This is an optimization exercise on Yosys and OpenROAD, whose aim is small area and a short achievable clock period, not a production implementation. RTL that was checked went through simulation tests only; none was proved equivalent to the original. Some runs may be left out. An edit can pass the tests and still lose a function that they never use. Function not checked in runs 2 to 5: the RTL went through the layout flow alone.

File: flow/constraint.sdc
create_clock -name core_clock -period 12.0 [get_ports {clk}]
set_input_delay 2.4000 -clock core_clock [delete_from_list [all_inputs] [get_ports {clk}]]
set_output_delay 2.4000 -clock core_clock [all_outputs]
set_load 0.01 [all_outputs]
File: flow/run.sh
#!/bin/bash
# synth_recipe.tcl (not shown) runs the flow's synth.tcl, then flattens the netlist and writes it again
# the make line also repeats each setting of config.mk as NAME=value (left out here)
make -C /OpenROAD-flow-scripts/flow DESIGN_CONFIG=/design/flow/config.mk WORK_HOME=/design/flow/orfs CLKGATE_MAP_FILE= SYNTH_SCRIPT=/design/flow/synth_recipe.tcl finish
File: flow/design.v
module decoder7 (In, Out);
	input [3:0] In;
	output reg[6:0] Out;
	always @(*)	
		case (In)
			4'b0000 : Out = ~7'b0111111; 
			4'b0001 : Out = ~7'b0000110;
			4'b0010 : Out = ~7'b1011011; 
			4'b0011 : Out = ~7'b1001111; 
			4'b0100 : Out = ~7'b1100110; 
			4'b0101 : Out = ~7'b1101101; 
			4'b0110 : Out = ~7'b1111101; 
			4'b0111 : Out = ~7'b0000111; 
			4'b1000 : Out = ~7'b1111111; 
			4'b1001 : Out = ~7'b1101111;
			4'b1010 : Out = ~7'b1110111; 
			4'b1011 : Out = ~7'b1111100; 
			4'b1100 : Out = ~7'b0111001; 
			4'b1101 : Out = ~7'b1011110; 
			4'b1110 : Out = ~7'b1111001; 
			4'b1111 : Out = ~7'b1110001; 
			default : Out = ~7'b0000000;
		endcase
endmodule
module ula(
	input [2:0] Op,
	input [15:0] A,
	input [15:0] B,
	output reg [15:0] S
);
	always@(*) begin
		S = 16'b0;
		if(Op == 3'b000) begin
			S = A+B;
		end
		if(Op == 3'b001) begin
			S = A-B;
		end
		if(Op == 3'b010) begin
			S = A&B;
		end
		if(Op == 3'b011) begin
			S = A|B;
		end
		if(Op == 3'b100) begin
			S = A^B;
		end
		if (Op == 3'b101) begin
			S = 16'b0;
		end
		if (Op == 3'b110) begin
			S = 16'b0;
		end
		if (Op == 3'b111) begin
			S = 16'b0;
		end
	end
endmodule
module comparador (
	input [15:0] A,
	input [15:0] B,
	output reg [3:0] S
);
always @(*)
	begin
	S = 4'b0000;
	if (A[15] == 0 & B[15] == 0)
		begin
		S[3] = (A == B);
		S[2] = (A != B);
		S[1] = (A >= B);
		S[0] = (A < B);
		end
	if (A[15] == 0 & B[15] == 1)
		begin
		S[3] = 1'b0;
		S[2] = 1'b1;
		S[1] = 1'b1;
		S[0] = 1'b0;
		end
	if (A[15] == 1 & B[15] == 0)
		begin
		S[3] = 1'b0;
		S[2] = 1'b1;
		S[1] = 1'b0;
		S[0] = 1'b1;
		end
	if (A[15] == 1 & B[15] == 1)
		begin
		S[3] = (A == B);
		S[2] = (A != B);
		S[1] = (A >= B);
		S[0] = (A < B);
		end
	end
endmodule
module controle(
	input [31:0] Inst,
	output wire [2:0] Op,
	output wire [3:0] Ra,
	output wire [3:0] Rb,
	output wire [3:0] Rd,
	output wire [15:0] Imm,
	output wire WE,
	output wire Jump,
	output wire CJump,
	output wire beq,
	output wire bne,
	output wire bge,
	output wire blt,
	output wire jalr
);
wire [3:0] Opcode;
assign Opcode = Inst % 5'b10000;
assign Op = Opcode[2:0];
assign Rd = ((Inst % 9'b100000000) >> 4);
assign Ra = ((Inst % 13'b1000000000000) >> 8);
assign Rb = ((Inst % 17'b10000000000000000) >> 12);
assign Imm = ((Inst % 33'b100000000000000000000000000000000) >> 16);
assign Jump = (Opcode == 4'b0101|Opcode == 4'b0110|Opcode == 4'b0111|Opcode == 4'b1001|Opcode == 4'b1011|Opcode == 4'b1100) ? 1'b1 : 1'b0;
assign CJump = (Opcode == 4'b0101|Opcode == 4'b0110|Opcode == 4'b0111|Opcode == 4'b1001) ? 1'b1 : 1'b0;
assign WE = (Opcode == 4'b0000|Opcode == 4'b0001|Opcode == 4'b0010|Opcode == 4'b0011|Opcode == 4'b0100|Opcode == 4'b1011|Opcode == 4'b1100) ? 1'b1 : 1'b0;
assign beq = Opcode == 4'b0101 ? 1'b1 : 1'b0;
assign bne = Opcode == 4'b0110 ? 1'b1 : 1'b0;
assign bge = Opcode == 4'b0111 ? 1'b1 : 1'b0;
assign blt = Opcode == 4'b1001 ? 1'b1 : 1'b0;
assign jalr = Opcode == 4'b1100 ? 1'b1 : 1'b0;
endmodule
module pc(
	input [15:0] E,
	input Reset,
	input clk,
	output wire [15:0] Saida
);
reg [15:0] S;
assign Saida = S;
always @(posedge clk) 
	begin
		if (Reset == 1'b1) 
			begin
				S[0] <= 1'b0;
				S[1] <= 1'b0;
				S[2] <= 1'b0;
				S[3] <= 1'b0;
				S[4] <= 1'b0;
				S[5] <= 1'b0;
				S[6] <= 1'b0;
				S[7] <= 1'b0;
				S[8] <= 1'b0;
				S[9] <= 1'b0;
				S[10] <= 1'b0;
				S[11] <= 1'b0;
				S[12] <= 1'b0;
				S[13] <= 1'b0;
				S[14] <= 1'b0;
				S[15] <= 1'b0;
			end
		else 
			begin
				S <= E;
			end
	end
endmodule
module registrador(
	input [3:0] Ra,
	input [3:0] Rb,
	input [3:0] Rd,
	input [15:0] D,
	input WE,
	input Reset,
	input clk,
	output reg [15:0] A,
	output reg [15:0] B
);
reg [15:0] S;
reg [15:0] R0;
reg [15:0] R1;
reg [15:0] R2;
reg [15:0] R3;
reg [15:0] R4;
reg [15:0] R5;
reg [15:0] R6;
reg [15:0] R7;
reg [15:0] R8;
reg [15:0] R9;
reg [15:0] R10;
reg [15:0] R11;
reg [15:0] R12;
reg [15:0] R13;
reg [15:0] R14;
reg [15:0] R15;
assign R0[0] = 1'b0;
assign R0[1] = 1'b0;
assign R0[2] = 1'b0;
assign R0[3] = 1'b0;
assign R0[4] = 1'b0;
assign R0[5] = 1'b0;
assign R0[6] = 1'b0;
assign R0[7] = 1'b0;
assign R0[8] = 1'b0;
assign R0[9] = 1'b0;
assign R0[10] = 1'b0;
assign R0[11] = 1'b0;
assign R0[12] = 1'b0;
assign R0[13] = 1'b0;
assign R0[14] = 1'b0;
assign R0[15] = 1'b0;
always @(*)  
	begin
	A = 16'b0;
	B = 16'b0;
				if (Ra == 4'b0000)
					begin
					A = R0;
					end
				if (Ra == 4'b0001)
					begin
					A = R1;
					end
				if (Ra == 4'b0010)
					begin
					A = R2;
					end
				if (Ra == 4'b0011)
					begin
					A = R3;
					end
				if (Ra == 4'b0100)
					begin
					A = R4;
					end
				if (Ra == 4'b0101)
					begin
					A = R5;
					end
				if (Ra == 4'b0110)
					begin
					A = R6;
					end
				if (Ra == 4'b0111)
					begin
					A = R7;
					end
				if (Ra == 4'b1000)
					begin
					A = R8;
					end
				if (Ra == 4'b1001)
					begin
					A = R9;
					end
				if (Ra == 4'b1010)
					begin
					A = R10;
					end
				if (Ra == 4'b1011)
					begin
					A = R11;
					end
				if (Ra == 4'b1100)
					begin
					A = R12;
					end
				if (Ra == 4'b1101)
					begin
					A = R13;
					end
				if (Ra == 4'b1110)
					begin
					A = R14;
					end
				if (Ra == 4'b1111)
					begin
					A = R15;
					end
				if (Rb == 4'b0000)
					begin
					B = R0;
					end
				if (Rb == 4'b0001)
					begin
					B = R1;
					end
				if (Rb == 4'b0010)
					begin
					B = R2;
					end
				if (Rb == 4'b0011)
					begin
					B = R3;
					end
				if (Rb == 4'b0100)
					begin
					B = R4;
					end
				if (Rb == 4'b0101)
					begin
					B = R5;
					end
				if (Rb == 4'b0110)
					begin
					B = R6;
					end
				if (Rb == 4'b0111)
					begin
					B = R7;
					end
				if (Rb == 4'b1000)
					begin
					B = R8;
					end
				if (Rb == 4'b1001)
					begin
					B = R9;
					end
				if (Rb == 4'b1010)
					begin
					B = R10;
					end
				if (Rb == 4'b1011)
					begin
					B = R11;
					end
				if (Rb == 4'b1100)
					begin
					B = R12;
					end
				if (Rb == 4'b1101)
					begin
					B = R13;
					end
				if (Rb == 4'b1110)
					begin
					B = R14;
					end
				if (Rb == 4'b1111)
					begin
					B = R15;
					end
	end
always @(posedge clk)  
	begin
	if (Reset == 1)  
		begin
		R1 <= R0;
		R2 <= R0;
		R3 <= R0;
		R4 <= R0;
		R5 <= R0;
		R6 <= R0;
		R7 <= R0;
		R8 <= R0;
		R9 <= R0;
		R10 <= R0;
		R11 <= R0;
		R12 <= R0;
		R13 <= R0;
		R14 <= R0;
		R15 <= R0;
		end
	if (Reset == 0)
		begin
		if (WE == 1)  
			begin
			if (Rd == 4'b0001)
				begin
				R1 <= D;
				end
			if (Rd == 4'b0010)
				begin
				R2 <= D;
				end
			if (Rd == 4'b0011)
				begin
				R3 <= D;
				end
			if (Rd == 4'b0100)
				begin
				R4 <= D;
				end
			if (Rd == 4'b0101)
				begin
				R5 <= D;
				end
			if (Rd == 4'b0110)
				begin
				R6 <= D;
				end
			if (Rd == 4'b0111)
				begin
				R7 <= D;
				end
			if (Rd == 4'b1000)
				begin
				R8 <= D;
				end
			if (Rd == 4'b1001)
				begin
				R9 <= D;
				end
			if (Rd == 4'b1010)
				begin
				R10 <= D;
				end
			if (Rd == 4'b1011)
				begin
				R11 <= D;
				end
			if (Rd == 4'b1100)
				begin
				R12 <= D;
				end
			if (Rd == 4'b1101)
				begin
				R13 <= D;
				end
			if (Rd == 4'b1110)
				begin
				R14 <= D;
				end
			if (Rd == 4'b1111)
				begin
				R15 <= D;
				end
			end
		if (WE == 0)
			begin
			end
		end
	end
endmodule
module zepto_cpu(
	input clk,
	input rst_n,  
	input [1:0] disp_sel,  
	input [31:0] inst,  
	output wire [15:0] pc,
	output reg [6:0] HEX0,
	output reg [6:0] HEX1,
	output reg [6:0] HEX2,
	output reg [6:0] HEX3,
	output reg [6:0] HEX4,
	output reg [6:0] HEX5,
	output reg [6:0] HEX6,
	output reg [6:0] HEX7,
	output [15:0] VerRA
);
wire [1:0] SW_sel;
assign SW_sel = disp_sel;
wire [15:0] E;  
wire [15:0] Adds;  
wire [31:0] Inst;  
wire Reset;
assign Reset = ~rst_n;
pc U1(.E(E),.clk(clk),.Saida(Adds),.Reset(Reset));
assign pc = Adds;
assign Inst = inst;
wire [2:0] Op;
wire [3:0] Ra;
wire [3:0] Rb;
wire [3:0] Rd;
wire [15:0] Imm;
wire WE;
wire Jump;
wire CJump;
wire beq;
wire bne;
wire bge;
wire blt;
wire jalr;
controle U3(.Inst(Inst),.Op(Op),.Ra(Ra),.Rb(Rb),.Rd(Rd),.Imm(Imm),.WE(WE),.Jump(Jump),.CJump(CJump),.beq(beq),.bne(bne),.bge(bge),.blt(blt),.jalr(jalr));
reg [15:0] D;
wire [15:0] A;
wire [15:0] B;
registrador U5(.D(D),.Ra(Ra),.Rb(Rb),.Rd(Rd),.WE(WE),.Reset(Reset),.clk(clk),.A(A),.B(B));
assign VerRA = A;
wire [15:0] P;
wire [15:0] S;
wire [3:0] SComp;
comparador U6(.A(A),.B(B),.S(SComp));
ula U7(.Op(Op),.A(A),.B(B),.S(S));  
ula U8(.Op(Op),.A(S),.B(Imm),.S(P));  
reg [15:0] Sadd;  
always @(*)
begin
	D = Adds + 1;
	Sadd = 16'b0000000000000001;
	if (Jump == 1'b0)
		begin
		D = P;
		Sadd = 16'b0000000000000001;
		end
	else
		begin
		if (CJump == 1'b1)
			begin
			if (beq == 1'b1)
				begin
				Sadd = SComp[3] ? Imm : 16'b0000000000000001;
				end
			if (bne == 1'b1)
				begin
				Sadd = SComp[2] ? Imm : 16'b0000000000000001;
				end
			if (bge == 1'b1)
				begin
				Sadd = SComp[1] ? Imm : 16'b0000000000000001;
				end
			if (blt == 1'b1)
				begin
				Sadd = SComp[0] ? Imm : 16'b0000000000000001;
				end
			end
		else
			begin
			if (jalr == 1'b1)
				begin
				D = Adds + 1;
				Sadd = A - Adds + Imm;
				end
			else
				begin
				D = Adds + 1;
				Sadd = Imm;
				end
			end
		end
end
ula U9(.Op(3'b000),.A(Adds),.B(Sadd),.S(E));  
	wire [6:0] PC0;
	wire [6:0] PC1;
	wire [6:0] PC2;
	wire [6:0] PC3;
	decoder7 D0(.In(Adds[3:0]),.Out(PC0));
	decoder7 D1(.In(Adds[7:4]),.Out(PC1));
	decoder7 D2(.In(Adds[11:8]),.Out(PC2));
	decoder7 D3(.In(Adds[15:12]),.Out(PC3));
	wire [6:0] IN0;
	wire [6:0] IN1;
	wire [6:0] IN2;
	wire [6:0] IN3;
	wire [6:0] IN4;
	wire [6:0] IN5;
	wire [6:0] IN6;
	wire [6:0] IN7;
	decoder7 D5(.In(Inst[3:0]),.Out(IN0));
	decoder7 D6(.In(Inst[7:4]),.Out(IN1));
	decoder7 D7(.In(Inst[11:8]),.Out(IN2));
	decoder7 D8(.In(Inst[15:12]),.Out(IN3));
	decoder7 D9(.In(Inst[19:16]),.Out(IN4));
	decoder7 D10(.In(Inst[23:20]),.Out(IN5));
	decoder7 D11(.In(Inst[27:24]),.Out(IN6));
	decoder7 D12(.In(Inst[31:28]),.Out(IN7));
	wire [6:0] RA0;
	wire [6:0] RA1;
	wire [6:0] RA2;
	wire [6:0] RA3;
	decoder7 D13(.In(A[3:0]),.Out(RA0));
	decoder7 D14(.In(A[7:4]),.Out(RA1));
	decoder7 D15(.In(A[11:8]),.Out(RA2));
	decoder7 D16(.In(A[15:12]),.Out(RA3));
	wire [6:0] RB0;
	wire [6:0] RB1;
	wire [6:0] RB2;
	wire [6:0] RB3;
	decoder7 D17(.In(B[3:0]),.Out(RB0));
	decoder7 D18(.In(B[7:4]),.Out(RB1));
	decoder7 D19(.In(B[11:8]),.Out(RB2));
	decoder7 D20(.In(B[15:12]),.Out(RB3));
	always @(*)
		begin
		HEX0 = PC0;
		HEX1 = PC1;
		HEX2 = PC2;
		HEX3 = PC3;
		HEX4 = 7'b0000000;
		HEX5 = 7'b0000000;
		HEX6 = 7'b0000000;
		HEX7 = 7'b0000000;
		if ((SW_sel[0] == 0) & (SW_sel[1] == 0))
			begin
			HEX0 = PC0;
			HEX1 = PC1;
			HEX2 = PC2;
			HEX3 = PC3;
			HEX4 = 7'b0000000;
			HEX5 = 7'b0000000;
			HEX6 = 7'b0000000;
			HEX7 = 7'b0000000;
			end
		if ((SW_sel[0] == 1) & (SW_sel[1] == 0))
			begin
			HEX0 = IN0;
			HEX1 = IN1;
			HEX2 = IN2;
			HEX3 = IN3;
			HEX4 = IN4;
			HEX5 = IN5;
			HEX6 = IN6;
			HEX7 = IN7;
			end
		if ((SW_sel[0] == 1) & (SW_sel[1] == 1))
			begin
			HEX0 = RA0;
			HEX1 = RA1;
			HEX2 = RA2;
			HEX3 = RA3;
			HEX4 = 7'b0000000;
			HEX5 = 7'b0000000;
			HEX6 = 7'b0000000;
			HEX7 = 7'b0000000;
			end
		if ((SW_sel[0] == 0) & (SW_sel[1] == 1))
			begin
			HEX0 = RB0;
			HEX1 = RB1;
			HEX2 = RB2;
			HEX3 = RB3;
			HEX4 = 7'b0000000;
			HEX5 = 7'b0000000;
			HEX6 = 7'b0000000;
			HEX7 = 7'b0000000;
			end
	end
endmodule
File: flow/config.mk
export PLATFORM = sky130hd
export DESIGN_NAME = zepto_cpu
export DESIGN_NICKNAME = zepto_cpu
export VERILOG_FILES = /design/flow/design.v
export SDC_FILE = /design/flow/constraint.sdc
export NUM_CORES = 4
export LEC_CHECK = 0
export CAP_MARGIN = 20
export CORE_MARGIN = 2
export CORE_UTILIZATION = 40
export SLEW_MARGIN = 20
==> impl_metrics.yaml, run 1 <==
routing:
  drtIter0Drc: 3385
  vias_per_cell: 6.43
  wl_met1_um: 49200
  finalWirelength_um: 109000
  num_vias: 27758
  dr.pass1.iters: 6
worst_setup_path:
  ff2ff_path_depth: 27
  r2r-end: "D3.Out[0]$_DFF_P_"
  arrival_ns: 11.56
  crit_required_ns: 12.45
  endpoint: "D3.Out[0]$_DFF_P_"
  critPathKind: "input port to flop"
synthesis:
  syn_area_sq_um: 26000
  syn_area_per_cell_sq_um: 7.60
  async_reset_ff_frac: 0
  yosys_warnings: 22
  synth_cell_types: 100
  yosys_register_bits: 284
  synth-edff-count: 0
floorplanning:
  start_util: 0.404
cts:
  cts_max_path_buffers: 3
  clockRootBuffer: "clkbuf_16"
timing:
  finalSetupViolCount: 0
  clock.fmax_ghz: 0.0900
outcome:
  status: "complete, no violations"
placed_design:
  dpl.hpwl_um: 82500
[run 1: cell type report]
| class | count | area (sq um) | share of cell area |
|---|---|---|---|
| clock buffer | 46 | 987 | 0.0335 |
| clock inverter | 16 | 199 | 0.00676 |
| tap | 855 | 1070 | 0.0363 |
| antenna | 2 | 5.00 | 0.000170 |
| timing repair buffer | 261 | 2260 | 0.0767 |
| sequential | 284 | 5690 | 0.193 |
| inverter | 168 | 632 | 0.0215 |
| multi-input combinational | 2685 | 18600 | 0.632 |
[run 1: worst min-delay path, delay by kind of cell, from the launching register on]
kind            cells  cell delay, ns
compound gates      1            0.05
simple gates        1            0.10
flops               1            0.32
[run 1: per-stage QoR]
step | cell area [sq um] | std cells | setup WS (ns) | hold WS [ns]
6_report | 29400 | 4317 | 0.889 | 0.514
2_1_floorplan | 26000 | 3415 | 1.90 | 0.482
3_5_place_dp | 28200 | 4252 | 0.441 | 0.503
4_1_cts | 29400 | 4314 | 1.00 | 0.511
3_3_place_gp | 28200 | 4252 | 0.550 | 0.504
5_1_grt | 29400 | 4315 | 0.316 | 0.542
[run 1: layout by cell type, fill, tap and decap left out, types with 82 or more instances in the layout]
master             n
a211oi_1         116
inv_1            158
a31oi_1           94
nor2_1           306
o21ai_0          294
dfxtp_1          284
buf_4            138
clkdlybuf4s50_1  119
nand2_1          226
mux2i_1           82
a21oi_1          306
ha_1             259
[run 1: metal layers]
layer,track usage,up-vias
met5,0,-
met4,0.111,0
met3,0.0692,230
met2,0.448,1577
met1,0.468,13233
li1,-,12718
[run 1: worst min-delay path by stage]
stage,startpoint,end,slack (ns),depth (start not counted)
detailed placement,U5.R11[3]$_DFF_P_,U5.R11[3]$_DFF_P_,0.50,2
finish,U5.R11[3]$_DFF_P_,U5.R11[3]$_DFF_P_,0.51,2
CTS,U5.R11[3]$_DFF_P_,U5.R11[3]$_DFF_P_,0.51,2
floorplan,U5.R10[9]$_DFF_P_,U5.R10[9]$_DFF_P_,0.48,2
global route,U5.R11[3]$_DFF_P_,U5.R11[3]$_DFF_P_,0.54,2
global placement,U5.R6[3]$_DFF_P_,U5.R6[3]$_DFF_P_,0.50,2
[run 1: state kept, by name, indices dropped and copies added (netlist names), 16 cells and up]
name,count
U5.R4,16
U5.R12,16
U5.R13,16
U5.R10,16
U5.R11,16
U5.R14,16
U5.R7,16
U5.R2,16
U5.R6,16
U5.R9,16
U5.R3,16
U5.R8,16
U5.R5,16
U5.R15,16
U5.R1,16
U1.S,16
[run 1: cell families (layout without fill, tap and decap cells)]
kind of cell	count (synthesis)	in the layout	synth area share
AOI/OAI and AO/OA	1330	1330	0.335
xor gates and xnor gates	60	60	0.0202
adders and majority gates	283	283	0.142
buffers and inverters	446	491	0.0676
DFF	284	284	0.219
muxes	107	107	0.0490
other	0	2	0
and+or+nand+nor	905	905	0.167
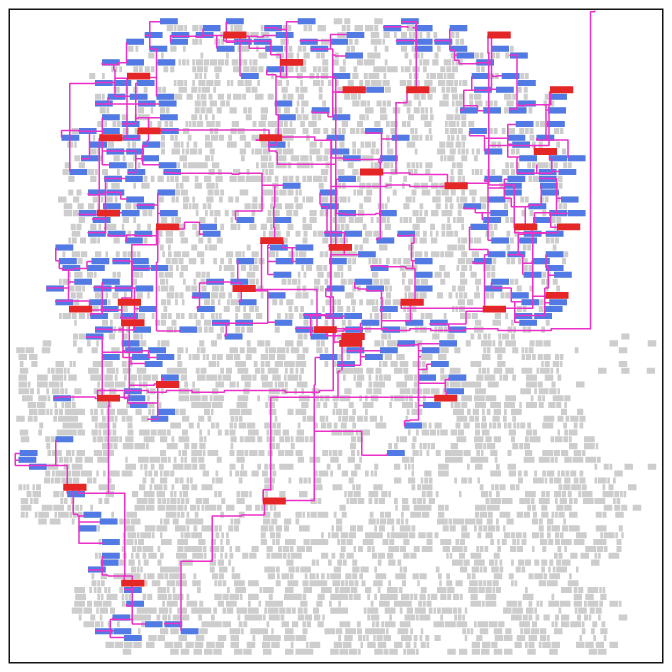
Run 1: clock network drawn from the DEF
Key: blue = flip-flops [count 284]; red = cells driving clock nets [count 35]; magenta = clock wires [length 4580 um]
There are 36 routed clock nets.

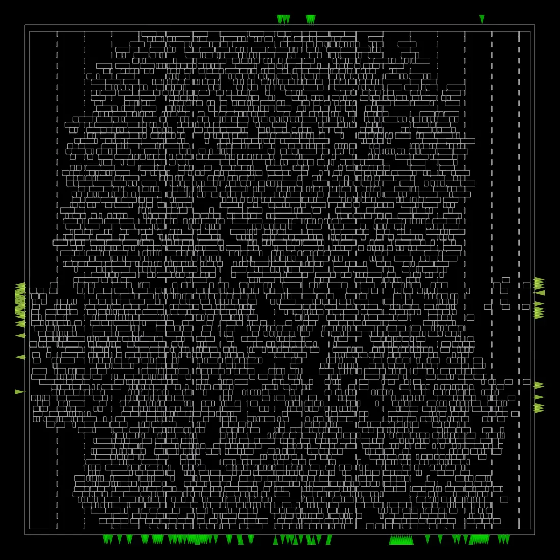
Run 1: placement view
Final Non-Filler Cells: 4317
final core occ: 0.458
Seq Cell Count: 284
sequential share of cell area: 0.193

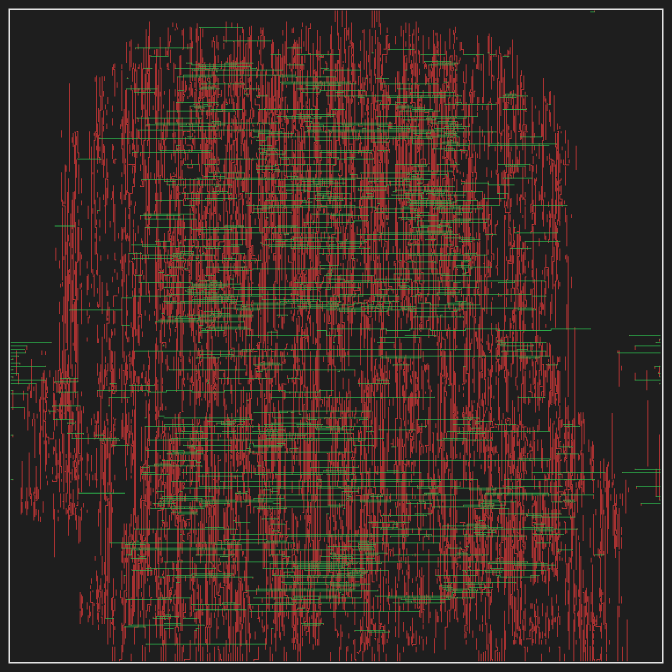
Run 1: signal wires by layer
Only two layers are drawn.
Key: green = met3 [wire length 11700 um]; red = met2 [wire length 44.4 mm]

## Run 2: files that changed since run 1, shown whole
==> flow/design.v <==
module decoder7 (In, Out);
	input [3:0] In;
	output reg [6:0] Out;
	always @(*)
		case (In)
			4'h0 : Out = 7'h40;
			4'h1 : Out = 7'h79;
			4'h2 : Out = 7'h24;
			4'h3 : Out = 7'h30;
			4'h4 : Out = 7'h19;
			4'h5 : Out = 7'h12;
			4'h6 : Out = 7'h02;
			4'h7 : Out = 7'h78;
			4'h8 : Out = 7'h00;
			4'h9 : Out = 7'h10;
			4'hA : Out = 7'h08;
			4'hB : Out = 7'h03;
			4'hC : Out = 7'h46;
			4'hD : Out = 7'h21;
			4'hE : Out = 7'h06;
			default : Out = 7'h0E;
		endcase
endmodule
module ula(
	input [2:0] Op,
	input Sub,
	input Zb,
	input [15:0] A,
	input [15:0] B,
	input [15:0] Imm,
	output wire [15:0] Sum,
	output reg [15:0] S
);
wire [15:0] b = (B & {16{~Zb}}) ^ {16{Sub}};
wire [15:0] i = Imm ^ {16{Sub}};
wire [15:0] s = A ^ b ^ i;
wire [15:0] c = (A & b) | (A & i) | (b & i);
wire [16:0] t = {s, Sub} + {c[14:0], Sub, Sub};
assign Sum = t[16:1];
always @(*)
	case (Op)
		3'd2: S = A & B & Imm;
		3'd3: S = A | B | Imm;
		3'd4: S = A ^ B ^ Imm;
		default: S = Sum;
	endcase
endmodule
module comparador (
	input [15:0] A,
	input [15:0] B,
	output wire eq,
	output wire lt
);
assign eq = (A == B);
assign lt = ($signed(A) < $signed(B));
endmodule
module controle(
	input [3:0] Opcode,
	output wire WE,     
	output wire Link,   
	output wire Sub,    
	output wire jalr,   
	output wire jal,
	output wire beq,
	output wire bne,
	output wire bge,
	output wire blt
);
assign beq  = Opcode == 4'd5;
assign bne  = Opcode == 4'd6;
assign bge  = Opcode == 4'd7;
assign blt  = Opcode == 4'd9;
assign jal  = Opcode == 4'd11;
assign jalr = Opcode == 4'd12;
assign Link = jal | jalr;
assign Sub  = Opcode == 4'd1;
assign WE   = (Opcode <= 4'd4) | Link;
endmodule
module pc(
	input clk,
	input rst_n,
	input [15:0] E,
	output reg [15:0] Saida
);
always @(posedge clk)
	if (!rst_n) Saida <= 16'd0;
	else Saida <= E;
endmodule
module registrador(
	input clk,
	input rst_n,
	input [3:0] Ra,
	input [3:0] Rb,
	input [3:0] Rd,
	input [15:0] D,
	input WE,
	output reg [15:0] A,
	output reg [15:0] B
);
reg [15:0] R [1:15];
integer k;
always @(*) begin
	A = 16'd0;
	B = 16'd0;
	for (k = 1; k < 16; k = k + 1) begin
		A = A | (R[k] & {16{Ra == k}});
		B = B | (R[k] & {16{Rb == k}});
	end
end
genvar g;
generate for (g = 1; g < 16; g = g + 1) begin : w
	always @(posedge clk)
		if (!rst_n) R[g] <= 16'd0;
		else if (WE && Rd == g) R[g] <= D;
end endgenerate
endmodule
module zepto_cpu(
	input clk,
	input rst_n,
	input [1:0] disp_sel,
	input [31:0] inst,
	output wire [15:0] pc,
	output wire [6:0] HEX0,
	output wire [6:0] HEX1,
	output wire [6:0] HEX2,
	output wire [6:0] HEX3,
	output wire [6:0] HEX4,
	output wire [6:0] HEX5,
	output wire [6:0] HEX6,
	output wire [6:0] HEX7,
	output [15:0] VerRA
);
wire [3:0] Rd = inst[7:4];
wire [3:0] Ra = inst[11:8];
wire [3:0] Rb = inst[15:12];
wire [15:0] Imm = inst[31:16];
wire WE, Link, Sub, jalr, jal, beq, bne, bge, blt;
controle U3(.Opcode(inst[3:0]), .WE(WE), .Link(Link), .Sub(Sub), .jalr(jalr),
	.jal(jal), .beq(beq), .bne(bne), .bge(bge), .blt(blt));
wire [15:0] A, B, Sum, S;
wire [15:0] pc_inc = pc + 16'd1;
wire [15:0] D = Link ? pc_inc : S;
registrador U5(.clk(clk), .rst_n(rst_n), .Ra(Ra), .Rb(Rb), .Rd(Rd), .D(D), .WE(WE), .A(A), .B(B));
assign VerRA = A;
wire eq, lt;
comparador U6(.A(A), .B(B), .eq(eq), .lt(lt));
ula U7(.Op(inst[2:0]), .Sub(Sub), .Zb(jalr), .A(A), .B(B), .Imm(Imm), .Sum(Sum), .S(S));
wire take = (beq & eq) | (bne & ~eq) | (bge & ~lt) | (blt & lt) | jal;
wire [15:0] pc_imm = pc + Imm;
wire [15:0] E = jalr ? Sum : (take ? pc_imm : pc_inc);
pc U1(.clk(clk), .rst_n(rst_n), .E(E), .Saida(pc));
reg [15:0] lo;
always @(*)
	case (disp_sel)
		2'b00: lo = pc;
		2'b01: lo = inst[15:0];
		2'b11: lo = A;
		default: lo = B;
	endcase
wire [6:0] d0, d1, d2, d3, d4, d5, d6, d7;
decoder7 D0(.In(lo[3:0]), .Out(d0));
decoder7 D1(.In(lo[7:4]), .Out(d1));
decoder7 D2(.In(lo[11:8]), .Out(d2));
decoder7 D3(.In(lo[15:12]), .Out(d3));
decoder7 D4(.In(inst[19:16]), .Out(d4));
decoder7 D5(.In(inst[23:20]), .Out(d5));
decoder7 D6(.In(inst[27:24]), .Out(d6));
decoder7 D7(.In(inst[31:28]), .Out(d7));
wire hi_on = (disp_sel == 2'b01);
assign HEX0 = d0;
assign HEX1 = d1;
assign HEX2 = d2;
assign HEX3 = d3;
assign HEX4 = d4 & {7{hi_on}};
assign HEX5 = d5 & {7{hi_on}};
assign HEX6 = d6 & {7{hi_on}};
assign HEX7 = d7 & {7{hi_on}};
endmodule
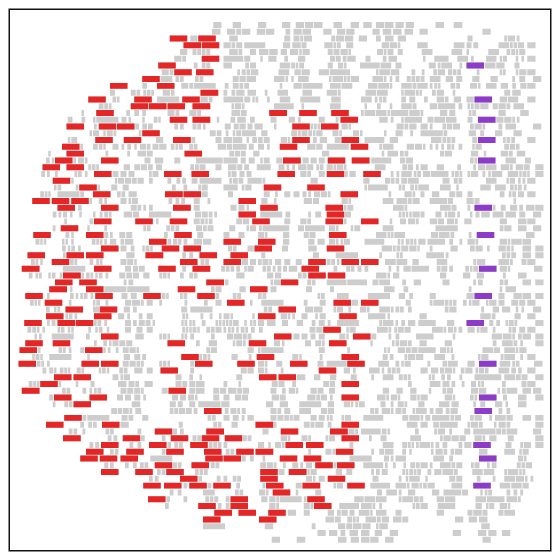
Run 2: sequential cells coloured by netlist name
Other cells in grey.
Key: purple = `U1.Saida` [sequential cells 16]; red = `U5.R` [sequential cells 240]

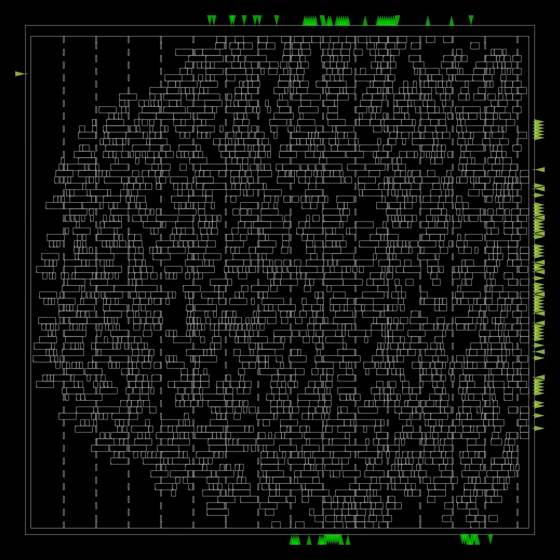
Run 2: placement view
Core ar.: 44400 sq um
sequential share of cell area: 0.245
Layout fillers: 4368
Seq Cell Count: 256
Tapcell Cnt: 592

==> run 2 against run 1 <==
Synthesized cell count decreased by 32%. Still clean on timing, DRC and antenna. Non-clock buffer count decreased by 77. Largest cell class unchanged. Fmax increased by 16%.
==> impl_metrics.yaml, run 2 <==
outcome:
  status: "complete, no violations"
floorplanning:
  start_util: 0.408
global_route:
  antenna_found_initial: 0
  grt_pass1_vias: 17684
  overflow: 0
timing:
  relSlewSlack: 0.120
  finalSetupViolCount: 0
  clock.fmax_ghz: 0.104
  clock_skew_ns: 0.0158
worst_setup_path:
  path_max_fanout: 15
  crit_required_ns: 9.60
  arrival_ns: 7.22
  endpoint_kind: "output pin"
  critPathKind: "input port to output pin"
final_layout:
  multi_input_area_sq_um: 12000
  seqCellArea_sq_um: 5120
  final_common_cell: "dfxtp_1"
  regMostFlops: "U5.R"
  largest_register_ffs: 240
  most-common-layout-cells: "dfxtp_1 (256), nand2_1 (243), nor2_1 (222), a21oi_1 (180), a22oi_1 (174)"
  largestRegisters: "U5.R: 240 flops, U1.Saida: 16 flops"
synthesis:
  yosys_register_bits: 256
  syn_area_per_cell_sq_um: 7.81
  synth-edff-count: 0
  synth.most_common_cell: "dfxtp_1"
  yosys_warnings: 6
  synth_cell_types: 70
  syn_area_sq_um: 18100
  async_reset_ff_frac: 0
routing:
  drtIter0Drc: 2345
  num_vias: 18641
  vias_per_cell: 6.26
  dr.pass1.iters: 10
  finalWirelength_um: 75400
cts:
  post_cts_buffers: 0
  cts_max_path_buffers: 3
  cts_tree: "done"
  postCtsHoldBufs: 0
  clockRootBuffer: "clkbuf_16"
placed_design:
  dpl.hpwl_um: 52800
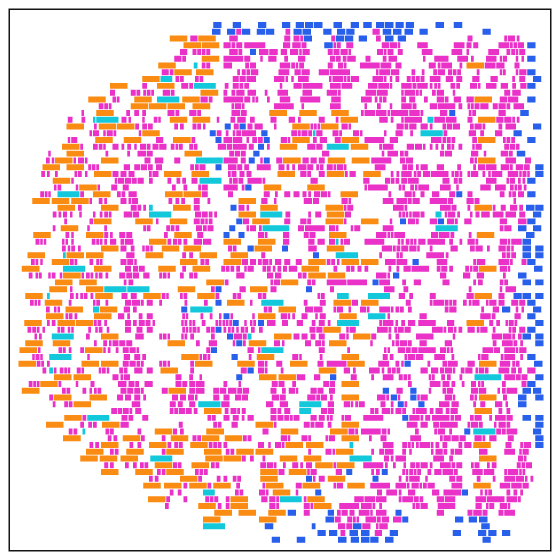
Run 2: placed cells, one colour a class
Key: cyan = clock drivers and dummy loads [cells 51, share of their area 4.8%]; magenta = all other logic [cells 1896, share of their area 62%]; blue = other buffers and delay cells [cells 184, share of their area 8.3%]; orange = flip-flops [cells 256, share of their area 25%]

## run 2: cell types whose count changed after synthesis, moves of 90 or more
cell and delta:
a21oi_1 -123, o21ai_0 -141, ha_1 -132, clkbuf_1 -132, a22oi_1 +140, a31oi_1 -90
## run 2: per-stage QoR
stage,hold slack [ns],util,cell area [sq um],cells,setup slack (ns)
floorplan,0.444,-,18100,2318,4.72
global placement,0.456,0.449,19900,2927,2.66
detailed placement,0.463,0.449,19900,2927,2.57
CTS,0.471,0.471,20900,2978,2.57
global route,0.490,0.471,20900,2979,2.30
finish,0.476,0.471,20900,2980,2.38
## run 2: final timing paths
check	start	to	slack, ns	cells after the start
max	inst[9]	HEX1[3]	2.38	11
min	U5.R[6][6]$_SDFFE_PN0P_	U5.R[6][6]$_SDFFE_PN0P_	0.48	2
max reg2reg	U5.R[2][3]$_SDFFE_PN0P_	U5.R[1][15]$_SDFFE_PN0P_	6.03	15
min reg2reg	U5.R[6][6]$_SDFFE_PN0P_	U5.R[6][6]$_SDFFE_PN0P_	0.48	2
## run 2: cell families (layout without fill, tap and decap cells)
group / count (synthesis) / after routing / share of synthesized area
compound gates: 781 / 781 / 0.284
xor+xnor: 79 / 79 / 0.0386
fa+ha+maj: 147 / 147 / 0.108
buf+inv: 275 / 344 / 0.0619
flops: 256 / 256 / 0.283
mux: 56 / 56 / 0.0451
other cells: 0 / 1 / 0
simple gates: 724 / 724 / 0.179
## run 2: layout make-up
cell class | count | area share
repair buffers | 184 | 0.0805
multi-input cells | 1787 | 0.574
clock buffers | 39 | 0.0384
diodes | 1 | 0.000120
well taps | 592 | 0.0354
flip-flops and latches | 256 | 0.245
clock inverters | 12 | 0.00753
inverters | 109 | 0.0197
## run 2: worst min-delay path, stage by stage (launching register included)
cell and delay (ns):
dfxtp_1 0.32, nand2_1 0.06, a21oi_1 0.05
## run 2: metal layers
layer | global-route usage | part of all wire
met3 | 0.0639 | 0.091
met5 | 0 | 0
met2 | 0.518 | 0.46
met1 | 0.381 | 0.39
met4 | 0.153 | 0.056
==> run 3: a larger rewrite; changed files in full <==
==> flow/design.v <==
module decoder7 (In, Out);
	input [3:0] In;
	output reg [6:0] Out;
	always @(*)
		case (In)
			4'h0 : Out = 7'h40;
			4'h1 : Out = 7'h79;
			4'h2 : Out = 7'h24;
			4'h3 : Out = 7'h30;
			4'h4 : Out = 7'h19;
			4'h5 : Out = 7'h12;
			4'h6 : Out = 7'h02;
			4'h7 : Out = 7'h78;
			4'h8 : Out = 7'h00;
			4'h9 : Out = 7'h10;
			4'hA : Out = 7'h08;
			4'hB : Out = 7'h03;
			4'hC : Out = 7'h46;
			4'hD : Out = 7'h21;
			4'hE : Out = 7'h06;
			default : Out = 7'h0E;
		endcase
endmodule
module ula(
	input [2:0] Op,
	input Sub,
	input Zb,
	input [15:0] A,
	input [15:0] B,
	input [15:0] Imm,
	output wire [15:0] Sum,
	output reg [15:0] S
);
wire [15:0] b = (B & {16{~Zb}}) ^ {16{Sub}};
wire [15:0] i = Imm ^ {16{Sub}};
wire [15:0] s = A ^ b ^ i;
wire [15:0] c = (A & b) | (A & i) | (b & i);
wire [16:0] t = {s, Sub} + {c[14:0], Sub, Sub};
assign Sum = t[16:1];
always @(*)
	case (Op)
		3'd2: S = A & B & Imm;
		3'd3: S = A | B | Imm;
		3'd4: S = A ^ B ^ Imm;
		default: S = Sum;
	endcase
endmodule
module comparador (
	input [15:0] A,
	input [15:0] B,
	output wire eq,
	output wire lt
);
assign eq = (A == B);
assign lt = ($signed(A) < $signed(B));
endmodule
module controle(
	input [3:0] Opcode,
	output wire WE,     
	output wire Link,   
	output wire Sub,    
	output wire jalr,   
	output wire jal,
	output wire beq,
	output wire bne,
	output wire bge,
	output wire blt
);
assign beq  = Opcode == 4'd5;
assign bne  = Opcode == 4'd6;
assign bge  = Opcode == 4'd7;
assign blt  = Opcode == 4'd9;
assign jal  = Opcode == 4'd11;
assign jalr = Opcode == 4'd12;
assign Link = jal | jalr;
assign Sub  = Opcode == 4'd1;
assign WE   = (Opcode <= 4'd4) | Link;
endmodule
module pc(
	input [15:0] Pc,
	input [15:0] Imm,
	input [15:0] Sum,
	input jalr,
	input take,
	output wire [15:0] Inc,
	output wire [15:0] E
);
assign Inc = Pc + 16'd1;
wire [15:0] Tgt = Pc + Imm;
assign E = jalr ? Sum : (take ? Tgt : Inc);
endmodule
module aoi222(input a1, input a2, input b1, input b2, input c1, input c2, output y);
assign y = ~((a1 & a2) | (b1 & b2) | (c1 & c2));
endmodule
module nand5(input a, input b, input c, input d, input e, output y);
assign y = ~(a & b & c & d & e);
endmodule
module rdbit(input [14:0] r, input [14:0] s, output y);
wire [4:0] n;
genvar i;
generate for (i = 0; i < 5; i = i + 1) begin : g
	aoi222 u(.a1(r[3*i]), .a2(s[3*i]), .b1(r[3*i+1]), .b2(s[3*i+1]),
		.c1(r[3*i+2]), .c2(s[3*i+2]), .y(n[i]));
end endgenerate
nand5 u5(.a(n[0]), .b(n[1]), .c(n[2]), .d(n[3]), .e(n[4]), .y(y));
endmodule
module registrador(input [239:0] Q, input [14:0] s, output [15:0] A);
genvar b, k;
generate for (b = 0; b < 16; b = b + 1) begin : bt
	wire [14:0] r;
	for (k = 0; k < 15; k = k + 1) begin : kk
		assign r[k] = Q[16*k + b];
	end
	rdbit u(.r(r), .s(s), .y(A[b]));
end endgenerate
endmodule
module display(
	input [1:0] sel,
	input [15:0] pc,
	input [31:0] inst,
	input [15:0] A,
	input [15:0] B,
	output [55:0] hex
);
reg [15:0] lo;
always @(*)
	case (sel)
		2'b00: lo = pc;
		2'b01: lo = inst[15:0];
		2'b11: lo = A;
		default: lo = B;
	endcase
wire hi_on = (sel == 2'b01);
genvar k;
generate for (k = 0; k < 4; k = k + 1) begin : d
	wire [6:0] l, h;
	decoder7 dl(.In(lo[4*k+3:4*k]), .Out(l));
	decoder7 dh(.In(inst[4*k+19:4*k+16]), .Out(h));
	assign hex[7*k+6:7*k] = l;
	assign hex[7*k+34:7*k+28] = h & {7{hi_on}};
end endgenerate
endmodule
module zepto_cpu(
	input clk,
	input rst_n,
	input [1:0] disp_sel,
	input [31:0] inst,
	output reg [15:0] pc,
	output wire [6:0] HEX0,
	output wire [6:0] HEX1,
	output wire [6:0] HEX2,
	output wire [6:0] HEX3,
	output wire [6:0] HEX4,
	output wire [6:0] HEX5,
	output wire [6:0] HEX6,
	output wire [6:0] HEX7,
	output [15:0] VerRA
);
wire [3:0] Rd = inst[7:4];
wire [3:0] Ra = inst[11:8];
wire [3:0] Rb = inst[15:12];
wire [15:0] Imm = inst[31:16];
wire WE, Link, Sub, jalr, jal, beq, bne, bge, blt;
controle U3(.Opcode(inst[3:0]), .WE(WE), .Link(Link), .Sub(Sub), .jalr(jalr),
	.jal(jal), .beq(beq), .bne(bne), .bge(bge), .blt(blt));
reg [239:0] rf;
wire [15:0] sa = 16'd1 << Ra;
wire [15:0] sb = 16'd1 << Rb;
wire [15:0] A, B;
registrador RA(.Q(rf), .s(sa[15:1]), .A(A));
registrador RB(.Q(rf), .s(sb[15:1]), .A(B));
assign VerRA = A;
wire eq, lt;
comparador U6(.A(A), .B(B), .eq(eq), .lt(lt));
wire [15:0] Sum, S;
ula U7(.Op(inst[2:0]), .Sub(Sub), .Zb(jalr), .A(A), .B(B), .Imm(Imm), .Sum(Sum), .S(S));
wire take = (beq & eq) | (bne & ~eq) | (bge & ~lt) | (blt & lt) | jal;
wire [15:0] Inc, E;
pc U1(.Pc(pc), .Imm(Imm), .Sum(Sum), .jalr(jalr), .take(take), .Inc(Inc), .E(E));
always @(posedge clk)
	if (!rst_n) pc <= 16'd0;
	else pc <= E;
wire [15:0] D = Link ? Inc : S;
wire [15:0] Dm = D & {16{rst_n}};
wire [15:0] wd = 16'd1 << Rd;
genvar g;
generate for (g = 1; g < 16; g = g + 1) begin : w
	wire en = (WE & wd[g]) | ~rst_n;
	always @(posedge clk)
		if (en) rf[16*g-1:16*g-16] <= Dm;
end endgenerate
wire [55:0] hex;
display U9(.sel(disp_sel), .pc(pc), .inst(inst), .A(A), .B(B), .hex(hex));
assign {HEX7, HEX6, HEX5, HEX4, HEX3, HEX2, HEX1, HEX0} = hex;
endmodule
==> flow/config.mk <==
export PLATFORM = sky130hd
export DESIGN_NAME = zepto_cpu
export DESIGN_NICKNAME = zepto_cpu
export VERILOG_FILES = /design/flow/design.v
export SDC_FILE = /design/flow/constraint.sdc
export NUM_CORES = 4
export LEC_CHECK = 0
export CAP_MARGIN = 20
export CORE_MARGIN = 2
export CORE_UTILIZATION = 40
export SETUP_SLACK_MARGIN = 5
export SLEW_MARGIN = 20
export SYNTH_HIERARCHICAL = 1
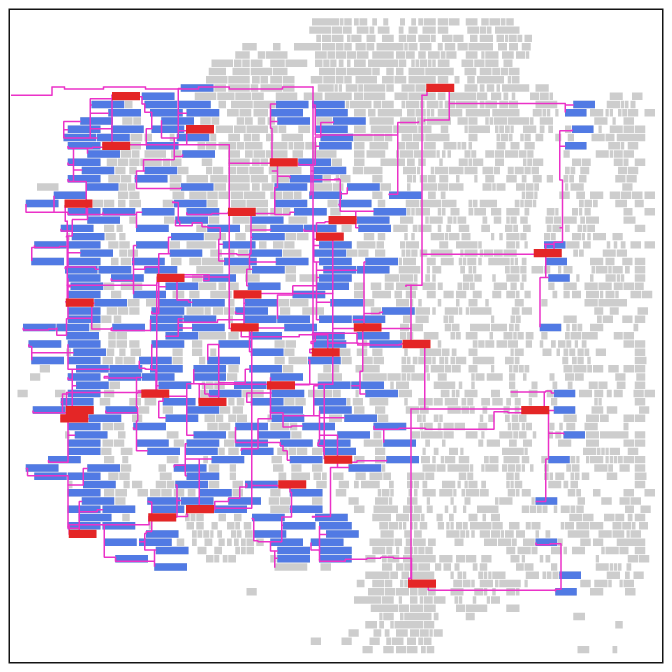
Run 3: clock network drawn from the DEF
Key: magenta = clock wires [length 3510 um]; red = cells driving clock nets [count 29]; blue = flip-flops [count 256]
There are 30 routed clock nets.

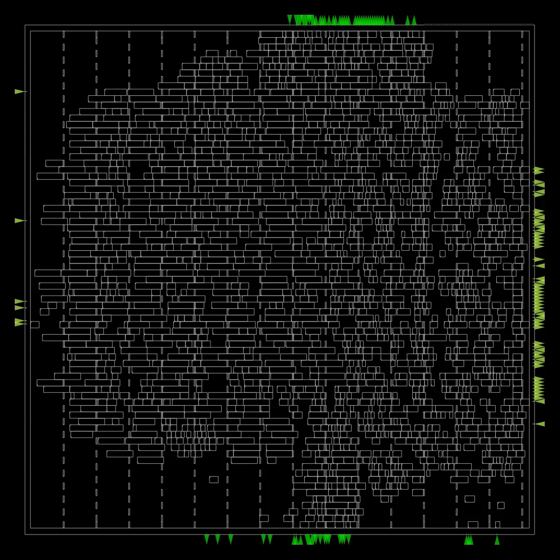
Run 3: placement view
Core ar.: 44000 sq um
Layout fillers: 3731

==> run 3 against run 2 <==
Highest routed layer is now met5. Register-to-register slack improved by 1.1 ns. Non-clock buffer count increased by 152. Critical path depth increased by 5. Final cell count decreased by 16%. Global-route usage decreased by 4.6 points. Wire length decreased by 15%. Utilization increased by 6.6 points. Largest cell class unchanged. First-iteration DRC count decreased by 10%. Critical path type unchanged. Design area increased by 13%.
==> impl_metrics.yaml, run 3 <==
routing:
  drtIter0Drc: 2102
  num_vias: 15779
  dr.pass1.iters: 12
  vias_per_cell: 6.32
  finalWirelength_um: 64100
  ant_nets: 0
synthesis:
  yosys.area_share.simple: 0.131
  async_reset_ff_frac: 0
  muxShareOfSynthArea: 0.0690
  synth_compound_area_frac: 0.179
  syn_area_sq_um: 17800
  syn_nets: 1756
  yosys_register_bits: 256
  syn_area_per_cell_sq_um: 11.3
  synth_xor_area_frac: 0.0394
  synth-edff-count: 240
cts:
  cts_tree: "done"
  postCtsHoldBufs: 0
  cts_max_path_buffers: 3
  clockRootBuffer: "clkbuf_16"
final_layout:
  largestRegisters: "rf: 240 flops, pc: 16 flops"
  largest_register_ffs: 240
  regMostFlops: "rf"
  final_common_cell: "edfxtp_1"
  most-common-layout-cells: "edfxtp_1 (240), a222oi_1 (160), buf_4 (145), ha_1 (116), inv_1 (101)"
  final_util: 0.537
  diodes: 0
global_route:
  grt_pass1_vias: 15473
  overflow: 0
  antenna_found_initial: 1
worst_setup_path:
  path_max_fanout: 6
  arrival_ns: 5.38
  crit_required_ns: 9.60
timing:
  finalSetupViolCount: 0
  clock.fmax_ghz: 0.129
  relSlewSlack: 0.330
  clock_skew_ns: 0.0140
  whs_ns: 0.965
floorplanning:
  start_util: 0.403
placed_design:
  dpl.hpwl_um: 39400
outcome:
  status: "complete, no violations"
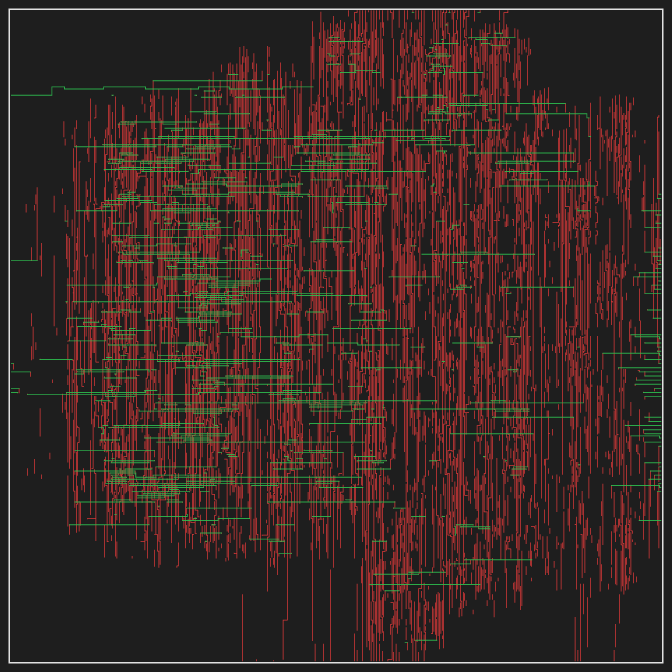
Run 3: signal wires by layer
Only two layers are drawn.
Key: green = met3 [wire length 5510 um]; red = met2 [wire length 31.1 mm]

run 3: changes by cell type in the layout (fill, tap and decap cells not counted), sizes merged, moves of 52 or more:
cell,delta
a211oi,-96
a21oi,-126
a222oi,+129
a22oi,-171
buf,+186
clkdlybuf4s50,-52
dfxtp,-240
edfxtp,+240
nand2,-179
nand3,-52
nor2,-125
o21ai,-91
run 3: kinds of logic (layout without fill, tap and decap cells):
kind of cell | Yosys count | count (layout)
XOR/XNOR | 79 | 79
flip-flops | 256 | 256
AND/OR/NAND/NOR | 422 | 427
buffers and inverters | 171 | 500
multiplexers | 86 | 88
AO/OA/AOI/OAI | 402 | 402
adder cells (fa/ha/maj) | 152 | 152
run 3: per-layer routing:
| layer | routed length [um] | GRT usage | vias up |
|---|---|---|---|
| met1 | 24300 | 0.318 | 7749 |
| met5 | 19 | 0 | - |
| met2 | 31100 | 0.461 | 900 |
| met3 | 5510 | 0.0477 | 212 |
| li1 | - | - | 6916 |
| met4 | 3240 | 0.118 | 2 |
run 3: critical path, cell delays in order:
cell and delay, ns:
buf_12 0.11, nand2b_4 0.16, nor3_4 0.07, buf_12 0.15, buf_12 0.12, a222oi_1 0.35, and3_4 0.28, nand3_4 0.09
mux4_2 0.53, buf_6 0.15, inv_8 0.05, ha_4 0.14, and2b_2 0.22, or3b_1 0.36, o21ai_2 0.06, buf_2 0.13
run 3: final cells by class:
cell class	count	area, sq um
Timing Repair Buffer	336	3400
Clock inverter	15	173
Multi-Input combinational cell	1148	10600
Tap cell	592	741
Sequential cell	256	7530
Inverter	115	459
Clock buffer	34	744
Fill cell	3731	20400
run 3: path summary, 6_finish.rpt:
check | from | end | slack (ns) | depth (start not counted)
worst max-delay path | inst[9] | HEX2[0] | 4.22 | 16
worst min-delay path | pc[15]$_SDFF_PN0_ | pc[15]$_SDFF_PN0_ | 0.97 | 4
worst max register to register | rf[8]$_DFFE_PP_ | rf[207]$_DFFE_PP_ | 7.14 | 19
worst min register to register | pc[15]$_SDFF_PN0_ | pc[15]$_SDFF_PN0_ | 0.97 | 4
run 3: stage by stage:
| step | instance area, sq um | setup slack (ns) | instances |
|---|---|---|---|
| after global routing | 23700 | 4.13 | 2496 |
| after detailed placement | 19900 | 2.60 | 2251 |
| after global placement | 19900 | 2.61 | 2251 |
| final | 23700 | 4.22 | 2496 |
| after CTS | 23100 | 4.32 | 2468 |
| after floorplan | 18100 | 4.86 | 1568 |
run 3: per-module statistics from Yosys (local to each module, per instance), a selection:
module,cell area [sq um],cells,flops+latches,times used
controle,105,16,0,1
aoi222,10.0,1,0,160
display,722,54,0,1
pc,1250,180,0,1
ula,2820,399,0,1
nand5,11.3,2,0,32
zepto_cpu,8270,379,256,1
decoder7,275,32,0,8
comparador,420,60,0,1
run 3: what timing repair did:
action	4_1_cts	5_1_grt
setup buffers	160	26
pin swaps	76	35
hold endpoints to repair	0	0
endpoints found under the setup margin	326	218
cloned	8	2
resized for setup	366	71
--- run 4 (changed files replaced; the others as in run 3) ---
==> flow/design.v <==
module decoder7 (In, Out);
	input [3:0] In;
	output reg [6:0] Out;
	always @(*)
		case (In)
			4'h0 : Out = 7'h40;
			4'h1 : Out = 7'h79;
			4'h2 : Out = 7'h24;
			4'h3 : Out = 7'h30;
			4'h4 : Out = 7'h19;
			4'h5 : Out = 7'h12;
			4'h6 : Out = 7'h02;
			4'h7 : Out = 7'h78;
			4'h8 : Out = 7'h00;
			4'h9 : Out = 7'h10;
			4'hA : Out = 7'h08;
			4'hB : Out = 7'h03;
			4'hC : Out = 7'h46;
			4'hD : Out = 7'h21;
			4'hE : Out = 7'h06;
			default : Out = 7'h0E;
		endcase
endmodule
module bkadd #(parameter N = 16) (
	input [N-1:0] X,
	input [N-1:0] Y,
	input ci,
	output [N-1:0] S
);
wire [N-1:0] p = X ^ Y;
reg [N-1:0] G, P;
integer k, d;
always @(*) begin
	G = X & Y;
	G[0] = G[0] | (p[0] & ci);
	P = p;
	for (d = 1; d < N; d = d * 2)
		for (k = 2*d - 1; k < N; k = k + 2*d) begin
			G[k] = G[k] | (P[k] & G[k-d]);
			P[k] = P[k] & P[k-d];
		end
	for (d = N / 4; d >= 1; d = d / 2)
		for (k = 3*d - 1; k < N; k = k + 2*d) begin
			G[k] = G[k] | (P[k] & G[k-d]);
			P[k] = P[k] & P[k-d];
		end
end
assign S = p ^ {G[N-2:0], ci};
endmodule
module csabit(input a, input bb, input ii, input zb, input ib, input br, input sub,
	output s, output c);
wire b = (bb & ~zb) ^ ib;
wire i = (ii & ~br) ^ sub;
assign s = a ^ b ^ i;
assign c = (a & b) | (a & i) | (b & i);
endmodule
module resbit(input s, input c, input sum, input inc,
	input kL, input k1, input k2, input kS, input kI, output d);
assign d = (s & c & kL) | (s & k1) | (c & k2) | (sum & kS) | (inc & kI);
endmodule
module ula(
	input [3:0] Opcode,
	input Sub,      
	input Br,       
	input Zb,       
	input Link,     
	input rst_n,
	input [15:0] A,
	input [15:0] B,
	input [15:0] Imm,
	input [15:0] Inc,
	output wire [15:0] s,
	output wire [15:0] Sum,
	output wire [15:0] Dm
);
wire ib = Sub | Br;
wire [15:0] c;
genvar k;
generate for (k = 0; k < 16; k = k + 1) begin : bt
	csabit u(.a(A[k]), .bb(B[k]), .ii(Imm[k]), .zb(Zb), .ib(ib), .br(Br), .sub(Sub),
		.s(s[k]), .c(c[k]));
end endgenerate
bkadd #(16) add(.X(s), .Y({c[14:0], ib}), .ci(Sub), .S(Sum));
wire op2 = Opcode == 4'd2;
wire op3 = Opcode == 4'd3;
wire op4 = Opcode == 4'd4;
wire kL = (op2 | op3 | op4) & rst_n;
wire k1 = (op3 | op4) & rst_n;
wire k2 = op3 & rst_n;
wire kS = (Opcode[3:1] == 3'd0) & rst_n;
wire kI = Link & rst_n;
generate for (k = 0; k < 16; k = k + 1) begin : rb
	resbit u(.s(s[k]), .c(c[k]), .sum(Sum[k]), .inc(Inc[k]),
		.kL(kL), .k1(k1), .k2(k2), .kS(kS), .kI(kI), .d(Dm[k]));
end endgenerate
endmodule
module comparador (
	input [15:0] s,
	input A15,
	input B15,
	input D15,
	input beq, input bne, input bge, input blt, input jal,
	output take
);
wire eq = &s;
wire lt = (A15 ^ B15) ? A15 : D15;
assign take = (beq & eq) | (bne & ~eq) | (bge & ~lt) | (blt & lt) | jal;
endmodule
module controle(
	input [3:0] Opcode,
	output wire WE,     
	output wire Link,   
	output wire Sub,    
	output wire Br,     
	output wire jalr,   
	output wire jal,
	output wire beq,
	output wire bne,
	output wire bge,
	output wire blt
);
assign beq  = Opcode == 4'd5;
assign bne  = Opcode == 4'd6;
assign bge  = Opcode == 4'd7;
assign blt  = Opcode == 4'd9;
assign Br   = beq | bne | bge | blt;
assign jal  = Opcode == 4'd11;
assign jalr = Opcode == 4'd12;
assign Link = jal | jalr;
assign Sub  = Opcode == 4'd1;
assign WE   = (Opcode <= 4'd4) | Link;
endmodule
module incr(input [15:0] X, output [15:0] S);
wire [16:0] c;
assign c[0] = 1'b1;
genvar k;
generate for (k = 0; k < 16; k = k + 1) begin : h
	assign S[k] = X[k] ^ c[k];
	assign c[k+1] = X[k] & c[k];
end endgenerate
endmodule
module pcbit(input sum, input tgt, input inc, input kJ, input kT, input kI, output e);
assign e = (sum & kJ) | (tgt & kT) | (inc & kI);
endmodule
module pc(
	input [15:0] Pc,
	input [15:0] Imm,
	input [15:0] Sum,
	input jalr,
	input take,
	input rst_n,
	output wire [15:0] Inc,
	output wire [15:0] E
);
incr inc(.X(Pc), .S(Inc));
wire [15:0] Tgt;
bkadd #(16) tgt(.X(Pc), .Y(Imm), .ci(1'b0), .S(Tgt));
wire kJ = jalr & rst_n;
wire kT = ~jalr & take & rst_n;
wire kI = ~jalr & ~take & rst_n;
genvar k;
generate for (k = 0; k < 16; k = k + 1) begin : b
	pcbit u(.sum(Sum[k]), .tgt(Tgt[k]), .inc(Inc[k]), .kJ(kJ), .kT(kT), .kI(kI), .e(E[k]));
end endgenerate
endmodule
module aoi222(input a1, input a2, input b1, input b2, input c1, input c2, output y);
assign y = ~((a1 & a2) | (b1 & b2) | (c1 & c2));
endmodule
module nand5(input a, input b, input c, input d, input e, output y);
assign y = ~(a & b & c & d & e);
endmodule
module rdbit(input [14:0] r, input [14:0] s, output y);
wire [4:0] n;
genvar i;
generate for (i = 0; i < 5; i = i + 1) begin : g
	aoi222 u(.a1(r[3*i]), .a2(s[3*i]), .b1(r[3*i+1]), .b2(s[3*i+1]),
		.c1(r[3*i+2]), .c2(s[3*i+2]), .y(n[i]));
end endgenerate
nand5 u5(.a(n[0]), .b(n[1]), .c(n[2]), .d(n[3]), .e(n[4]), .y(y));
endmodule
module registrador(input [239:0] Q, input [14:0] s, output [15:0] A);
genvar b, k;
generate for (b = 0; b < 16; b = b + 1) begin : bt
	wire [14:0] r;
	for (k = 0; k < 15; k = k + 1) begin : kk
		assign r[k] = Q[16*k + b];
	end
	rdbit u(.r(r), .s(s), .y(A[b]));
end endgenerate
endmodule
module display(
	input [1:0] sel,
	input [15:0] pc,
	input [31:0] inst,
	input [15:0] A,
	input [15:0] B,
	output [55:0] hex
);
reg [15:0] lo;
always @(*)
	case (sel)
		2'b00: lo = pc;
		2'b01: lo = inst[15:0];
		2'b11: lo = A;
		default: lo = B;
	endcase
wire hi_on = (sel == 2'b01);
genvar k;
generate for (k = 0; k < 4; k = k + 1) begin : d
	wire [6:0] l, h;
	decoder7 dl(.In(lo[4*k+3:4*k]), .Out(l));
	decoder7 dh(.In(inst[4*k+19:4*k+16]), .Out(h));
	assign hex[7*k+6:7*k] = l;
	assign hex[7*k+34:7*k+28] = h & {7{hi_on}};
end endgenerate
endmodule
module zepto_cpu(
	input clk,
	input rst_n,
	input [1:0] disp_sel,
	input [31:0] inst,
	output reg [15:0] pc,
	output wire [6:0] HEX0,
	output wire [6:0] HEX1,
	output wire [6:0] HEX2,
	output wire [6:0] HEX3,
	output wire [6:0] HEX4,
	output wire [6:0] HEX5,
	output wire [6:0] HEX6,
	output wire [6:0] HEX7,
	output [15:0] VerRA
);
wire [3:0] Rd = inst[7:4];
wire [3:0] Ra = inst[11:8];
wire [3:0] Rb = inst[15:12];
wire [15:0] Imm = inst[31:16];
wire WE, Link, Sub, Br, jalr, jal, beq, bne, bge, blt;
controle U3(.Opcode(inst[3:0]), .WE(WE), .Link(Link), .Sub(Sub), .Br(Br), .jalr(jalr),
	.jal(jal), .beq(beq), .bne(bne), .bge(bge), .blt(blt));
reg [239:0] rf;
wire [15:0] sa = 16'd1 << Ra;
wire [15:0] sb = 16'd1 << Rb;
wire [15:0] A, B;
registrador RA(.Q(rf), .s(sa[15:1]), .A(A));
registrador RB(.Q(rf), .s(sb[15:1]), .A(B));
assign VerRA = A;
wire [15:0] s, Sum, Dm, Inc, E;
ula U7(.Opcode(inst[3:0]), .Sub(Sub), .Br(Br), .Zb(jalr), .Link(Link), .rst_n(rst_n),
	.A(A), .B(B), .Imm(Imm), .Inc(Inc), .s(s), .Sum(Sum), .Dm(Dm));
wire take;
comparador U6(.s(s), .A15(A[15]), .B15(B[15]), .D15(Sum[15]),
	.beq(beq), .bne(bne), .bge(bge), .blt(blt), .jal(jal), .take(take));
pc U1(.Pc(pc), .Imm(Imm), .Sum(Sum), .jalr(jalr), .take(take), .rst_n(rst_n), .Inc(Inc), .E(E));
always @(posedge clk)
	pc <= E;
wire [15:0] wd = 16'd1 << Rd;
genvar g;
generate for (g = 1; g < 16; g = g + 1) begin : w
	wire en = (WE & wd[g]) | ~rst_n;
	always @(posedge clk)
		if (en) rf[16*g-1:16*g-16] <= Dm;
end endgenerate
wire [55:0] hex;
display U9(.sel(disp_sel), .pc(pc), .inst(inst), .A(A), .B(B), .hex(hex));
assign {HEX7, HEX6, HEX5, HEX4, HEX3, HEX2, HEX1, HEX0} = hex;
endmodule
==> flow/config.mk <==
export PLATFORM = sky130hd
export DESIGN_NAME = zepto_cpu
export DESIGN_NICKNAME = zepto_cpu
export VERILOG_FILES = /design/flow/design.v
export SDC_FILE = /design/flow/constraint.sdc
export NUM_CORES = 4
export LEC_CHECK = 0
export CAP_MARGIN = 20
export CORE_MARGIN = 2
export CORE_UTILIZATION = 40
export SETUP_SLACK_MARGIN = 5
export SLEW_MARGIN = 20
export SYNTH_HIERARCHICAL = 1
export TNS_END_PERCENT = 5
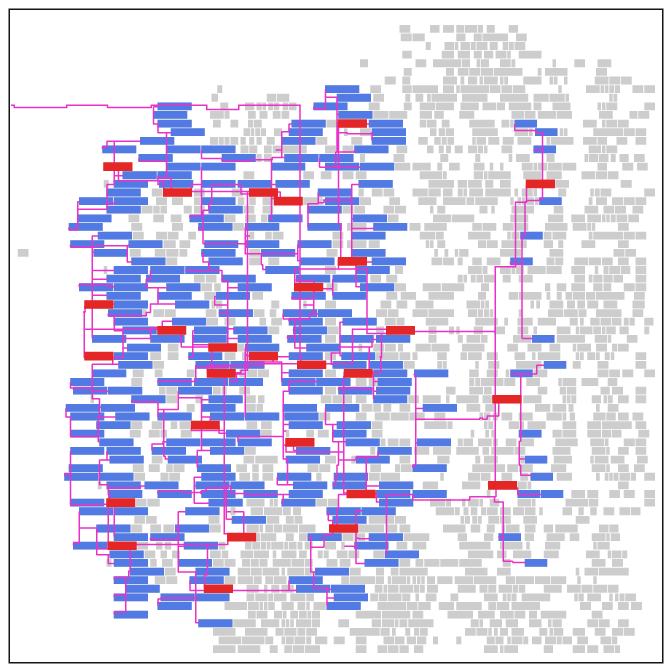
Run 4: clock network drawn from the DEF
Key: magenta = clock wires [length 3010 um]; blue = flip-flops [count 256]; red = cells driving clock nets [count 27]
There are 28 routed clock nets.

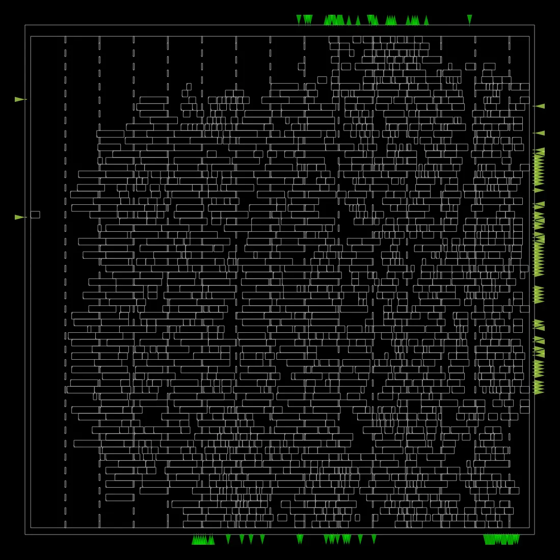
Run 4: placement view
sequential share of cell area: 0.363
final core occ: 0.518

==> run 4 against run 3 <==
Die area is 8.1% lower. Design area is 12% lower. Highest routed layer unchanged. Wire length is 18% lower. Count of clock-buffer cells in the layout is 2 higher. Setup slack better by 0.079 ns. Critical path type unchanged. Worst hold slack worse by 0.30 ns.
==> impl_metrics.yaml, run 4 <==
cts:
  cts_max_path_buffers: 3
  cts_tree: "done"
  clk_pin_slew_ns: 0.06
  clkSinkCount: 256
final_layout:
  most-common-layout-cells: "edfxtp_1 (240), a222oi_1 (192), buf_4 (124), clkdlybuf4s50_1 (82), ha_1 (81)"
  diodes: 0
  stdcell_count: 2050
  largestRegisters: "rf: 240 flops, pc: 16 flops"
  largest_register_ffs: 240
  regMostFlops: "rf"
  final_common_cell: "edfxtp_1"
synthesis:
  async_reset_ff_frac: 0
  synth-edff-count: 240
  syn_area_per_cell_sq_um: 13.3
  synth.most_common_cell: "edfxtp_1"
  yosys_register_bits: 256
  yosys_warnings: 10
  synth_cell_types: 56
  syn_nets: 1387
  syn_area_sq_um: 16300
placed_design:
  dpl.hpwl_um: 34300
  port_buffers: 123
  preCtsSetupSlack_ns: 2.69
  place_inst: 1896
worst_setup_path:
  slowest_delay_ns: 0.53
  slowest_stage: "mux4_2"
  arrival_ns: 5.30
  cp_cell_sequence: "buf_12 -> nand2_1 -> nor3_1 -> buf_4 -> a222oi_1 -> and3_1 -> nand3_2 -> mux4_2 -> inv_2 -> buf_6 -> buf_6 -> ha_4 -> nor2_1 -> or3b_1 -> o21ai_1 -> buf_2"
  crit_required_ns: 9.60
  path_max_fanout: 16
  worstSetupStartpoint: "inst[8]"
  cp_common_cell: "buf_6"
  critPathKind: "input port to output pin"
  r2r-start: "rf[0]$_DFFE_PP_"
timing:
  finalSetupViolCount: 0
  setup_ws_ns: 4.30
  relSlewSlack: 0.308
  clock_skew_ns: 0.0155
routing:
  ant_nets: 0
  vias_per_cell: 6.35
  finalWirelength_um: 52700
  drtIter0Drc: 2330
  num_vias: 13025
global_route:
  overflow: 0
  antenna_found_initial: 1
outcome:
  status: "complete, no violations"
floorplanning:
  fp.coreArea_sq_um: 40000
  start_util: 0.407
  die_w_um: 206
  die_area_sq_um: 42400
worst_hold_path:
  holdCritStartpoint: "pc[0]$_DFF_P_"
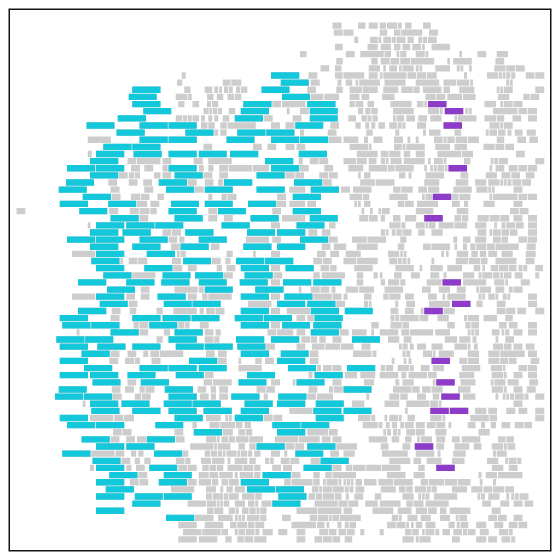
Run 4: sequential cells coloured by netlist name
Other cells in grey.
Key: cyan = `rf` [sequential cells 240]; purple = `pc` [sequential cells 16]

## run 4: worst paths after layout
path	endpoint	slack [ns]	depth (start not counted)
setup / recovery	HEX3[0]	4.30	16
hold / removal	pc[0]$_DFF_P_	0.67	3
setup reg to reg	pc[11]$_DFF_P_	6.40	22
hold reg to reg	pc[0]$_DFF_P_	0.67	3
## run 4: routing by layer
layer	global-route usage	wire length [um]
met1	0.319	20400
met4	0.0839	1890
met2	0.422	25600
met5	0	10
met3	0.0352	4790
## run 4: worst max-delay path: cells and delay by family
family | cells | cell delay (ns)
simple gates | 6 | 1.03
buf+inv | 6 | 0.81
mux | 1 | 0.53
compound gates | 2 | 0.41
fa+ha+maj | 1 | 0.11
## run 4: modules after synthesis (local to each module, per instance), excerpt
| module | times used | cell area [sq um] |
|---|---|---|
| nand5 | 32 | 11.3 |
| pc | 1 | 32.5 |
| resbit | 16 | 23.8 |
| display | 1 | 722 |
| ula | 1 | 60.1 |
| incr | 1 | 188 |
| csabit | 16 | 80.1 |
| aoi222 | 160 | 10.0 |
| pcbit | 16 | 13.8 |
| controle | 1 | 110 |
## run 4: metrics by stage
step	hold slack, ns	utilization	area, sq um
6_report	0.667	0.518	20700
5_1_grt	0.686	0.518	20700
4_1_cts	0.660	0.516	20600
3_5_place_dp	0.641	0.461	18500
3_3_place_gp	0.636	0.461	18400
2_1_floorplan	0.567	-	16300
## run 4: timing repair
action | CTS | global route
gates cloned | 6 | 0
resized for setup | 306 | 4
pin swaps | 66 | 4
setup endpoints to repair | 288 | 162
hold buffers | 0 | 0
buffers inserted | 97 | 2
endpoints found under the hold margin | 0 | 0
## run 4: cell type report
class,instances,area (sq um)
clock buffers,36,709
clock inverters,12,104
fillers,3397,19300
inverters,83,312
multi-input cells,858,8810
flip-flops and latches,256,7530
well taps,525,657
repair buffers,280,2600
## run 4: logic make-up (layout without fill, tap and decap cells)
family,Yosys count,in the layout,synth area share
other cells,1,1,0.000230
fa+ha+maj,129,129,0.115
xor+xnor,49,49,0.0411
mux,66,66,0.0628
compound gates,325,325,0.169
simple gates,287,288,0.119
flops,256,256,0.462
buf+inv,110,411,0.0314
==> run 4 -> run 5 <==
--- a/flow/config.mk
+++ b/flow/config.mk
@@ -12,3 +12,2 @@
 export SLEW_MARGIN = 20
 export SYNTH_HIERARCHICAL = 1
-export TNS_END_PERCENT = 5
==> run 5 against run 4 <==
Design area increased by 6.2%. Critical endpoint unchanged. Setup slack lost 0.13 ns. Highest routed layer is now met4. Via count increased by 4.1%. Wire length increased by 6.5%.
==> impl_metrics.yaml, run 5 <==
worst_setup_path:
  critPathKind: "input port to output pin"
  path_max_fanout: 12
  endpoint_kind: "output pin"
  arrival_ns: 5.43
  r2r-start: "rf[48]$_DFFE_PP_"
  crit_required_ns: 9.60
  worstSetupStartpoint: "inst[12]"
timing:
  clock.fmax_ghz: 0.128
  relSlewSlack: 0.435
  finalSetupViolCount: 0
final_layout:
  regMostFlops: "rf"
  most-common-layout-cells: "edfxtp_1 (240), a222oi_1 (192), buf_4 (166), ha_1 (79), clkdlybuf4s50_1 (70)"
  final_common_cell: "edfxtp_1"
  largestRegisters: "rf: 240 flops, pc: 16 flops"
  largest_register_ffs: 240
  diodes: 0
synthesis:
  syn_area_per_cell_sq_um: 13.3
  yosys_register_bits: 256
  async_reset_ff_frac: 0
  syn_nets: 1387
  syn_area_sq_um: 16300
  synth_cell_types: 56
  yosys_warnings: 10
worst_hold_path:
  holdCritStartpoint: "pc[0]$_DFF_P_"
floorplanning:
  fp.coreArea_sq_um: 40000
  die_area_sq_um: 42400
routing:
  vias_per_cell: 6.38
  num_vias: 13564
  dr.pass1.iters: 11
  finalWirelength_um: 56100
  drtIter0Drc: 2496
  ant_nets: 0
outcome:
  status: "complete, no violations"
placed_design:
  dpl.hpwl_um: 35100
  port_buffers: 123
  place_inst: 1870
global_route:
  overflow: 0
  grt_pass1_vias: 13118
  antenna_found_initial: 0
cts:
  clkSinkCount: 256
  cts_tree: "done"
  cts_max_path_buffers: 3
[run 5: cell counts after synthesis]
Identical to the previous run, type by type.
[run 5: final cells by class]
cell class                      count  area (sq um)
Sequential cell                   256          7530
Fill cell                        3234         18000
Clock inverter                     17           193
Multi-Input combinational cell    868          9320
Tap cell                          525           657
Inverter                           83           332
Timing Repair Buffer              346          3290
Clock buffer                       31           691
[run 5: per-module statistics from Yosys (local to each module, per instance), excerpt]
module / copies in the design / flops+latches / cell area, sq um / cells inside
zepto_cpu: 1 / 256 / 7870 / 324
display: 1 / 0 / 722 / 54
incr: 1 / 0 / 188 / 16
ula: 1 / 0 / 60.1 / 10
resbit: 16 / 0 / 23.8 / 4
pcbit: 16 / 0 / 13.8 / 2
nand5: 32 / 0 / 11.3 / 2
[run 5: metrics by stage]
stage	hold WS, ns	util	worst slack [ns]	area (sq um)
2_1_floorplan	0.568	-	3.82	16800
5_1_grt	0.707	0.550	4.18	22000
3_3_place_gp	0.632	0.467	2.75	18700
4_1_cts	0.652	0.532	4.28	21300
6_report	0.651	0.550	4.17	22000
3_5_place_dp	0.632	0.467	2.61	18700
[run 5: cell families after synthesis]
| family | share of synthesized area |
|---|---|
| AO/OA/AOI/OAI | 0.169 |
| other | 0.000230 |
| AND/OR/NAND/NOR | 0.119 |
| adder cells (fa/ha/maj) | 0.115 |
| buffers and inverters | 0.0314 |
| flip-flops | 0.462 |
| XOR/XNOR | 0.0411 |
| multiplexers | 0.0628 |
[run 5: worst paths after layout]
path         slack (ns)             to  cells after the start
max reg2reg        6.42  pc[1]$_DFF_P_                     22
max                4.17        HEX3[0]                     15
min                0.65  pc[0]$_DFF_P_                      3
min reg2reg        0.65  pc[0]$_DFF_P_                      3
[run 5: worst max-delay path, cell delays in order]
cell and delay, ns:
buf_16 0.12, nand2b_4 0.23, buf_4 0.15, nor2_2 0.04
buf_6 0.15, a222oi_1 0.56, nand3_4 0.14, mux4_2 0.51
buf_6 0.14, inv_6 0.06, ha_4 0.13, and2b_2 0.22
or3b_1 0.36, o21ai_2 0.06, buf_2 0.15
[run 5: repair_timing]
| item | in CTS | in global routing |
|---|---|---|
| gates resized for setup | 298 | 74 |
| pin swaps | 63 | 52 |
| endpoints found under the setup margin | 306 | 99 |
| hold buffers | 0 | 0 |
| buffers inserted | 138 | 58 |
| gates cloned | 7 | 4 |
[run 5: routing by layer]
layer | GRT usage | vias to the layer above | part of all wire
li1 | - | 5877 | -
met1 | 0.322 | 6710 | 0.38
met2 | 0.443 | 841 | 0.49
met3 | 0.0380 | 136 | 0.092
met4 | 0.0890 | 0 | 0.035
met5 | 0 | - | 0
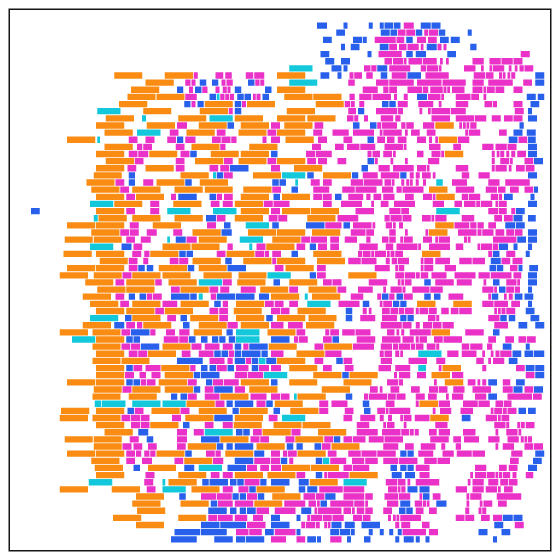
Run 5: placed cells, one colour a class
Key: orange = flip-flops [cells 256, share of their area 35%]; cyan = clock drivers and dummy loads [cells 48, share of their area 4.1%]; blue = other buffers and delay cells [cells 346, share of their area 15%]; magenta = all other logic [cells 951, share of their area 45%]

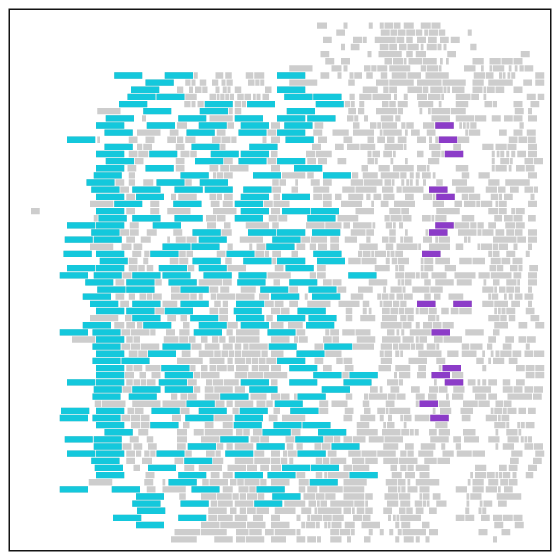
Run 5: sequential cells coloured by netlist name
Other cells in grey.
Key: purple = `pc` [sequential cells 16, where east]; cyan = `rf` [sequential cells 240]

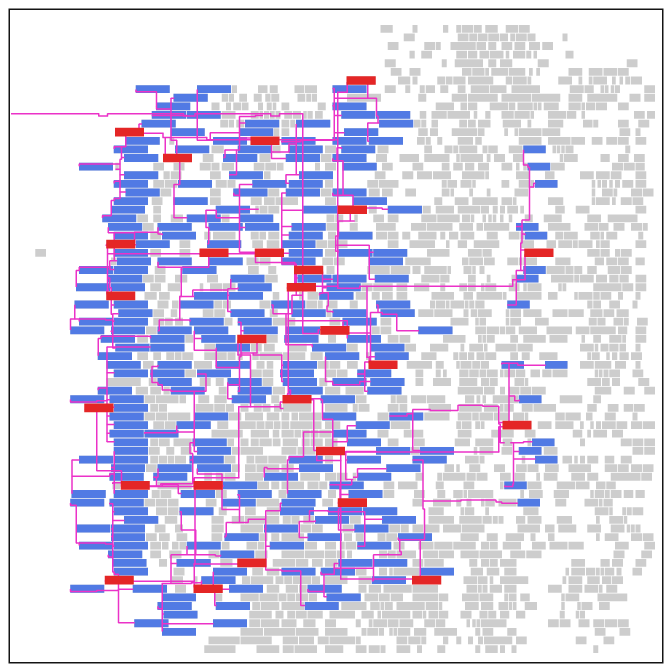
Run 5: clock network drawn from the DEF
Key: blue = flip-flops [count 256]; magenta = clock wires [length 3140 um]; red = cells driving clock nets [count 26]
There are 27 routed clock nets.

--- run 6 (changed files replaced; the others as in run 5) ---
removed: flow/run.sh
==> flow/design.v <==
module g_inv(input a, output y);
assign y = ~a;
endmodule
module g_nand2(input a, input b, output y);
assign y = ~(a & b);
endmodule
module g_nand3(input a, input b, input c, output y);
assign y = ~(a & b & c);
endmodule
module g_nand4(input a, input b, input c, input d, output y);
assign y = ~(a & b & c & d);
endmodule
module g_and3(input a, input b, input c, output y);
assign y = a & b & c;
endmodule
module g_or2(input a, input b, output y);
assign y = a | b;
endmodule
module g_nor2(input a, input b, output y);
assign y = ~(a | b);
endmodule
module g_nor3(input a, input b, input c, output y);
assign y = ~(a | b | c);
endmodule
module g_a21oi(input a1, input a2, input b1, output y);
assign y = ~((a1 & a2) | b1);
endmodule
module g_o21ai(input a1, input a2, input b1, output y);
assign y = ~((a1 | a2) & b1);
endmodule
module g_o21a(input a1, input a2, input b1, output y);
assign y = (a1 | a2) & b1;
endmodule
module g_o22ai(input a1, input a2, input b1, input b2, output y);
assign y = ~((a1 | a2) & (b1 | b2));
endmodule
module g_a222oi(input a1, input a2, input b1, input b2, input c1, input c2, output y);
assign y = ~((a1 & a2) | (b1 & b2) | (c1 & c2));
endmodule
module g_xnor2(input a, input b, output y);
assign y = ~(a ^ b);
endmodule
module g_xor2(input a, input b, output y);
assign y = a ^ b;
endmodule
module g_a22oi(input a1, input a2, input b1, input b2, output y);
assign y = ~((a1 & a2) | (b1 & b2));
endmodule
module g_fa(input a, input b, input c, output s, output co);
assign s = a ^ b ^ c;
assign co = (a & b) | (a & c) | (b & c);
endmodule
module seg_fast(input [3:0] x, input [3:0] xn, output [6:0] y);
wire t0, t1, t2, t3, t4, t5, t6, t7, t8, t9, t10, t11, t12, t13, t14, t15, t16, t17, t18, t19, t20;
g_nand4 u_t0(xn[3], xn[2], xn[1], x[0], t0);
g_nand4 u_t1(xn[3], x[2], xn[1], xn[0], t1);
g_nand4 u_t2(x[3], xn[2], x[1], x[0], t2);
g_nand4 u_t3(x[3], x[2], xn[1], x[0], t3);
g_nand3 u_t4(x[2], x[1], xn[0], t4);
g_nand3 u_t5(x[3], x[1], x[0], t5);
g_nand3 u_t6(x[3], x[2], xn[0], t6);
g_nand4 u_t7(xn[3], x[2], xn[1], x[0], t7);
g_nand3 u_t8(x[3], x[2], x[1], t8);
g_nand4 u_t9(xn[3], xn[2], x[1], xn[0], t9);
g_nand3 u_t10(x[2], x[1], x[0], t10);
g_nand4 u_t11(x[3], xn[2], x[1], xn[0], t11);
g_nand3 u_t12(xn[2], xn[1], x[0], t12);
g_nand2 u_t13(xn[3], x[0], t13);
g_nand3 u_t14(xn[3], x[2], xn[1], t14);
g_nand3 u_t15(xn[3], x[1], x[0], t15);
g_nand3 u_t16(xn[3], xn[2], x[0], t16);
g_nand3 u_t17(xn[3], xn[2], x[1], t17);
g_nand3 u_t18(xn[3], xn[2], xn[1], t18);
g_nand4 u_t19(xn[3], x[2], x[1], x[0], t19);
g_nand4 u_t20(x[3], x[2], xn[1], xn[0], t20);
g_nand4 u_y0(t0, t1, t2, t3, y[0]);
g_nand4 u_y1(t4, t5, t6, t7, y[1]);
g_nand3 u_y2(t6, t8, t9, y[2]);
g_nand4 u_y3(t10, t0, t1, t11, y[3]);
g_nand3 u_y4(t12, t13, t14, y[4]);
g_nand4 u_y5(t15, t16, t17, t3, y[5]);
g_nand3 u_y6(t18, t19, t20, y[6]);
endmodule
module seg_small(input x0, input x0n, input x1n, input x2, input x2n, input x3, input x3n, output [6:0] y);
wire w36, w39, w40, w41, w43, w44, w45, w46, w47, w48, w49, w50, w51, w52, w53, w54;
g_a21oi u56(x1n, x2, x3, w36);
g_nor2 u59(x2n, x3n, w39);
g_a21oi u60(w39, x1n, w36, w40);
g_nand2 u61(x0, x2, w41);
g_nand2 u63(x0n, x2n, w43);
g_a21oi u64(w43, w41, x1n, w44);
g_nor2 u65(x0, w44, w45);
g_nor2 u66(w40, w45, y[5]);
g_nand2 u67(w43, x3n, w46);
g_inv u68(w46, w47);
g_nand2 u69(w41, x1n, w48);
g_o21ai u70(x0, x3, w44, w49);
g_a21oi u71(w49, w48, w39, w50);
g_nor2 u72(w47, w50, w51);
g_nor2 u73(w48, w46, w52);
g_nor2 u74(x0, w52, w53);
g_nor2 u75(w53, w51, y[4]);
g_o21ai u76(w46, w48, w49, y[3]);
g_nor2 u77(w44, w53, w54);
g_nor3 u78(w47, w54, w50, y[2]);
g_nor2 u79(y[5], w50, y[1]);
g_o21a u80(w52, w51, w54, y[0]);
g_a21oi u81(w49, w48, w40, y[6]);
endmodule
module display(
	input [1:0] sel,
	input [15:0] pc,
	input [31:0] inst,
	input [15:0] A,
	input [15:0] B,
	output [55:0] hex
);
wire sA = sel[1] & sel[0];
wire sB = sel[1] & ~sel[0];
wire sP = ~sel[1] & ~sel[0];
wire sI = ~sel[1] & sel[0];
wire [15:0] lo, lon, na, nb, np;
genvar k;
generate for (k = 0; k < 16; k = k + 1) begin : m
	g_nand2 u1(.a(A[k]), .b(sA), .y(na[k]));
	g_nand2 u2(.a(B[k]), .b(sB), .y(nb[k]));
	g_a22oi u3(.a1(pc[k]), .a2(sP), .b1(inst[k]), .b2(sI), .y(np[k]));
	g_nand3 u4(.a(na[k]), .b(nb[k]), .c(np[k]), .y(lo[k]));
	g_and3 u5(.a(na[k]), .b(nb[k]), .c(np[k]), .y(lon[k]));
end endgenerate
generate for (k = 0; k < 4; k = k + 1) begin : d
	seg_fast dl(.x(lo[4*k+3:4*k]), .xn(lon[4*k+3:4*k]), .y(hex[7*k+6:7*k]));
	wire i0n, i1n, i2n, i3n, x0, x2, x3, x3n;
	g_nand2 a0(.a(inst[16+4*k]), .b(sI), .y(i0n));
	g_nand2 a1(.a(inst[17+4*k]), .b(sI), .y(i1n));
	g_nand2 a2(.a(inst[18+4*k]), .b(sI), .y(i2n));
	g_inv a3(.a(inst[19+4*k]), .y(i3n));
	g_nand2 a4(.a(i3n), .b(sI), .y(x3));
	g_inv b0(.a(i0n), .y(x0));
	g_inv b2(.a(i2n), .y(x2));
	g_inv b3(.a(x3), .y(x3n));
	seg_small dh(.x0(x0), .x0n(i0n), .x1n(i1n), .x2(x2), .x2n(i2n), .x3(x3), .x3n(x3n),
		.y(hex[7*k+34:7*k+28]));
end endgenerate
endmodule
module bkadd #(parameter N = 16) (
	input [N-1:0] X,
	input [N-1:0] Y,
	input ci,
	output [N-1:0] S
);
wire [N-1:0] p = X ^ Y;
reg [N-1:0] G, P;
integer k, d;
always @(*) begin
	G = X & Y;
	G[0] = G[0] | (p[0] & ci);
	P = p;
	for (d = 1; d < N; d = d * 2)
		for (k = 2*d - 1; k < N; k = k + 2*d) begin
			G[k] = G[k] | (P[k] & G[k-d]);
			P[k] = P[k] & P[k-d];
		end
	for (d = N / 4; d >= 1; d = d / 2)
		for (k = 3*d - 1; k < N; k = k + 2*d) begin
			G[k] = G[k] | (P[k] & G[k-d]);
			P[k] = P[k] & P[k-d];
		end
end
assign S = p ^ {G[N-2:0], ci};
endmodule
module csabit(input a, input bb, input ii, input zb, input sub, output s, output c);
wire bx, b, i;
g_xnor2 u0(.a(bb), .b(sub), .y(bx));
g_nor2 u1(.a(bx), .b(zb), .y(b));
g_xor2 u2(.a(ii), .b(sub), .y(i));
g_fa u4(.a(a), .b(b), .c(i), .s(s), .co(c));
endmodule
module resbit(input s, input c, input sum, input inc,
	input kL, input k1, input k2, input kS, input kI, output d);
assign d = (s & c & kL) | (s & k1) | (c & k2) | (sum & kS) | (inc & kI);
endmodule
module ula(
	input [3:0] Opcode,
	input Sub,      
	input Zb,       
	input Link,     
	input rst_n,
	input [15:0] A,
	input [15:0] B,
	input [15:0] Imm,
	input [15:0] Inc,
	output wire [15:0] Sum,
	output wire [15:0] Dm
);
wire [15:0] s, c;
genvar k;
generate for (k = 0; k < 16; k = k + 1) begin : bt
	csabit u(.a(A[k]), .bb(B[k]), .ii(Imm[k]), .zb(Zb), .sub(Sub), .s(s[k]), .c(c[k]));
end endgenerate
bkadd #(16) add(.X(s), .Y({c[14:0], Sub}), .ci(Sub), .S(Sum));
wire op2 = Opcode == 4'd2;
wire op3 = Opcode == 4'd3;
wire op4 = Opcode == 4'd4;
wire kL = (op2 | op3 | op4) & rst_n;
wire k1 = (op3 | op4) & rst_n;
wire k2 = op3 & rst_n;
wire kS = (Opcode[3:1] == 3'd0) & rst_n;
wire kI = Link & rst_n;
generate for (k = 0; k < 16; k = k + 1) begin : rb
	resbit u(.s(s[k]), .c(c[k]), .sum(Sum[k]), .inc(Inc[k]),
		.kL(kL), .k1(k1), .k2(k2), .kS(kS), .kI(kI), .d(Dm[k]));
end endgenerate
endmodule
module comparador (
	input [15:0] A,
	input [15:0] B,
	input beq, input bne, input bge, input blt, input jal,
	output take
);
reg [15:0] L, E;
integer k, d;
always @(*) begin
	E = ~(A ^ B);
	L = ~A & B;
	L[15] = A[15] & ~B[15];
	for (d = 1; d < 16; d = d * 2)
		for (k = 2*d - 1; k < 16; k = k + 2*d) begin
			L[k] = L[k] | (E[k] & L[k-d]);
			E[k] = E[k] & E[k-d];
		end
end
wire eq = E[15];
wire lt = L[15];
assign take = (beq & eq) | (bne & ~eq) | (bge & ~lt) | (blt & lt) | jal;
endmodule
module controle(
	input [3:0] Opcode,
	output wire WE,     
	output wire Link,   
	output wire Sub,    
	output wire jalr,   
	output wire jal,
	output wire beq,
	output wire bne,
	output wire bge,
	output wire blt
);
assign beq  = Opcode == 4'd5;
assign bne  = Opcode == 4'd6;
assign bge  = Opcode == 4'd7;
assign blt  = Opcode == 4'd9;
assign jal  = Opcode == 4'd11;
assign jalr = Opcode == 4'd12;
assign Link = jal | jalr;
assign Sub  = Opcode == 4'd1;
assign WE   = (Opcode <= 4'd4) | Link;
endmodule
module incr(input [15:0] X, output [15:0] S);
wire [16:0] c;
assign c[0] = 1'b1;
genvar k;
generate for (k = 0; k < 16; k = k + 1) begin : h
	assign S[k] = X[k] ^ c[k];
	assign c[k+1] = X[k] & c[k];
end endgenerate
endmodule
module pcbit(input sum, input tgt, input inc, input kJ, input kT, input kI, output e);
assign e = (sum & kJ) | (tgt & kT) | (inc & kI);
endmodule
module pc(
	input [15:0] Pc,
	input [15:0] Imm,
	input [15:0] Sum,
	input jalr,
	input take,
	input rst_n,
	output wire [15:0] Inc,
	output wire [15:0] E
);
incr inc(.X(Pc), .S(Inc));
wire [15:0] Tgt;
bkadd #(16) tgt(.X(Pc), .Y(Imm), .ci(1'b0), .S(Tgt));
wire kJ = jalr & rst_n;
wire kT = ~jalr & take & rst_n;
wire kI = ~jalr & ~take & rst_n;
genvar k;
generate for (k = 0; k < 16; k = k + 1) begin : b
	pcbit u(.sum(Sum[k]), .tgt(Tgt[k]), .inc(Inc[k]), .kJ(kJ), .kT(kT), .kI(kI), .e(E[k]));
end endgenerate
endmodule
module aoi222(input a1, input a2, input b1, input b2, input c1, input c2, output y);
assign y = ~((a1 & a2) | (b1 & b2) | (c1 & c2));
endmodule
module nand5(input a, input b, input c, input d, input e, output y);
wire p, q;
g_nand3 u0(.a(a), .b(b), .c(c), .y(p));
g_nand2 u1(.a(d), .b(e), .y(q));
g_or2 u2(.a(p), .b(q), .y(y));
endmodule
module rdbit(input [14:0] r, input [14:0] s, output y);
wire [4:0] n;
genvar i;
generate for (i = 0; i < 5; i = i + 1) begin : g
	aoi222 u(.a1(r[3*i]), .a2(s[3*i]), .b1(r[3*i+1]), .b2(s[3*i+1]),
		.c1(r[3*i+2]), .c2(s[3*i+2]), .y(n[i]));
end endgenerate
nand5 u5(.a(n[0]), .b(n[1]), .c(n[2]), .d(n[3]), .e(n[4]), .y(y));
endmodule
module registrador(input [239:0] Q, input [14:0] s, output [15:0] A);
genvar b, k;
generate for (b = 0; b < 16; b = b + 1) begin : bt
	wire [14:0] r;
	for (k = 0; k < 15; k = k + 1) begin : kk
		assign r[k] = Q[16*k + b];
	end
	rdbit u(.r(r), .s(s), .y(A[b]));
end endgenerate
endmodule
module zepto_cpu(
	input clk,
	input rst_n,
	input [1:0] disp_sel,
	input [31:0] inst,
	output reg [15:0] pc,
	output wire [6:0] HEX0,
	output wire [6:0] HEX1,
	output wire [6:0] HEX2,
	output wire [6:0] HEX3,
	output wire [6:0] HEX4,
	output wire [6:0] HEX5,
	output wire [6:0] HEX6,
	output wire [6:0] HEX7,
	output [15:0] VerRA
);
wire [3:0] Rd = inst[7:4];
wire [3:0] Ra = inst[11:8];
wire [3:0] Rb = inst[15:12];
wire [15:0] Imm = inst[31:16];
wire WE, Link, Sub, jalr, jal, beq, bne, bge, blt;
controle U3(.Opcode(inst[3:0]), .WE(WE), .Link(Link), .Sub(Sub), .jalr(jalr),
	.jal(jal), .beq(beq), .bne(bne), .bge(bge), .blt(blt));
reg [239:0] rf;
wire [15:0] sa = 16'd1 << Ra;
wire [15:0] sb = 16'd1 << Rb;
wire [15:0] A, B;
registrador RA(.Q(rf), .s(sa[15:1]), .A(A));
registrador RB(.Q(rf), .s(sb[15:1]), .A(B));
assign VerRA = A;
wire [15:0] Sum, Dm, Inc, E;
ula U7(.Opcode(inst[3:0]), .Sub(Sub), .Zb(jalr), .Link(Link), .rst_n(rst_n),
	.A(A), .B(B), .Imm(Imm), .Inc(Inc), .Sum(Sum), .Dm(Dm));
wire take;
comparador U6(.A(A), .B(B), .beq(beq), .bne(bne), .bge(bge), .blt(blt), .jal(jal), .take(take));
pc U1(.Pc(pc), .Imm(Imm), .Sum(Sum), .jalr(jalr), .take(take), .rst_n(rst_n), .Inc(Inc), .E(E));
always @(posedge clk)
	pc <= E;
wire [15:0] wd = 16'd1 << Rd;
genvar g;
generate for (g = 1; g < 16; g = g + 1) begin : w
	wire en = (WE & wd[g]) | ~rst_n;
	always @(posedge clk)
		if (en) rf[16*g-1:16*g-16] <= Dm;
end endgenerate
wire [55:0] hex;
display U9(.sel(disp_sel), .pc(pc), .inst(inst), .A(A), .B(B), .hex(hex));
assign {HEX7, HEX6, HEX5, HEX4, HEX3, HEX2, HEX1, HEX0} = hex;
endmodule
==> flow/flow/run.sh <==
#!/bin/bash
# Layout flow: the standard ORFS flow (standard.sh, which runs the
# standard synthesis unchanged), with the input/output port buffers made
# from the smallest buffer cell; timing repair resizes them where needed.
set -euo pipefail
bash standard.sh "BUFFER_PORTS_ARGS=-buffer_cell sky130_fd_sc_hd__buf_1" finish > flow_make.log 2>&1
==> flow/standard.sh <==
#!/bin/bash
# synth_recipe.tcl (not shown) runs the flow's synth.tcl, then flattens the netlist and writes it again
# the make line also repeats each setting of config.mk as NAME=value (left out here)
make -C /OpenROAD-flow-scripts/flow DESIGN_CONFIG=/design/flow/config.mk WORK_HOME=/design/flow/orfs CLKGATE_MAP_FILE= SYNTH_SCRIPT=/design/flow/synth_recipe.tcl "${@:-finish}"
==> flow/config.mk <==
export PLATFORM = sky130hd
export DESIGN_NAME = zepto_cpu
export DESIGN_NICKNAME = zepto_cpu
export VERILOG_FILES = /design/flow/design.v
export SDC_FILE = /design/flow/constraint.sdc
export NUM_CORES = 4
export LEC_CHECK = 0
export CAP_MARGIN = 20
export CORE_MARGIN = 2
export CORE_UTILIZATION = 50
export SETUP_SLACK_MARGIN = 5
export SLEW_MARGIN = 20
export SYNTH_HIERARCHICAL = 1
export TNS_END_PERCENT = 5
==> run 6 against run 5 <==
Worst hold slack better by 0.012 ns. Count of clock-buffer cells in the layout is 1 lower. Critical path depth is 3 lower. Global-route usage is 5.2 points higher. Non-clock buffer count down 124. Via count is 1.9% lower. Design area decreased by 17%. Critical path type unchanged. Largest cell class unchanged.
==> impl_metrics.yaml, run 6 <==
floorplanning:
  start_util: 0.507
  fp.coreArea_sq_um: 29600
  die_area_sq_um: 31400
final_layout:
  final_util: 0.617
  regMostFlops: "rf"
  most-common-layout-cells: "edfxtp_1 (240), a222oi_1 (192), nand2_1 (114), buf_1 (107), nand3_1 (93)"
  seqCellArea_sq_um: 7530
  multi_input_area_sq_um: 7660
  largestRegisters: "rf: 240 flops, pc: 16 flops"
  nFillCells: 2416
worst_setup_path:
  slowest_stage: "a222oi_1"
  crit_required_ns: 9.60
  slowest_delay_ns: 0.35
timing:
  clock_skew_ns: 0.0474
cts:
  postCtsHoldBufs: 0
  clk_pin_slew_ns: 0.06
  cts_tree: "done"
  clkSinkCount: 256
outcome:
  status: "complete, no violations"
synthesis:
  syn_nets: 1422
  yosys_register_bits: 256
  yosys_warnings: 9
placed_design:
  dpl.hpwl_um: 33200
  place_inst: 1863
routing:
  num_vias: 13311
==> run 6: changes by cell type after synthesis, sizes merged, moves of 17 or more <==
cell and delta:
nand2 +97, and3 -17, ha -40, nor2 +18, nand2b -31, a21oi +19, or2 +32, nand4 +52
buf -22, and3b -28, mux4 -24, a22oi +18, nand3 +72, mux2i -32
==> run 6: worst min-delay path by stage <==
| stage | slack (ns) | cells after the start | to | startpoint |
|---|---|---|---|---|
| after floorplan | 0.59 | 3 | pc[0]$_DFF_P_ | pc[0]$_DFF_P_ |
| after global placement | 0.62 | 3 | pc[0]$_DFF_P_ | pc[0]$_DFF_P_ |
| after detailed placement | 0.62 | 3 | pc[0]$_DFF_P_ | pc[0]$_DFF_P_ |
| after CTS | 0.64 | 3 | pc[0]$_DFF_P_ | pc[0]$_DFF_P_ |
| after global routing | 0.72 | 3 | pc[0]$_DFF_P_ | pc[0]$_DFF_P_ |
| final | 0.66 | 3 | pc[0]$_DFF_P_ | pc[0]$_DFF_P_ |
==> run 6: worst max-delay path, delay by kind of cell <==
| family | cells | cell delay [ns] |
|---|---|---|
| AND/OR/NAND/NOR | 8 | 1.49 |
| buffers and inverters | 3 | 0.53 |
| AO/OA/AOI/OAI | 1 | 0.35 |
==> run 6: logic make-up after synthesis <==
family | Yosys count | synth area share
AND/OR/NAND/NOR | 471 | 0.158
AO/OA/AOI/OAI | 336 | 0.196
flip-flops | 256 | 0.502
buffers and inverters | 95 | 0.0238
adder cells (fa/ha/maj) | 88 | 0.0904
XOR/XNOR | 49 | 0.0286
multiplexers | 2 | 0.00134
other | 1 | 0.000250
==> run 6: per-stage QoR <==
step	setup WS [ns]	area [sq um]	hold slack, ns
finish	4.81	18200	0.662
global route	4.63	18200	0.718
global placement	3.95	16400	0.620
CTS	4.86	17700	0.639
floorplan	4.88	15100	0.586
detailed placement	3.87	16400	0.621
==> run 6: area by class of cell <==
type                       instances  share of cell area
multi-input combinational        951               0.420
clock inverter                    19             0.00817
clock buffer                      30              0.0389
sequential                       256               0.413
tap                              390              0.0268
inverter                          94              0.0194
timing repair buffer             222              0.0736
==> run 6: Yosys stat by module (local to each module, per instance), a selection <==
module / flip-flops and latches / cells
g_nor2: 0 / 1
g_xnor2: 0 / 1
g_nand2: 0 / 1
g_inv: 0 / 1
incr: 0 / 16
g_o21a: 0 / 1
controle: 0 / 16
resbit: 0 / 4
g_nor3: 0 / 1
g_a22oi: 0 / 1
==> run 6: metal layers <==
layer	part of all wire	track usage	up-vias
met5	0.00016	0	-
met4	0.032	0.102	2
met3	0.099	0.0434	127
met2	0.48	0.510	829
met1	0.39	0.414	6470
li1	-	-	5883
==> run 6: repair_timing <==
action                                  in CTS  in global routing
pin swaps                                   32                 15
resized for setup                          113                 27
hold endpoints to repair                     0                  0
cloned                                       2                  5
endpoints found under the setup margin     227                164
buffers inserted                             7                 36
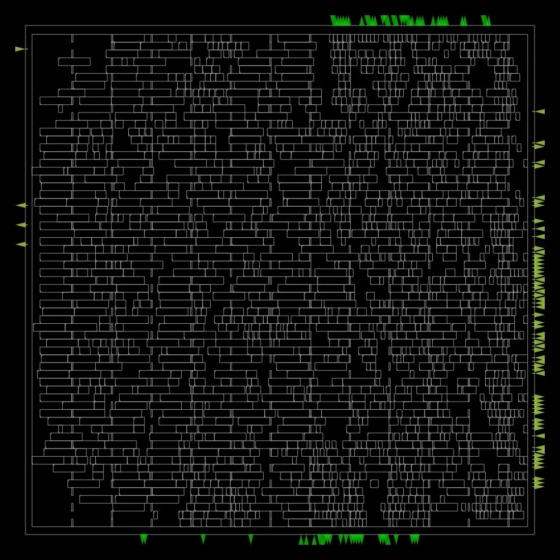
Run 6: placement view
Final Non-Filler Cells: 1962
sequential share of cell area: 0.413

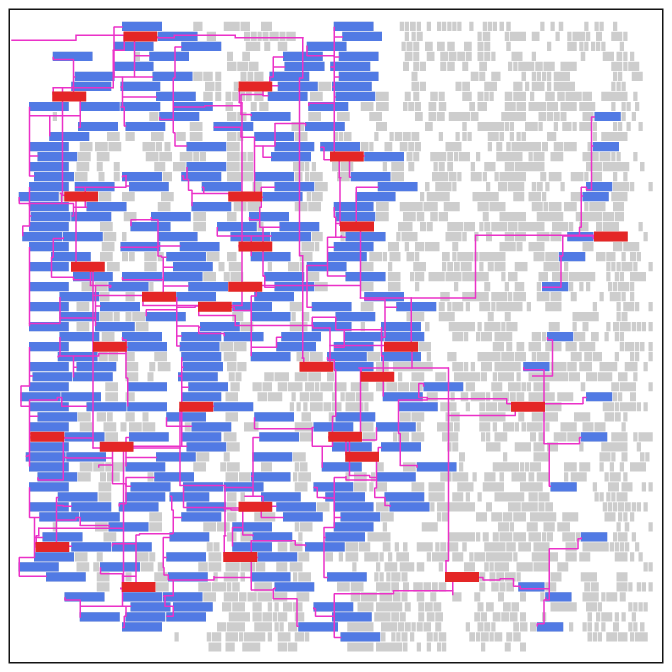
Run 6: clock network drawn from the DEF
Key: red = cells driving clock nets [count 28]; magenta = clock wires [length 3090 um]; blue = flip-flops [count 256]
There are 29 routed clock nets.

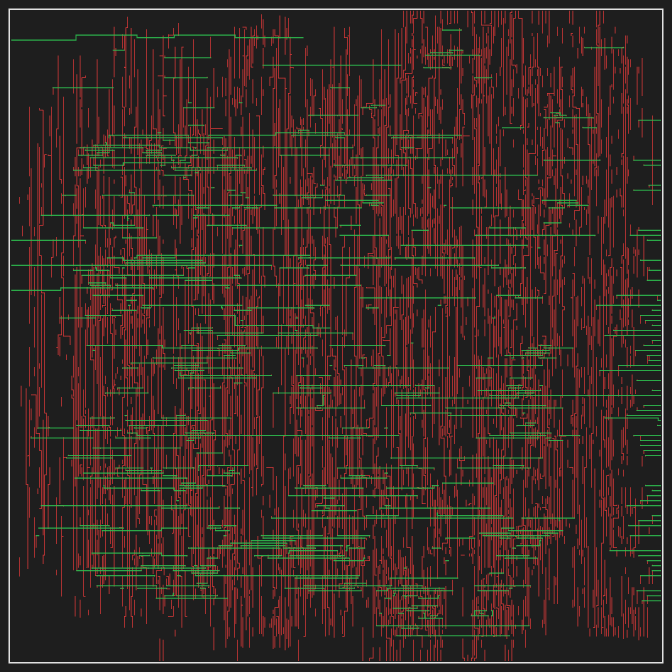
Run 6: signal wires by layer
Only two layers are drawn.
Key: green = met3 [wire length 4990 um]; red = met2 [wire length 24.1 mm]

==> run 6 -> run 7 <==
--- a/flow/design.v
+++ b/flow/design.v
@@ -17,4 +17,13 @@
 assign y = a | b;
 endmodule
+module g_a22o(input a1, input a2, input b1, input b2, output y);
+assign y = (a1 & a2) | (b1 & b2);
+endmodule
+module g_a21o(input a1, input a2, input b1, output y);
+assign y = (a1 & a2) | b1;
+endmodule
+module g_and2(input a, input b, output y);
+assign y = a & b;
+endmodule
 module g_nor2(input a, input b, output y);
 assign y = ~(a | b);
@@ -47,4 +56,8 @@
 assign y = ~((a1 & a2) | (b1 & b2));
 endmodule
+module g_ha(input a, input b, output s, output co);
+assign s = a ^ b;
+assign co = a & b;
+endmodule
 module g_fa(input a, input b, input c, output s, output co);
 assign s = a ^ b ^ c;
@@ -144,40 +157,77 @@
 end endgenerate
 endmodule
-module bkadd #(parameter N = 16) (
-	input [N-1:0] X,
-	input [N-1:0] Y,
-	input ci,
-	output [N-1:0] S
-);
-wire [N-1:0] p = X ^ Y;
-reg [N-1:0] G, P;
-integer k, d;
-always @(*) begin
-	G = X & Y;
-	G[0] = G[0] | (p[0] & ci);
-	P = p;
-	for (d = 1; d < N; d = d * 2)
-		for (k = 2*d - 1; k < N; k = k + 2*d) begin
-			G[k] = G[k] | (P[k] & G[k-d]);
-			P[k] = P[k] & P[k-d];
+module skadd(input [15:0] X, input [15:0] Y, input ci, output [15:0] S);
+wire [15:0] p, g0;
+genvar k;
+generate for (k = 0; k < 16; k = k + 1) begin : pg
+	g_ha u(.a(X[k]), .b(Y[k]), .s(p[k]), .co(g0[k]));
+end endgenerate
+wire [15:0] G1, P1, G2, P2, G3, P3, G4;
+wire g0c;
+g_a21o uc(.a1(p[0]), .a2(ci), .b1(g0[0]), .y(g0c));
+wire [15:0] Gi = {g0[15:1], g0c};
+generate for (k = 0; k < 16; k = k + 1) begin : l1
+	if (k % 2 == 1) begin : n
+		g_a21o ug(.a1(p[k]), .a2(Gi[k-1]), .b1(Gi[k]), .y(G1[k]));
+		g_and2 up(.a(p[k]), .b(p[k-1]), .y(P1[k]));
+	end else begin : w
+		assign G1[k] = Gi[k];
+		assign P1[k] = p[k];
+	end
+end endgenerate
+generate for (k = 0; k < 16; k = k + 1) begin : l2
+	if (k % 4 >= 2) begin : n
+		g_a21o ug(.a1(P1[k]), .a2(G1[k - k % 4 + 1]), .b1(G1[k]), .y(G2[k]));
+		if (k >= 4) begin : q
+			g_and2 up(.a(P1[k]), .b(P1[k - k % 4 + 1]), .y(P2[k]));
+		end else begin : r
+			assign P2[k] = 1'b0;
 		end
-	for (d = N / 4; d >= 1; d = d / 2)
-		for (k = 3*d - 1; k < N; k = k + 2*d) begin
-			G[k] = G[k] | (P[k] & G[k-d]);
-			P[k] = P[k] & P[k-d];
+	end else begin : w
+		assign G2[k] = G1[k];
+		assign P2[k] = P1[k];
+	end
+end endgenerate
+generate for (k = 0; k < 16; k = k + 1) begin : l3
+	if (k % 8 >= 4) begin : n
+		g_a21o ug(.a1(P2[k]), .a2(G2[k - k % 8 + 3]), .b1(G2[k]), .y(G3[k]));
+		if (k >= 8) begin : q
+			g_and2 up(.a(P2[k]), .b(P2[k - k % 8 + 3]), .y(P3[k]));
+		end else begin : r
+			assign P3[k] = 1'b0;
 		end
-end
-assign S = p ^ {G[N-2:0], ci};
+	end else begin : w
+		assign G3[k] = G2[k];
+		assign P3[k] = P2[k];
+	end
+end endgenerate
+generate for (k = 0; k < 16; k = k + 1) begin : l4
+	if (k >= 8) begin : n
+		g_a21o ug(.a1(P3[k]), .a2(G3[7]), .b1(G3[k]), .y(G4[k]));
+	end else begin : w
+		assign G4[k] = G3[k];
+	end
+end endgenerate
+g_xor2 us0(.a(p[0]), .b(ci), .y(S[0]));
+generate for (k = 1; k < 16; k = k + 1) begin : sm
+	g_xor2 u(.a(p[k]), .b(G4[k-1]), .y(S[k]));
+end endgenerate
 endmodule
-module csabit(input a, input bb, input ii, input zb, input sub, output s, output c);
-wire bx, b, i;
-g_xnor2 u0(.a(bb), .b(sub), .y(bx));
-g_nor2 u1(.a(bx), .b(zb), .y(b));
-g_xor2 u2(.a(ii), .b(sub), .y(i));
+module csabit(input aa, input p, input pcr, input npcr, input bb, input ii, input zb, input sub,
+	output s, output c);
+wire a, bx, b, i;
+g_a22o u0(.a1(aa), .a2(npcr), .b1(p), .b2(pcr), .y(a));
+g_xnor2 u1(.a(bb), .b(sub), .y(bx));
+g_nor2 u2(.a(bx), .b(zb), .y(b));
+g_xor2 u3(.a(ii), .b(sub), .y(i));
 g_fa u4(.a(a), .b(b), .c(i), .s(s), .co(c));
 endmodule
 module resbit(input s, input c, input sum, input inc,
 	input kL, input k1, input k2, input kS, input kI, output d);
-assign d = (s & c & kL) | (s & k1) | (c & k2) | (sum & kS) | (inc & kI);
+wire x, r, ns;
+g_a21o u0(.a1(c), .a2(kL), .b1(k1), .y(x));
+g_a222oi u1(.a1(s), .a2(x), .b1(c), .b2(k2), .c1(inc), .c2(kI), .y(r));
+g_nand2 u2(.a(sum), .b(kS), .y(ns));
+g_nand2 u3(.a(ns), .b(r), .y(d));
 endmodule
 module ula(
@@ -185,8 +235,11 @@
 	input Sub,      
 	input Zb,       
+	input Pcr,      
+	input nPcr,
 	input Link,     
 	input rst_n,
 	input [15:0] A,
 	input [15:0] B,
+	input [15:0] Pc,
 	input [15:0] Imm,
 	input [15:0] Inc,
@@ -197,7 +250,8 @@
 genvar k;
 generate for (k = 0; k < 16; k = k + 1) begin : bt
-	csabit u(.a(A[k]), .bb(B[k]), .ii(Imm[k]), .zb(Zb), .sub(Sub), .s(s[k]), .c(c[k]));
+	csabit u(.aa(A[k]), .p(Pc[k]), .pcr(Pcr), .npcr(nPcr), .bb(B[k]), .ii(Imm[k]), .zb(Zb),
+		.sub(Sub), .s(s[k]), .c(c[k]));
 end endgenerate
-bkadd #(16) add(.X(s), .Y({c[14:0], Sub}), .ci(Sub), .S(Sum));
+skadd add(.X(s), .Y({c[14:0], Sub}), .ci(Sub), .S(Sum));
 wire op2 = Opcode == 4'd2;
 wire op3 = Opcode == 4'd3;
@@ -216,5 +270,5 @@
 	input [15:0] A,
 	input [15:0] B,
-	input beq, input bne, input bge, input blt, input jal,
+	input beq, input bne, input bge, input blt, input jal, input jalr,
 	output take
 );
@@ -233,5 +287,5 @@
 wire eq = E[15];
 wire lt = L[15];
-assign take = (beq & eq) | (bne & ~eq) | (bge & ~lt) | (blt & lt) | jal;
+assign take = (beq & eq) | (bne & ~eq) | (bge & ~lt) | (blt & lt) | jal | jalr;
 endmodule
 module controle(
@@ -242,4 +296,7 @@
 	output wire jalr,   
 	output wire jal,
+	output wire Pcr,    
+	output wire nPcr,
+	output wire Zb,     
 	output wire beq,
 	output wire bne,
@@ -254,4 +311,7 @@
 assign jalr = Opcode == 4'd12;
 assign Link = jal | jalr;
+assign Pcr  = (Opcode == 4'd5) | (Opcode == 4'd6) | (Opcode == 4'd7) | (Opcode == 4'd9) | (Opcode == 4'd11);
+assign nPcr = ~((Opcode == 4'd5) | (Opcode == 4'd6) | (Opcode == 4'd7) | (Opcode == 4'd9) | (Opcode == 4'd11));
+assign Zb   = (Opcode == 4'd5) | (Opcode == 4'd6) | (Opcode == 4'd7) | (Opcode == 4'd9) | (Opcode == 4'd11) | (Opcode == 4'd12);
 assign Sub  = Opcode == 4'd1;
 assign WE   = (Opcode <= 4'd4) | Link;
@@ -266,13 +326,8 @@
 end endgenerate
 endmodule
-module pcbit(input sum, input tgt, input inc, input kJ, input kT, input kI, output e);
-assign e = (sum & kJ) | (tgt & kT) | (inc & kI);
-endmodule
 module pc(
 	input [15:0] Pc,
-	input [15:0] Imm,
 	input [15:0] Sum,
-	input jalr,
-	input take,
+	input jump,
 	input rst_n,
 	output wire [15:0] Inc,
@@ -280,12 +335,9 @@
 );
 incr inc(.X(Pc), .S(Inc));
-wire [15:0] Tgt;
-bkadd #(16) tgt(.X(Pc), .Y(Imm), .ci(1'b0), .S(Tgt));
-wire kJ = jalr & rst_n;
-wire kT = ~jalr & take & rst_n;
-wire kI = ~jalr & ~take & rst_n;
+wire kS = jump & rst_n;
+wire kI = ~jump & rst_n;
 genvar k;
 generate for (k = 0; k < 16; k = k + 1) begin : b
-	pcbit u(.sum(Sum[k]), .tgt(Tgt[k]), .inc(Inc[k]), .kJ(kJ), .kT(kT), .kI(kI), .e(E[k]));
+	g_a22o u(.a1(Sum[k]), .a2(kS), .b1(Inc[k]), .b2(kI), .y(E[k]));
 end endgenerate
 endmodule
@@ -338,7 +390,7 @@
 wire [3:0] Rb = inst[15:12];
 wire [15:0] Imm = inst[31:16];
-wire WE, Link, Sub, jalr, jal, beq, bne, bge, blt;
+wire WE, Link, Sub, Pcr, nPcr, Zb, jalr, jal, beq, bne, bge, blt;
 controle U3(.Opcode(inst[3:0]), .WE(WE), .Link(Link), .Sub(Sub), .jalr(jalr),
-	.jal(jal), .beq(beq), .bne(bne), .bge(bge), .blt(blt));
+	.jal(jal), .Pcr(Pcr), .nPcr(nPcr), .Zb(Zb), .beq(beq), .bne(bne), .bge(bge), .blt(blt));
 reg [239:0] rf;
 wire [15:0] sa = 16'd1 << Ra;
@@ -349,9 +401,9 @@
 assign VerRA = A;
 wire [15:0] Sum, Dm, Inc, E;
-ula U7(.Opcode(inst[3:0]), .Sub(Sub), .Zb(jalr), .Link(Link), .rst_n(rst_n),
-	.A(A), .B(B), .Imm(Imm), .Inc(Inc), .Sum(Sum), .Dm(Dm));
+ula U7(.Opcode(inst[3:0]), .Sub(Sub), .Zb(Zb), .Pcr(Pcr), .nPcr(nPcr), .Link(Link), .rst_n(rst_n),
+	.A(A), .B(B), .Pc(pc), .Imm(Imm), .Inc(Inc), .Sum(Sum), .Dm(Dm));
 wire take;
-comparador U6(.A(A), .B(B), .beq(beq), .bne(bne), .bge(bge), .blt(blt), .jal(jal), .take(take));
-pc U1(.Pc(pc), .Imm(Imm), .Sum(Sum), .jalr(jalr), .take(take), .rst_n(rst_n), .Inc(Inc), .E(E));
+comparador U6(.A(A), .B(B), .beq(beq), .bne(bne), .bge(bge), .blt(blt), .jal(jal), .jalr(jalr), .take(take));
+pc U1(.Pc(pc), .Sum(Sum), .jump(take), .rst_n(rst_n), .Inc(Inc), .E(E));
 always @(posedge clk)
 	pc <= E;
--- a/flow/config.mk
+++ b/flow/config.mk
@@ -12,3 +12,3 @@
 export SLEW_MARGIN = 20
 export SYNTH_HIERARCHICAL = 1
-export TNS_END_PERCENT = 5
+export TNS_END_PERCENT = 20
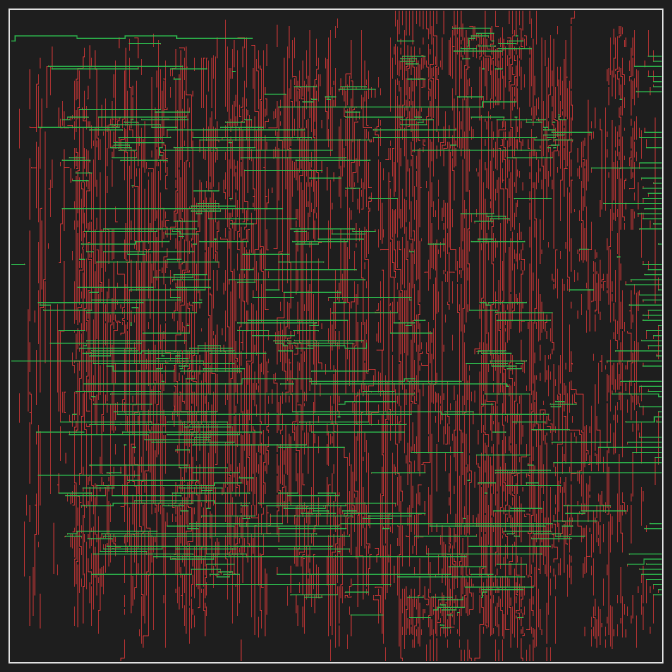
Run 7: signal wires by layer
Only two layers are drawn.
Key: green = met3 [wire length 5480 um]; red = met2 [wire length 24.0 mm]

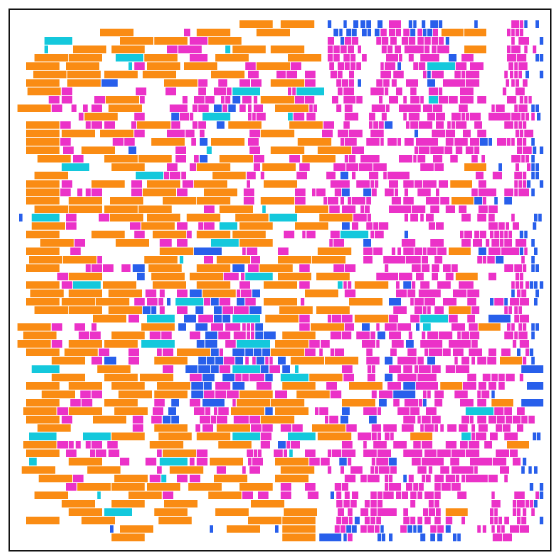
Run 7: placed cells, one colour a class
Key: blue = other buffers and delay cells [cells 214, share of their area 7.9%]; orange = flip-flops [cells 256, share of their area 43%]; magenta = all other logic [cells 997, share of their area 44%]; cyan = clock drivers and dummy loads [cells 47, share of their area 4.9%]

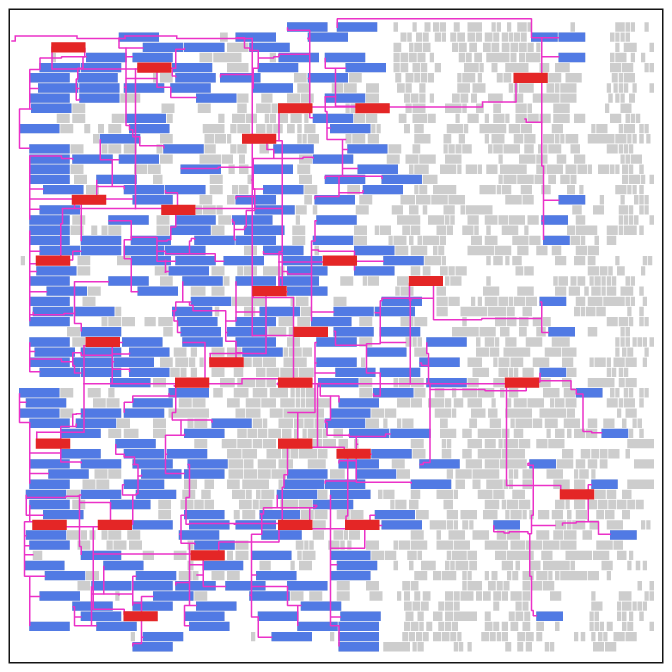
Run 7: clock network drawn from the DEF
Key: blue = flip-flops [count 256]; red = cells driving clock nets [count 28]; magenta = clock wires [length 3150 um]
There are 29 routed clock nets.

==> run 7 against run 6 <==
Sequential cell count stayed put. Wire length is 0.61% higher. Count of clock-buffer cells in the layout is 3 higher. Largest cell class unchanged.
==> impl_metrics.yaml, run 7 <==
cts:
  cts_max_path_buffers: 3
  postCtsHoldBufs: 0
  clkSinkCount: 256
  clockRootBuffer: "clkbuf_16"
final_layout:
  most-common-layout-cells: "edfxtp_1 (240), a222oi_1 (176), nand2_1 (122), buf_1 (95), nand3_1 (86)"
  largestRegisters: "rf: 240 flops, pc: 16 flops"
  largest_register_ffs: 240
  stdcell_count: 1898
  regMostFlops: "rf"
  nFillCells: 2267
floorplanning:
  start_util: 0.507
  die_area_sq_um: 30500
  fp.coreArea_sq_um: 28700
synthesis:
  synth-edff-count: 240
  yosys_register_bits: 256
  yosys_warnings: 8
  async_reset_ff_frac: 0
  synth.most_common_cell: "edfxtp_1"
  synth_cell_types: 43
worst_hold_path:
  holdPathEnd: "pc[0]$_DFF_P_"
  hold_path_depth: 2
  holdCritStartpoint: "pc[0]$_DFF_P_"
routing:
  dr.pass1.iters: 13
  num_vias: 13251
  drtIter0Drc: 2199
  ant_nets: 0
  finalWirelength_um: 50800
worst_setup_path:
  critPathKind: "input port to output pin"
  slowest_stage: "a222oi_1"
  ff2ff_path_depth: 16
  r2r-start: "rf[5]$_DFFE_PP_"
  crit_required_ns: 9.60
  reg2reg_slack_ns: 7.34
  arrival_ns: 4.65
  critical_path.top_delay_family: "simple AND/OR/NAND/NOR gates"
global_route:
  overflow: 0
  grt_pass1_vias: 12515
timing:
  finalSetupViolCount: 0
  clock_skew_ns: 0.0329
outcome:
  status: "complete, no violations"
[run 7: cell count changes after synthesis, moves of 14 or more]
cell      delta
fa_1        -18
a21o_1      +43
a222oi_1    -16
o21ai_1     -18
and2_1      +14
a21oi_1     -21
inv_1       -53
nand2_1     +23
a22o_1      +33
[run 7: worst max-delay path by stage]
| stage | startpoint | end |
|---|---|---|
| 3_3_place_gp | inst[11] | HEX2[0] |
| 2_1_floorplan | inst[9] | HEX0[0] |
| 6_report | inst[9] | HEX0[0] |
| 5_1_grt | inst[11] | HEX2[0] |
| 3_5_place_dp | inst[10] | HEX2[5] |
| 4_1_cts | inst[13] | HEX2[3] |
[run 7: repair_timing]
action                     in CTS  in global routing
setup buffers                  17                 29
gates resized for setup       137                 87
gates cloned                    5                  6
pin swaps                      40                 93
hold endpoints to repair        0                  0
setup endpoints to repair     146                111
[run 7: cell families after synthesis]
family / after synthesis / share of synthesized area
flops: 256 / 0.518
fa+ha+maj: 62 / 0.0616
simple gates: 498 / 0.170
buf+inv: 43 / 0.0114
compound gates: 340 / 0.210
xor+xnor: 50 / 0.0301
[run 7: routing by layer]
| metal | track usage | wire length, um | part of all wire | up-vias |
|---|---|---|---|---|
| met2 | 0.521 | 24000 | 0.47 | 861 |
| met5 | 0 | 0 | 0 | - |
| li1 | - | - | - | 5758 |
| met4 | 0.0955 | 1190 | 0.023 | 0 |
| met3 | 0.0575 | 5480 | 0.11 | 95 |
| met1 | 0.434 | 20200 | 0.40 | 6537 |
[run 7: cell type report]
class | instances | area, sq um | area share
well taps | 384 | 480 | 0.0267
flip-flops and latches | 256 | 7530 | 0.418
repair buffers | 214 | 1380 | 0.0767
multi-input cells | 956 | 7600 | 0.422
clock inverters | 14 | 141 | 0.00786
clock buffers | 33 | 719 | 0.0400
inverters | 41 | 154 | 0.00855
[run 7: worst reg2reg max path: cells and delay by family (launching register included)]
family,cells,cell delay (ns)
AO/OA/AOI/OAI,5,1.23
XOR/XNOR,2,0.31
adder cells (fa/ha/maj),2,0.81
buffers and inverters,2,0.26
flip-flops,1,0.38
AND/OR/NAND/NOR,5,1.39
[run 7: modules after synthesis (local to each module, per instance), a selection]
module	cells inside	flip-flops and latches	times used	area, sq um
g_a21o	1	0	45	7.51
g_a22o	1	0	32	8.76
g_fa	1	0	16	20.0
g_nand2	1	0	132	3.75
g_nand4	1	0	52	6.26
g_or2	1	0	32	6.26
[run 7: stage by stage]
step                      cell area [sq um]  hold WS [ns]   util  setup slack [ns]
after floorplan                       14600         0.575      -              5.01
after global placement                15900         0.653  0.554              4.30
after detailed placement              16000         0.637  0.556              4.24
after CTS                             17500         0.658  0.608              4.95
after global routing                  18000         0.688  0.627              4.88
final                                 18000         0.651  0.627              4.95

==> notes/layouts.md <==
Pictures saved along the way, in no particular order.

Sequential cells coloured by netlist name.
Other cells in grey.
panel A
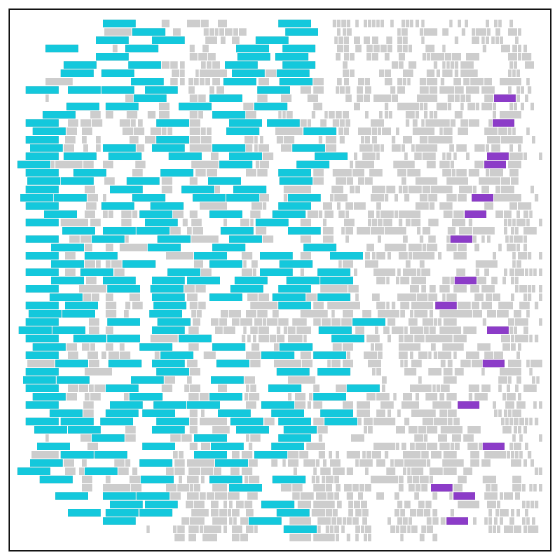
panel B
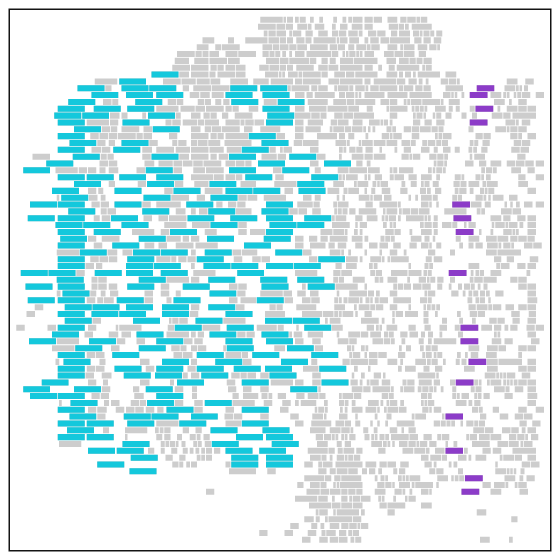
The one with the most cells is panel B.
- run 3 = panel B
- run 6 = panel A


## Gallery

Placed cells, one colour a class.
Plate I
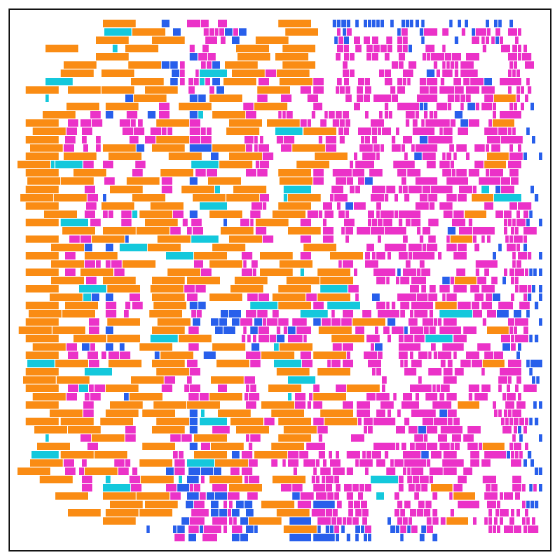
Plate II
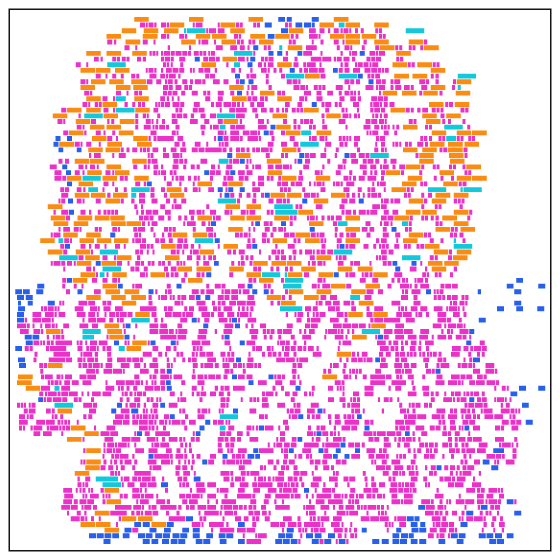
Plate III
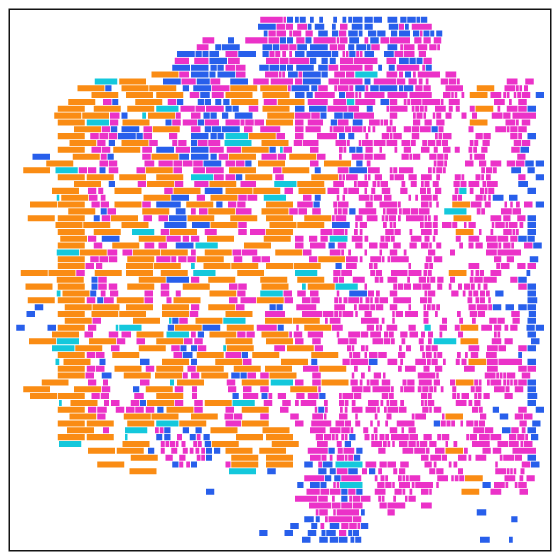
Plate IV
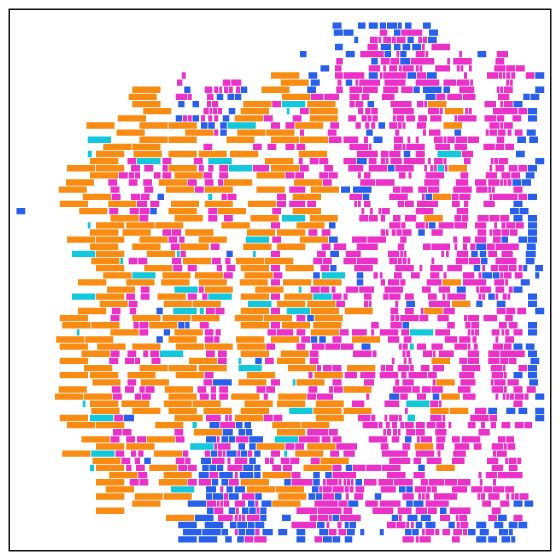
The one with the most cells is Plate II.
run 6 -> Plate I
run 3 -> Plate III
run 1 -> Plate II
run 4 -> Plate IV

[afterwards: timing with drivers on the ports]
No port has a modelled driver above. Below, the same layouts with a new extraction and two added sets of constraints. Step 1 assumes that a clkbuf_16 drives the clock port and a buf_2 every other input. Step 2 also shifts input and output timing later by t, the mid clock arrival at the registers, as if the neighbouring blocks saw the same clock. Three values: ideal, step 1, step 2; two values: the first two.
| run | t (ns) | slack for setup (ns) | worst setup path after step 2 |
|---|---|---|---|
| run 1 | 0.624 | 0.889 / 0.925 / 0.301 | input to register |
| run 2 | 0.637 | 2.383 / 2.358 / 2.358 | input to output |
| run 3 | 0.631 | 4.222 / 4.131 / 4.131 | input to output |
| run 4 | 0.597 | 4.301 / 4.247 / 3.753 | input to register |
| run 5 | 0.585 | 4.175 / 4.086 / 3.770 | input to register |
| run 6 | 0.613 | 4.812 / 4.781 / 4.222 | input to register |
| run 7 | 0.597 | 4.954 / 4.856 / 4.665 | input to register |
After both steps every run listed still meets setup and hold. The setup slack of run 6, which loses most, moves by -0.031 ns with the drivers and by -0.590 ns with both steps.
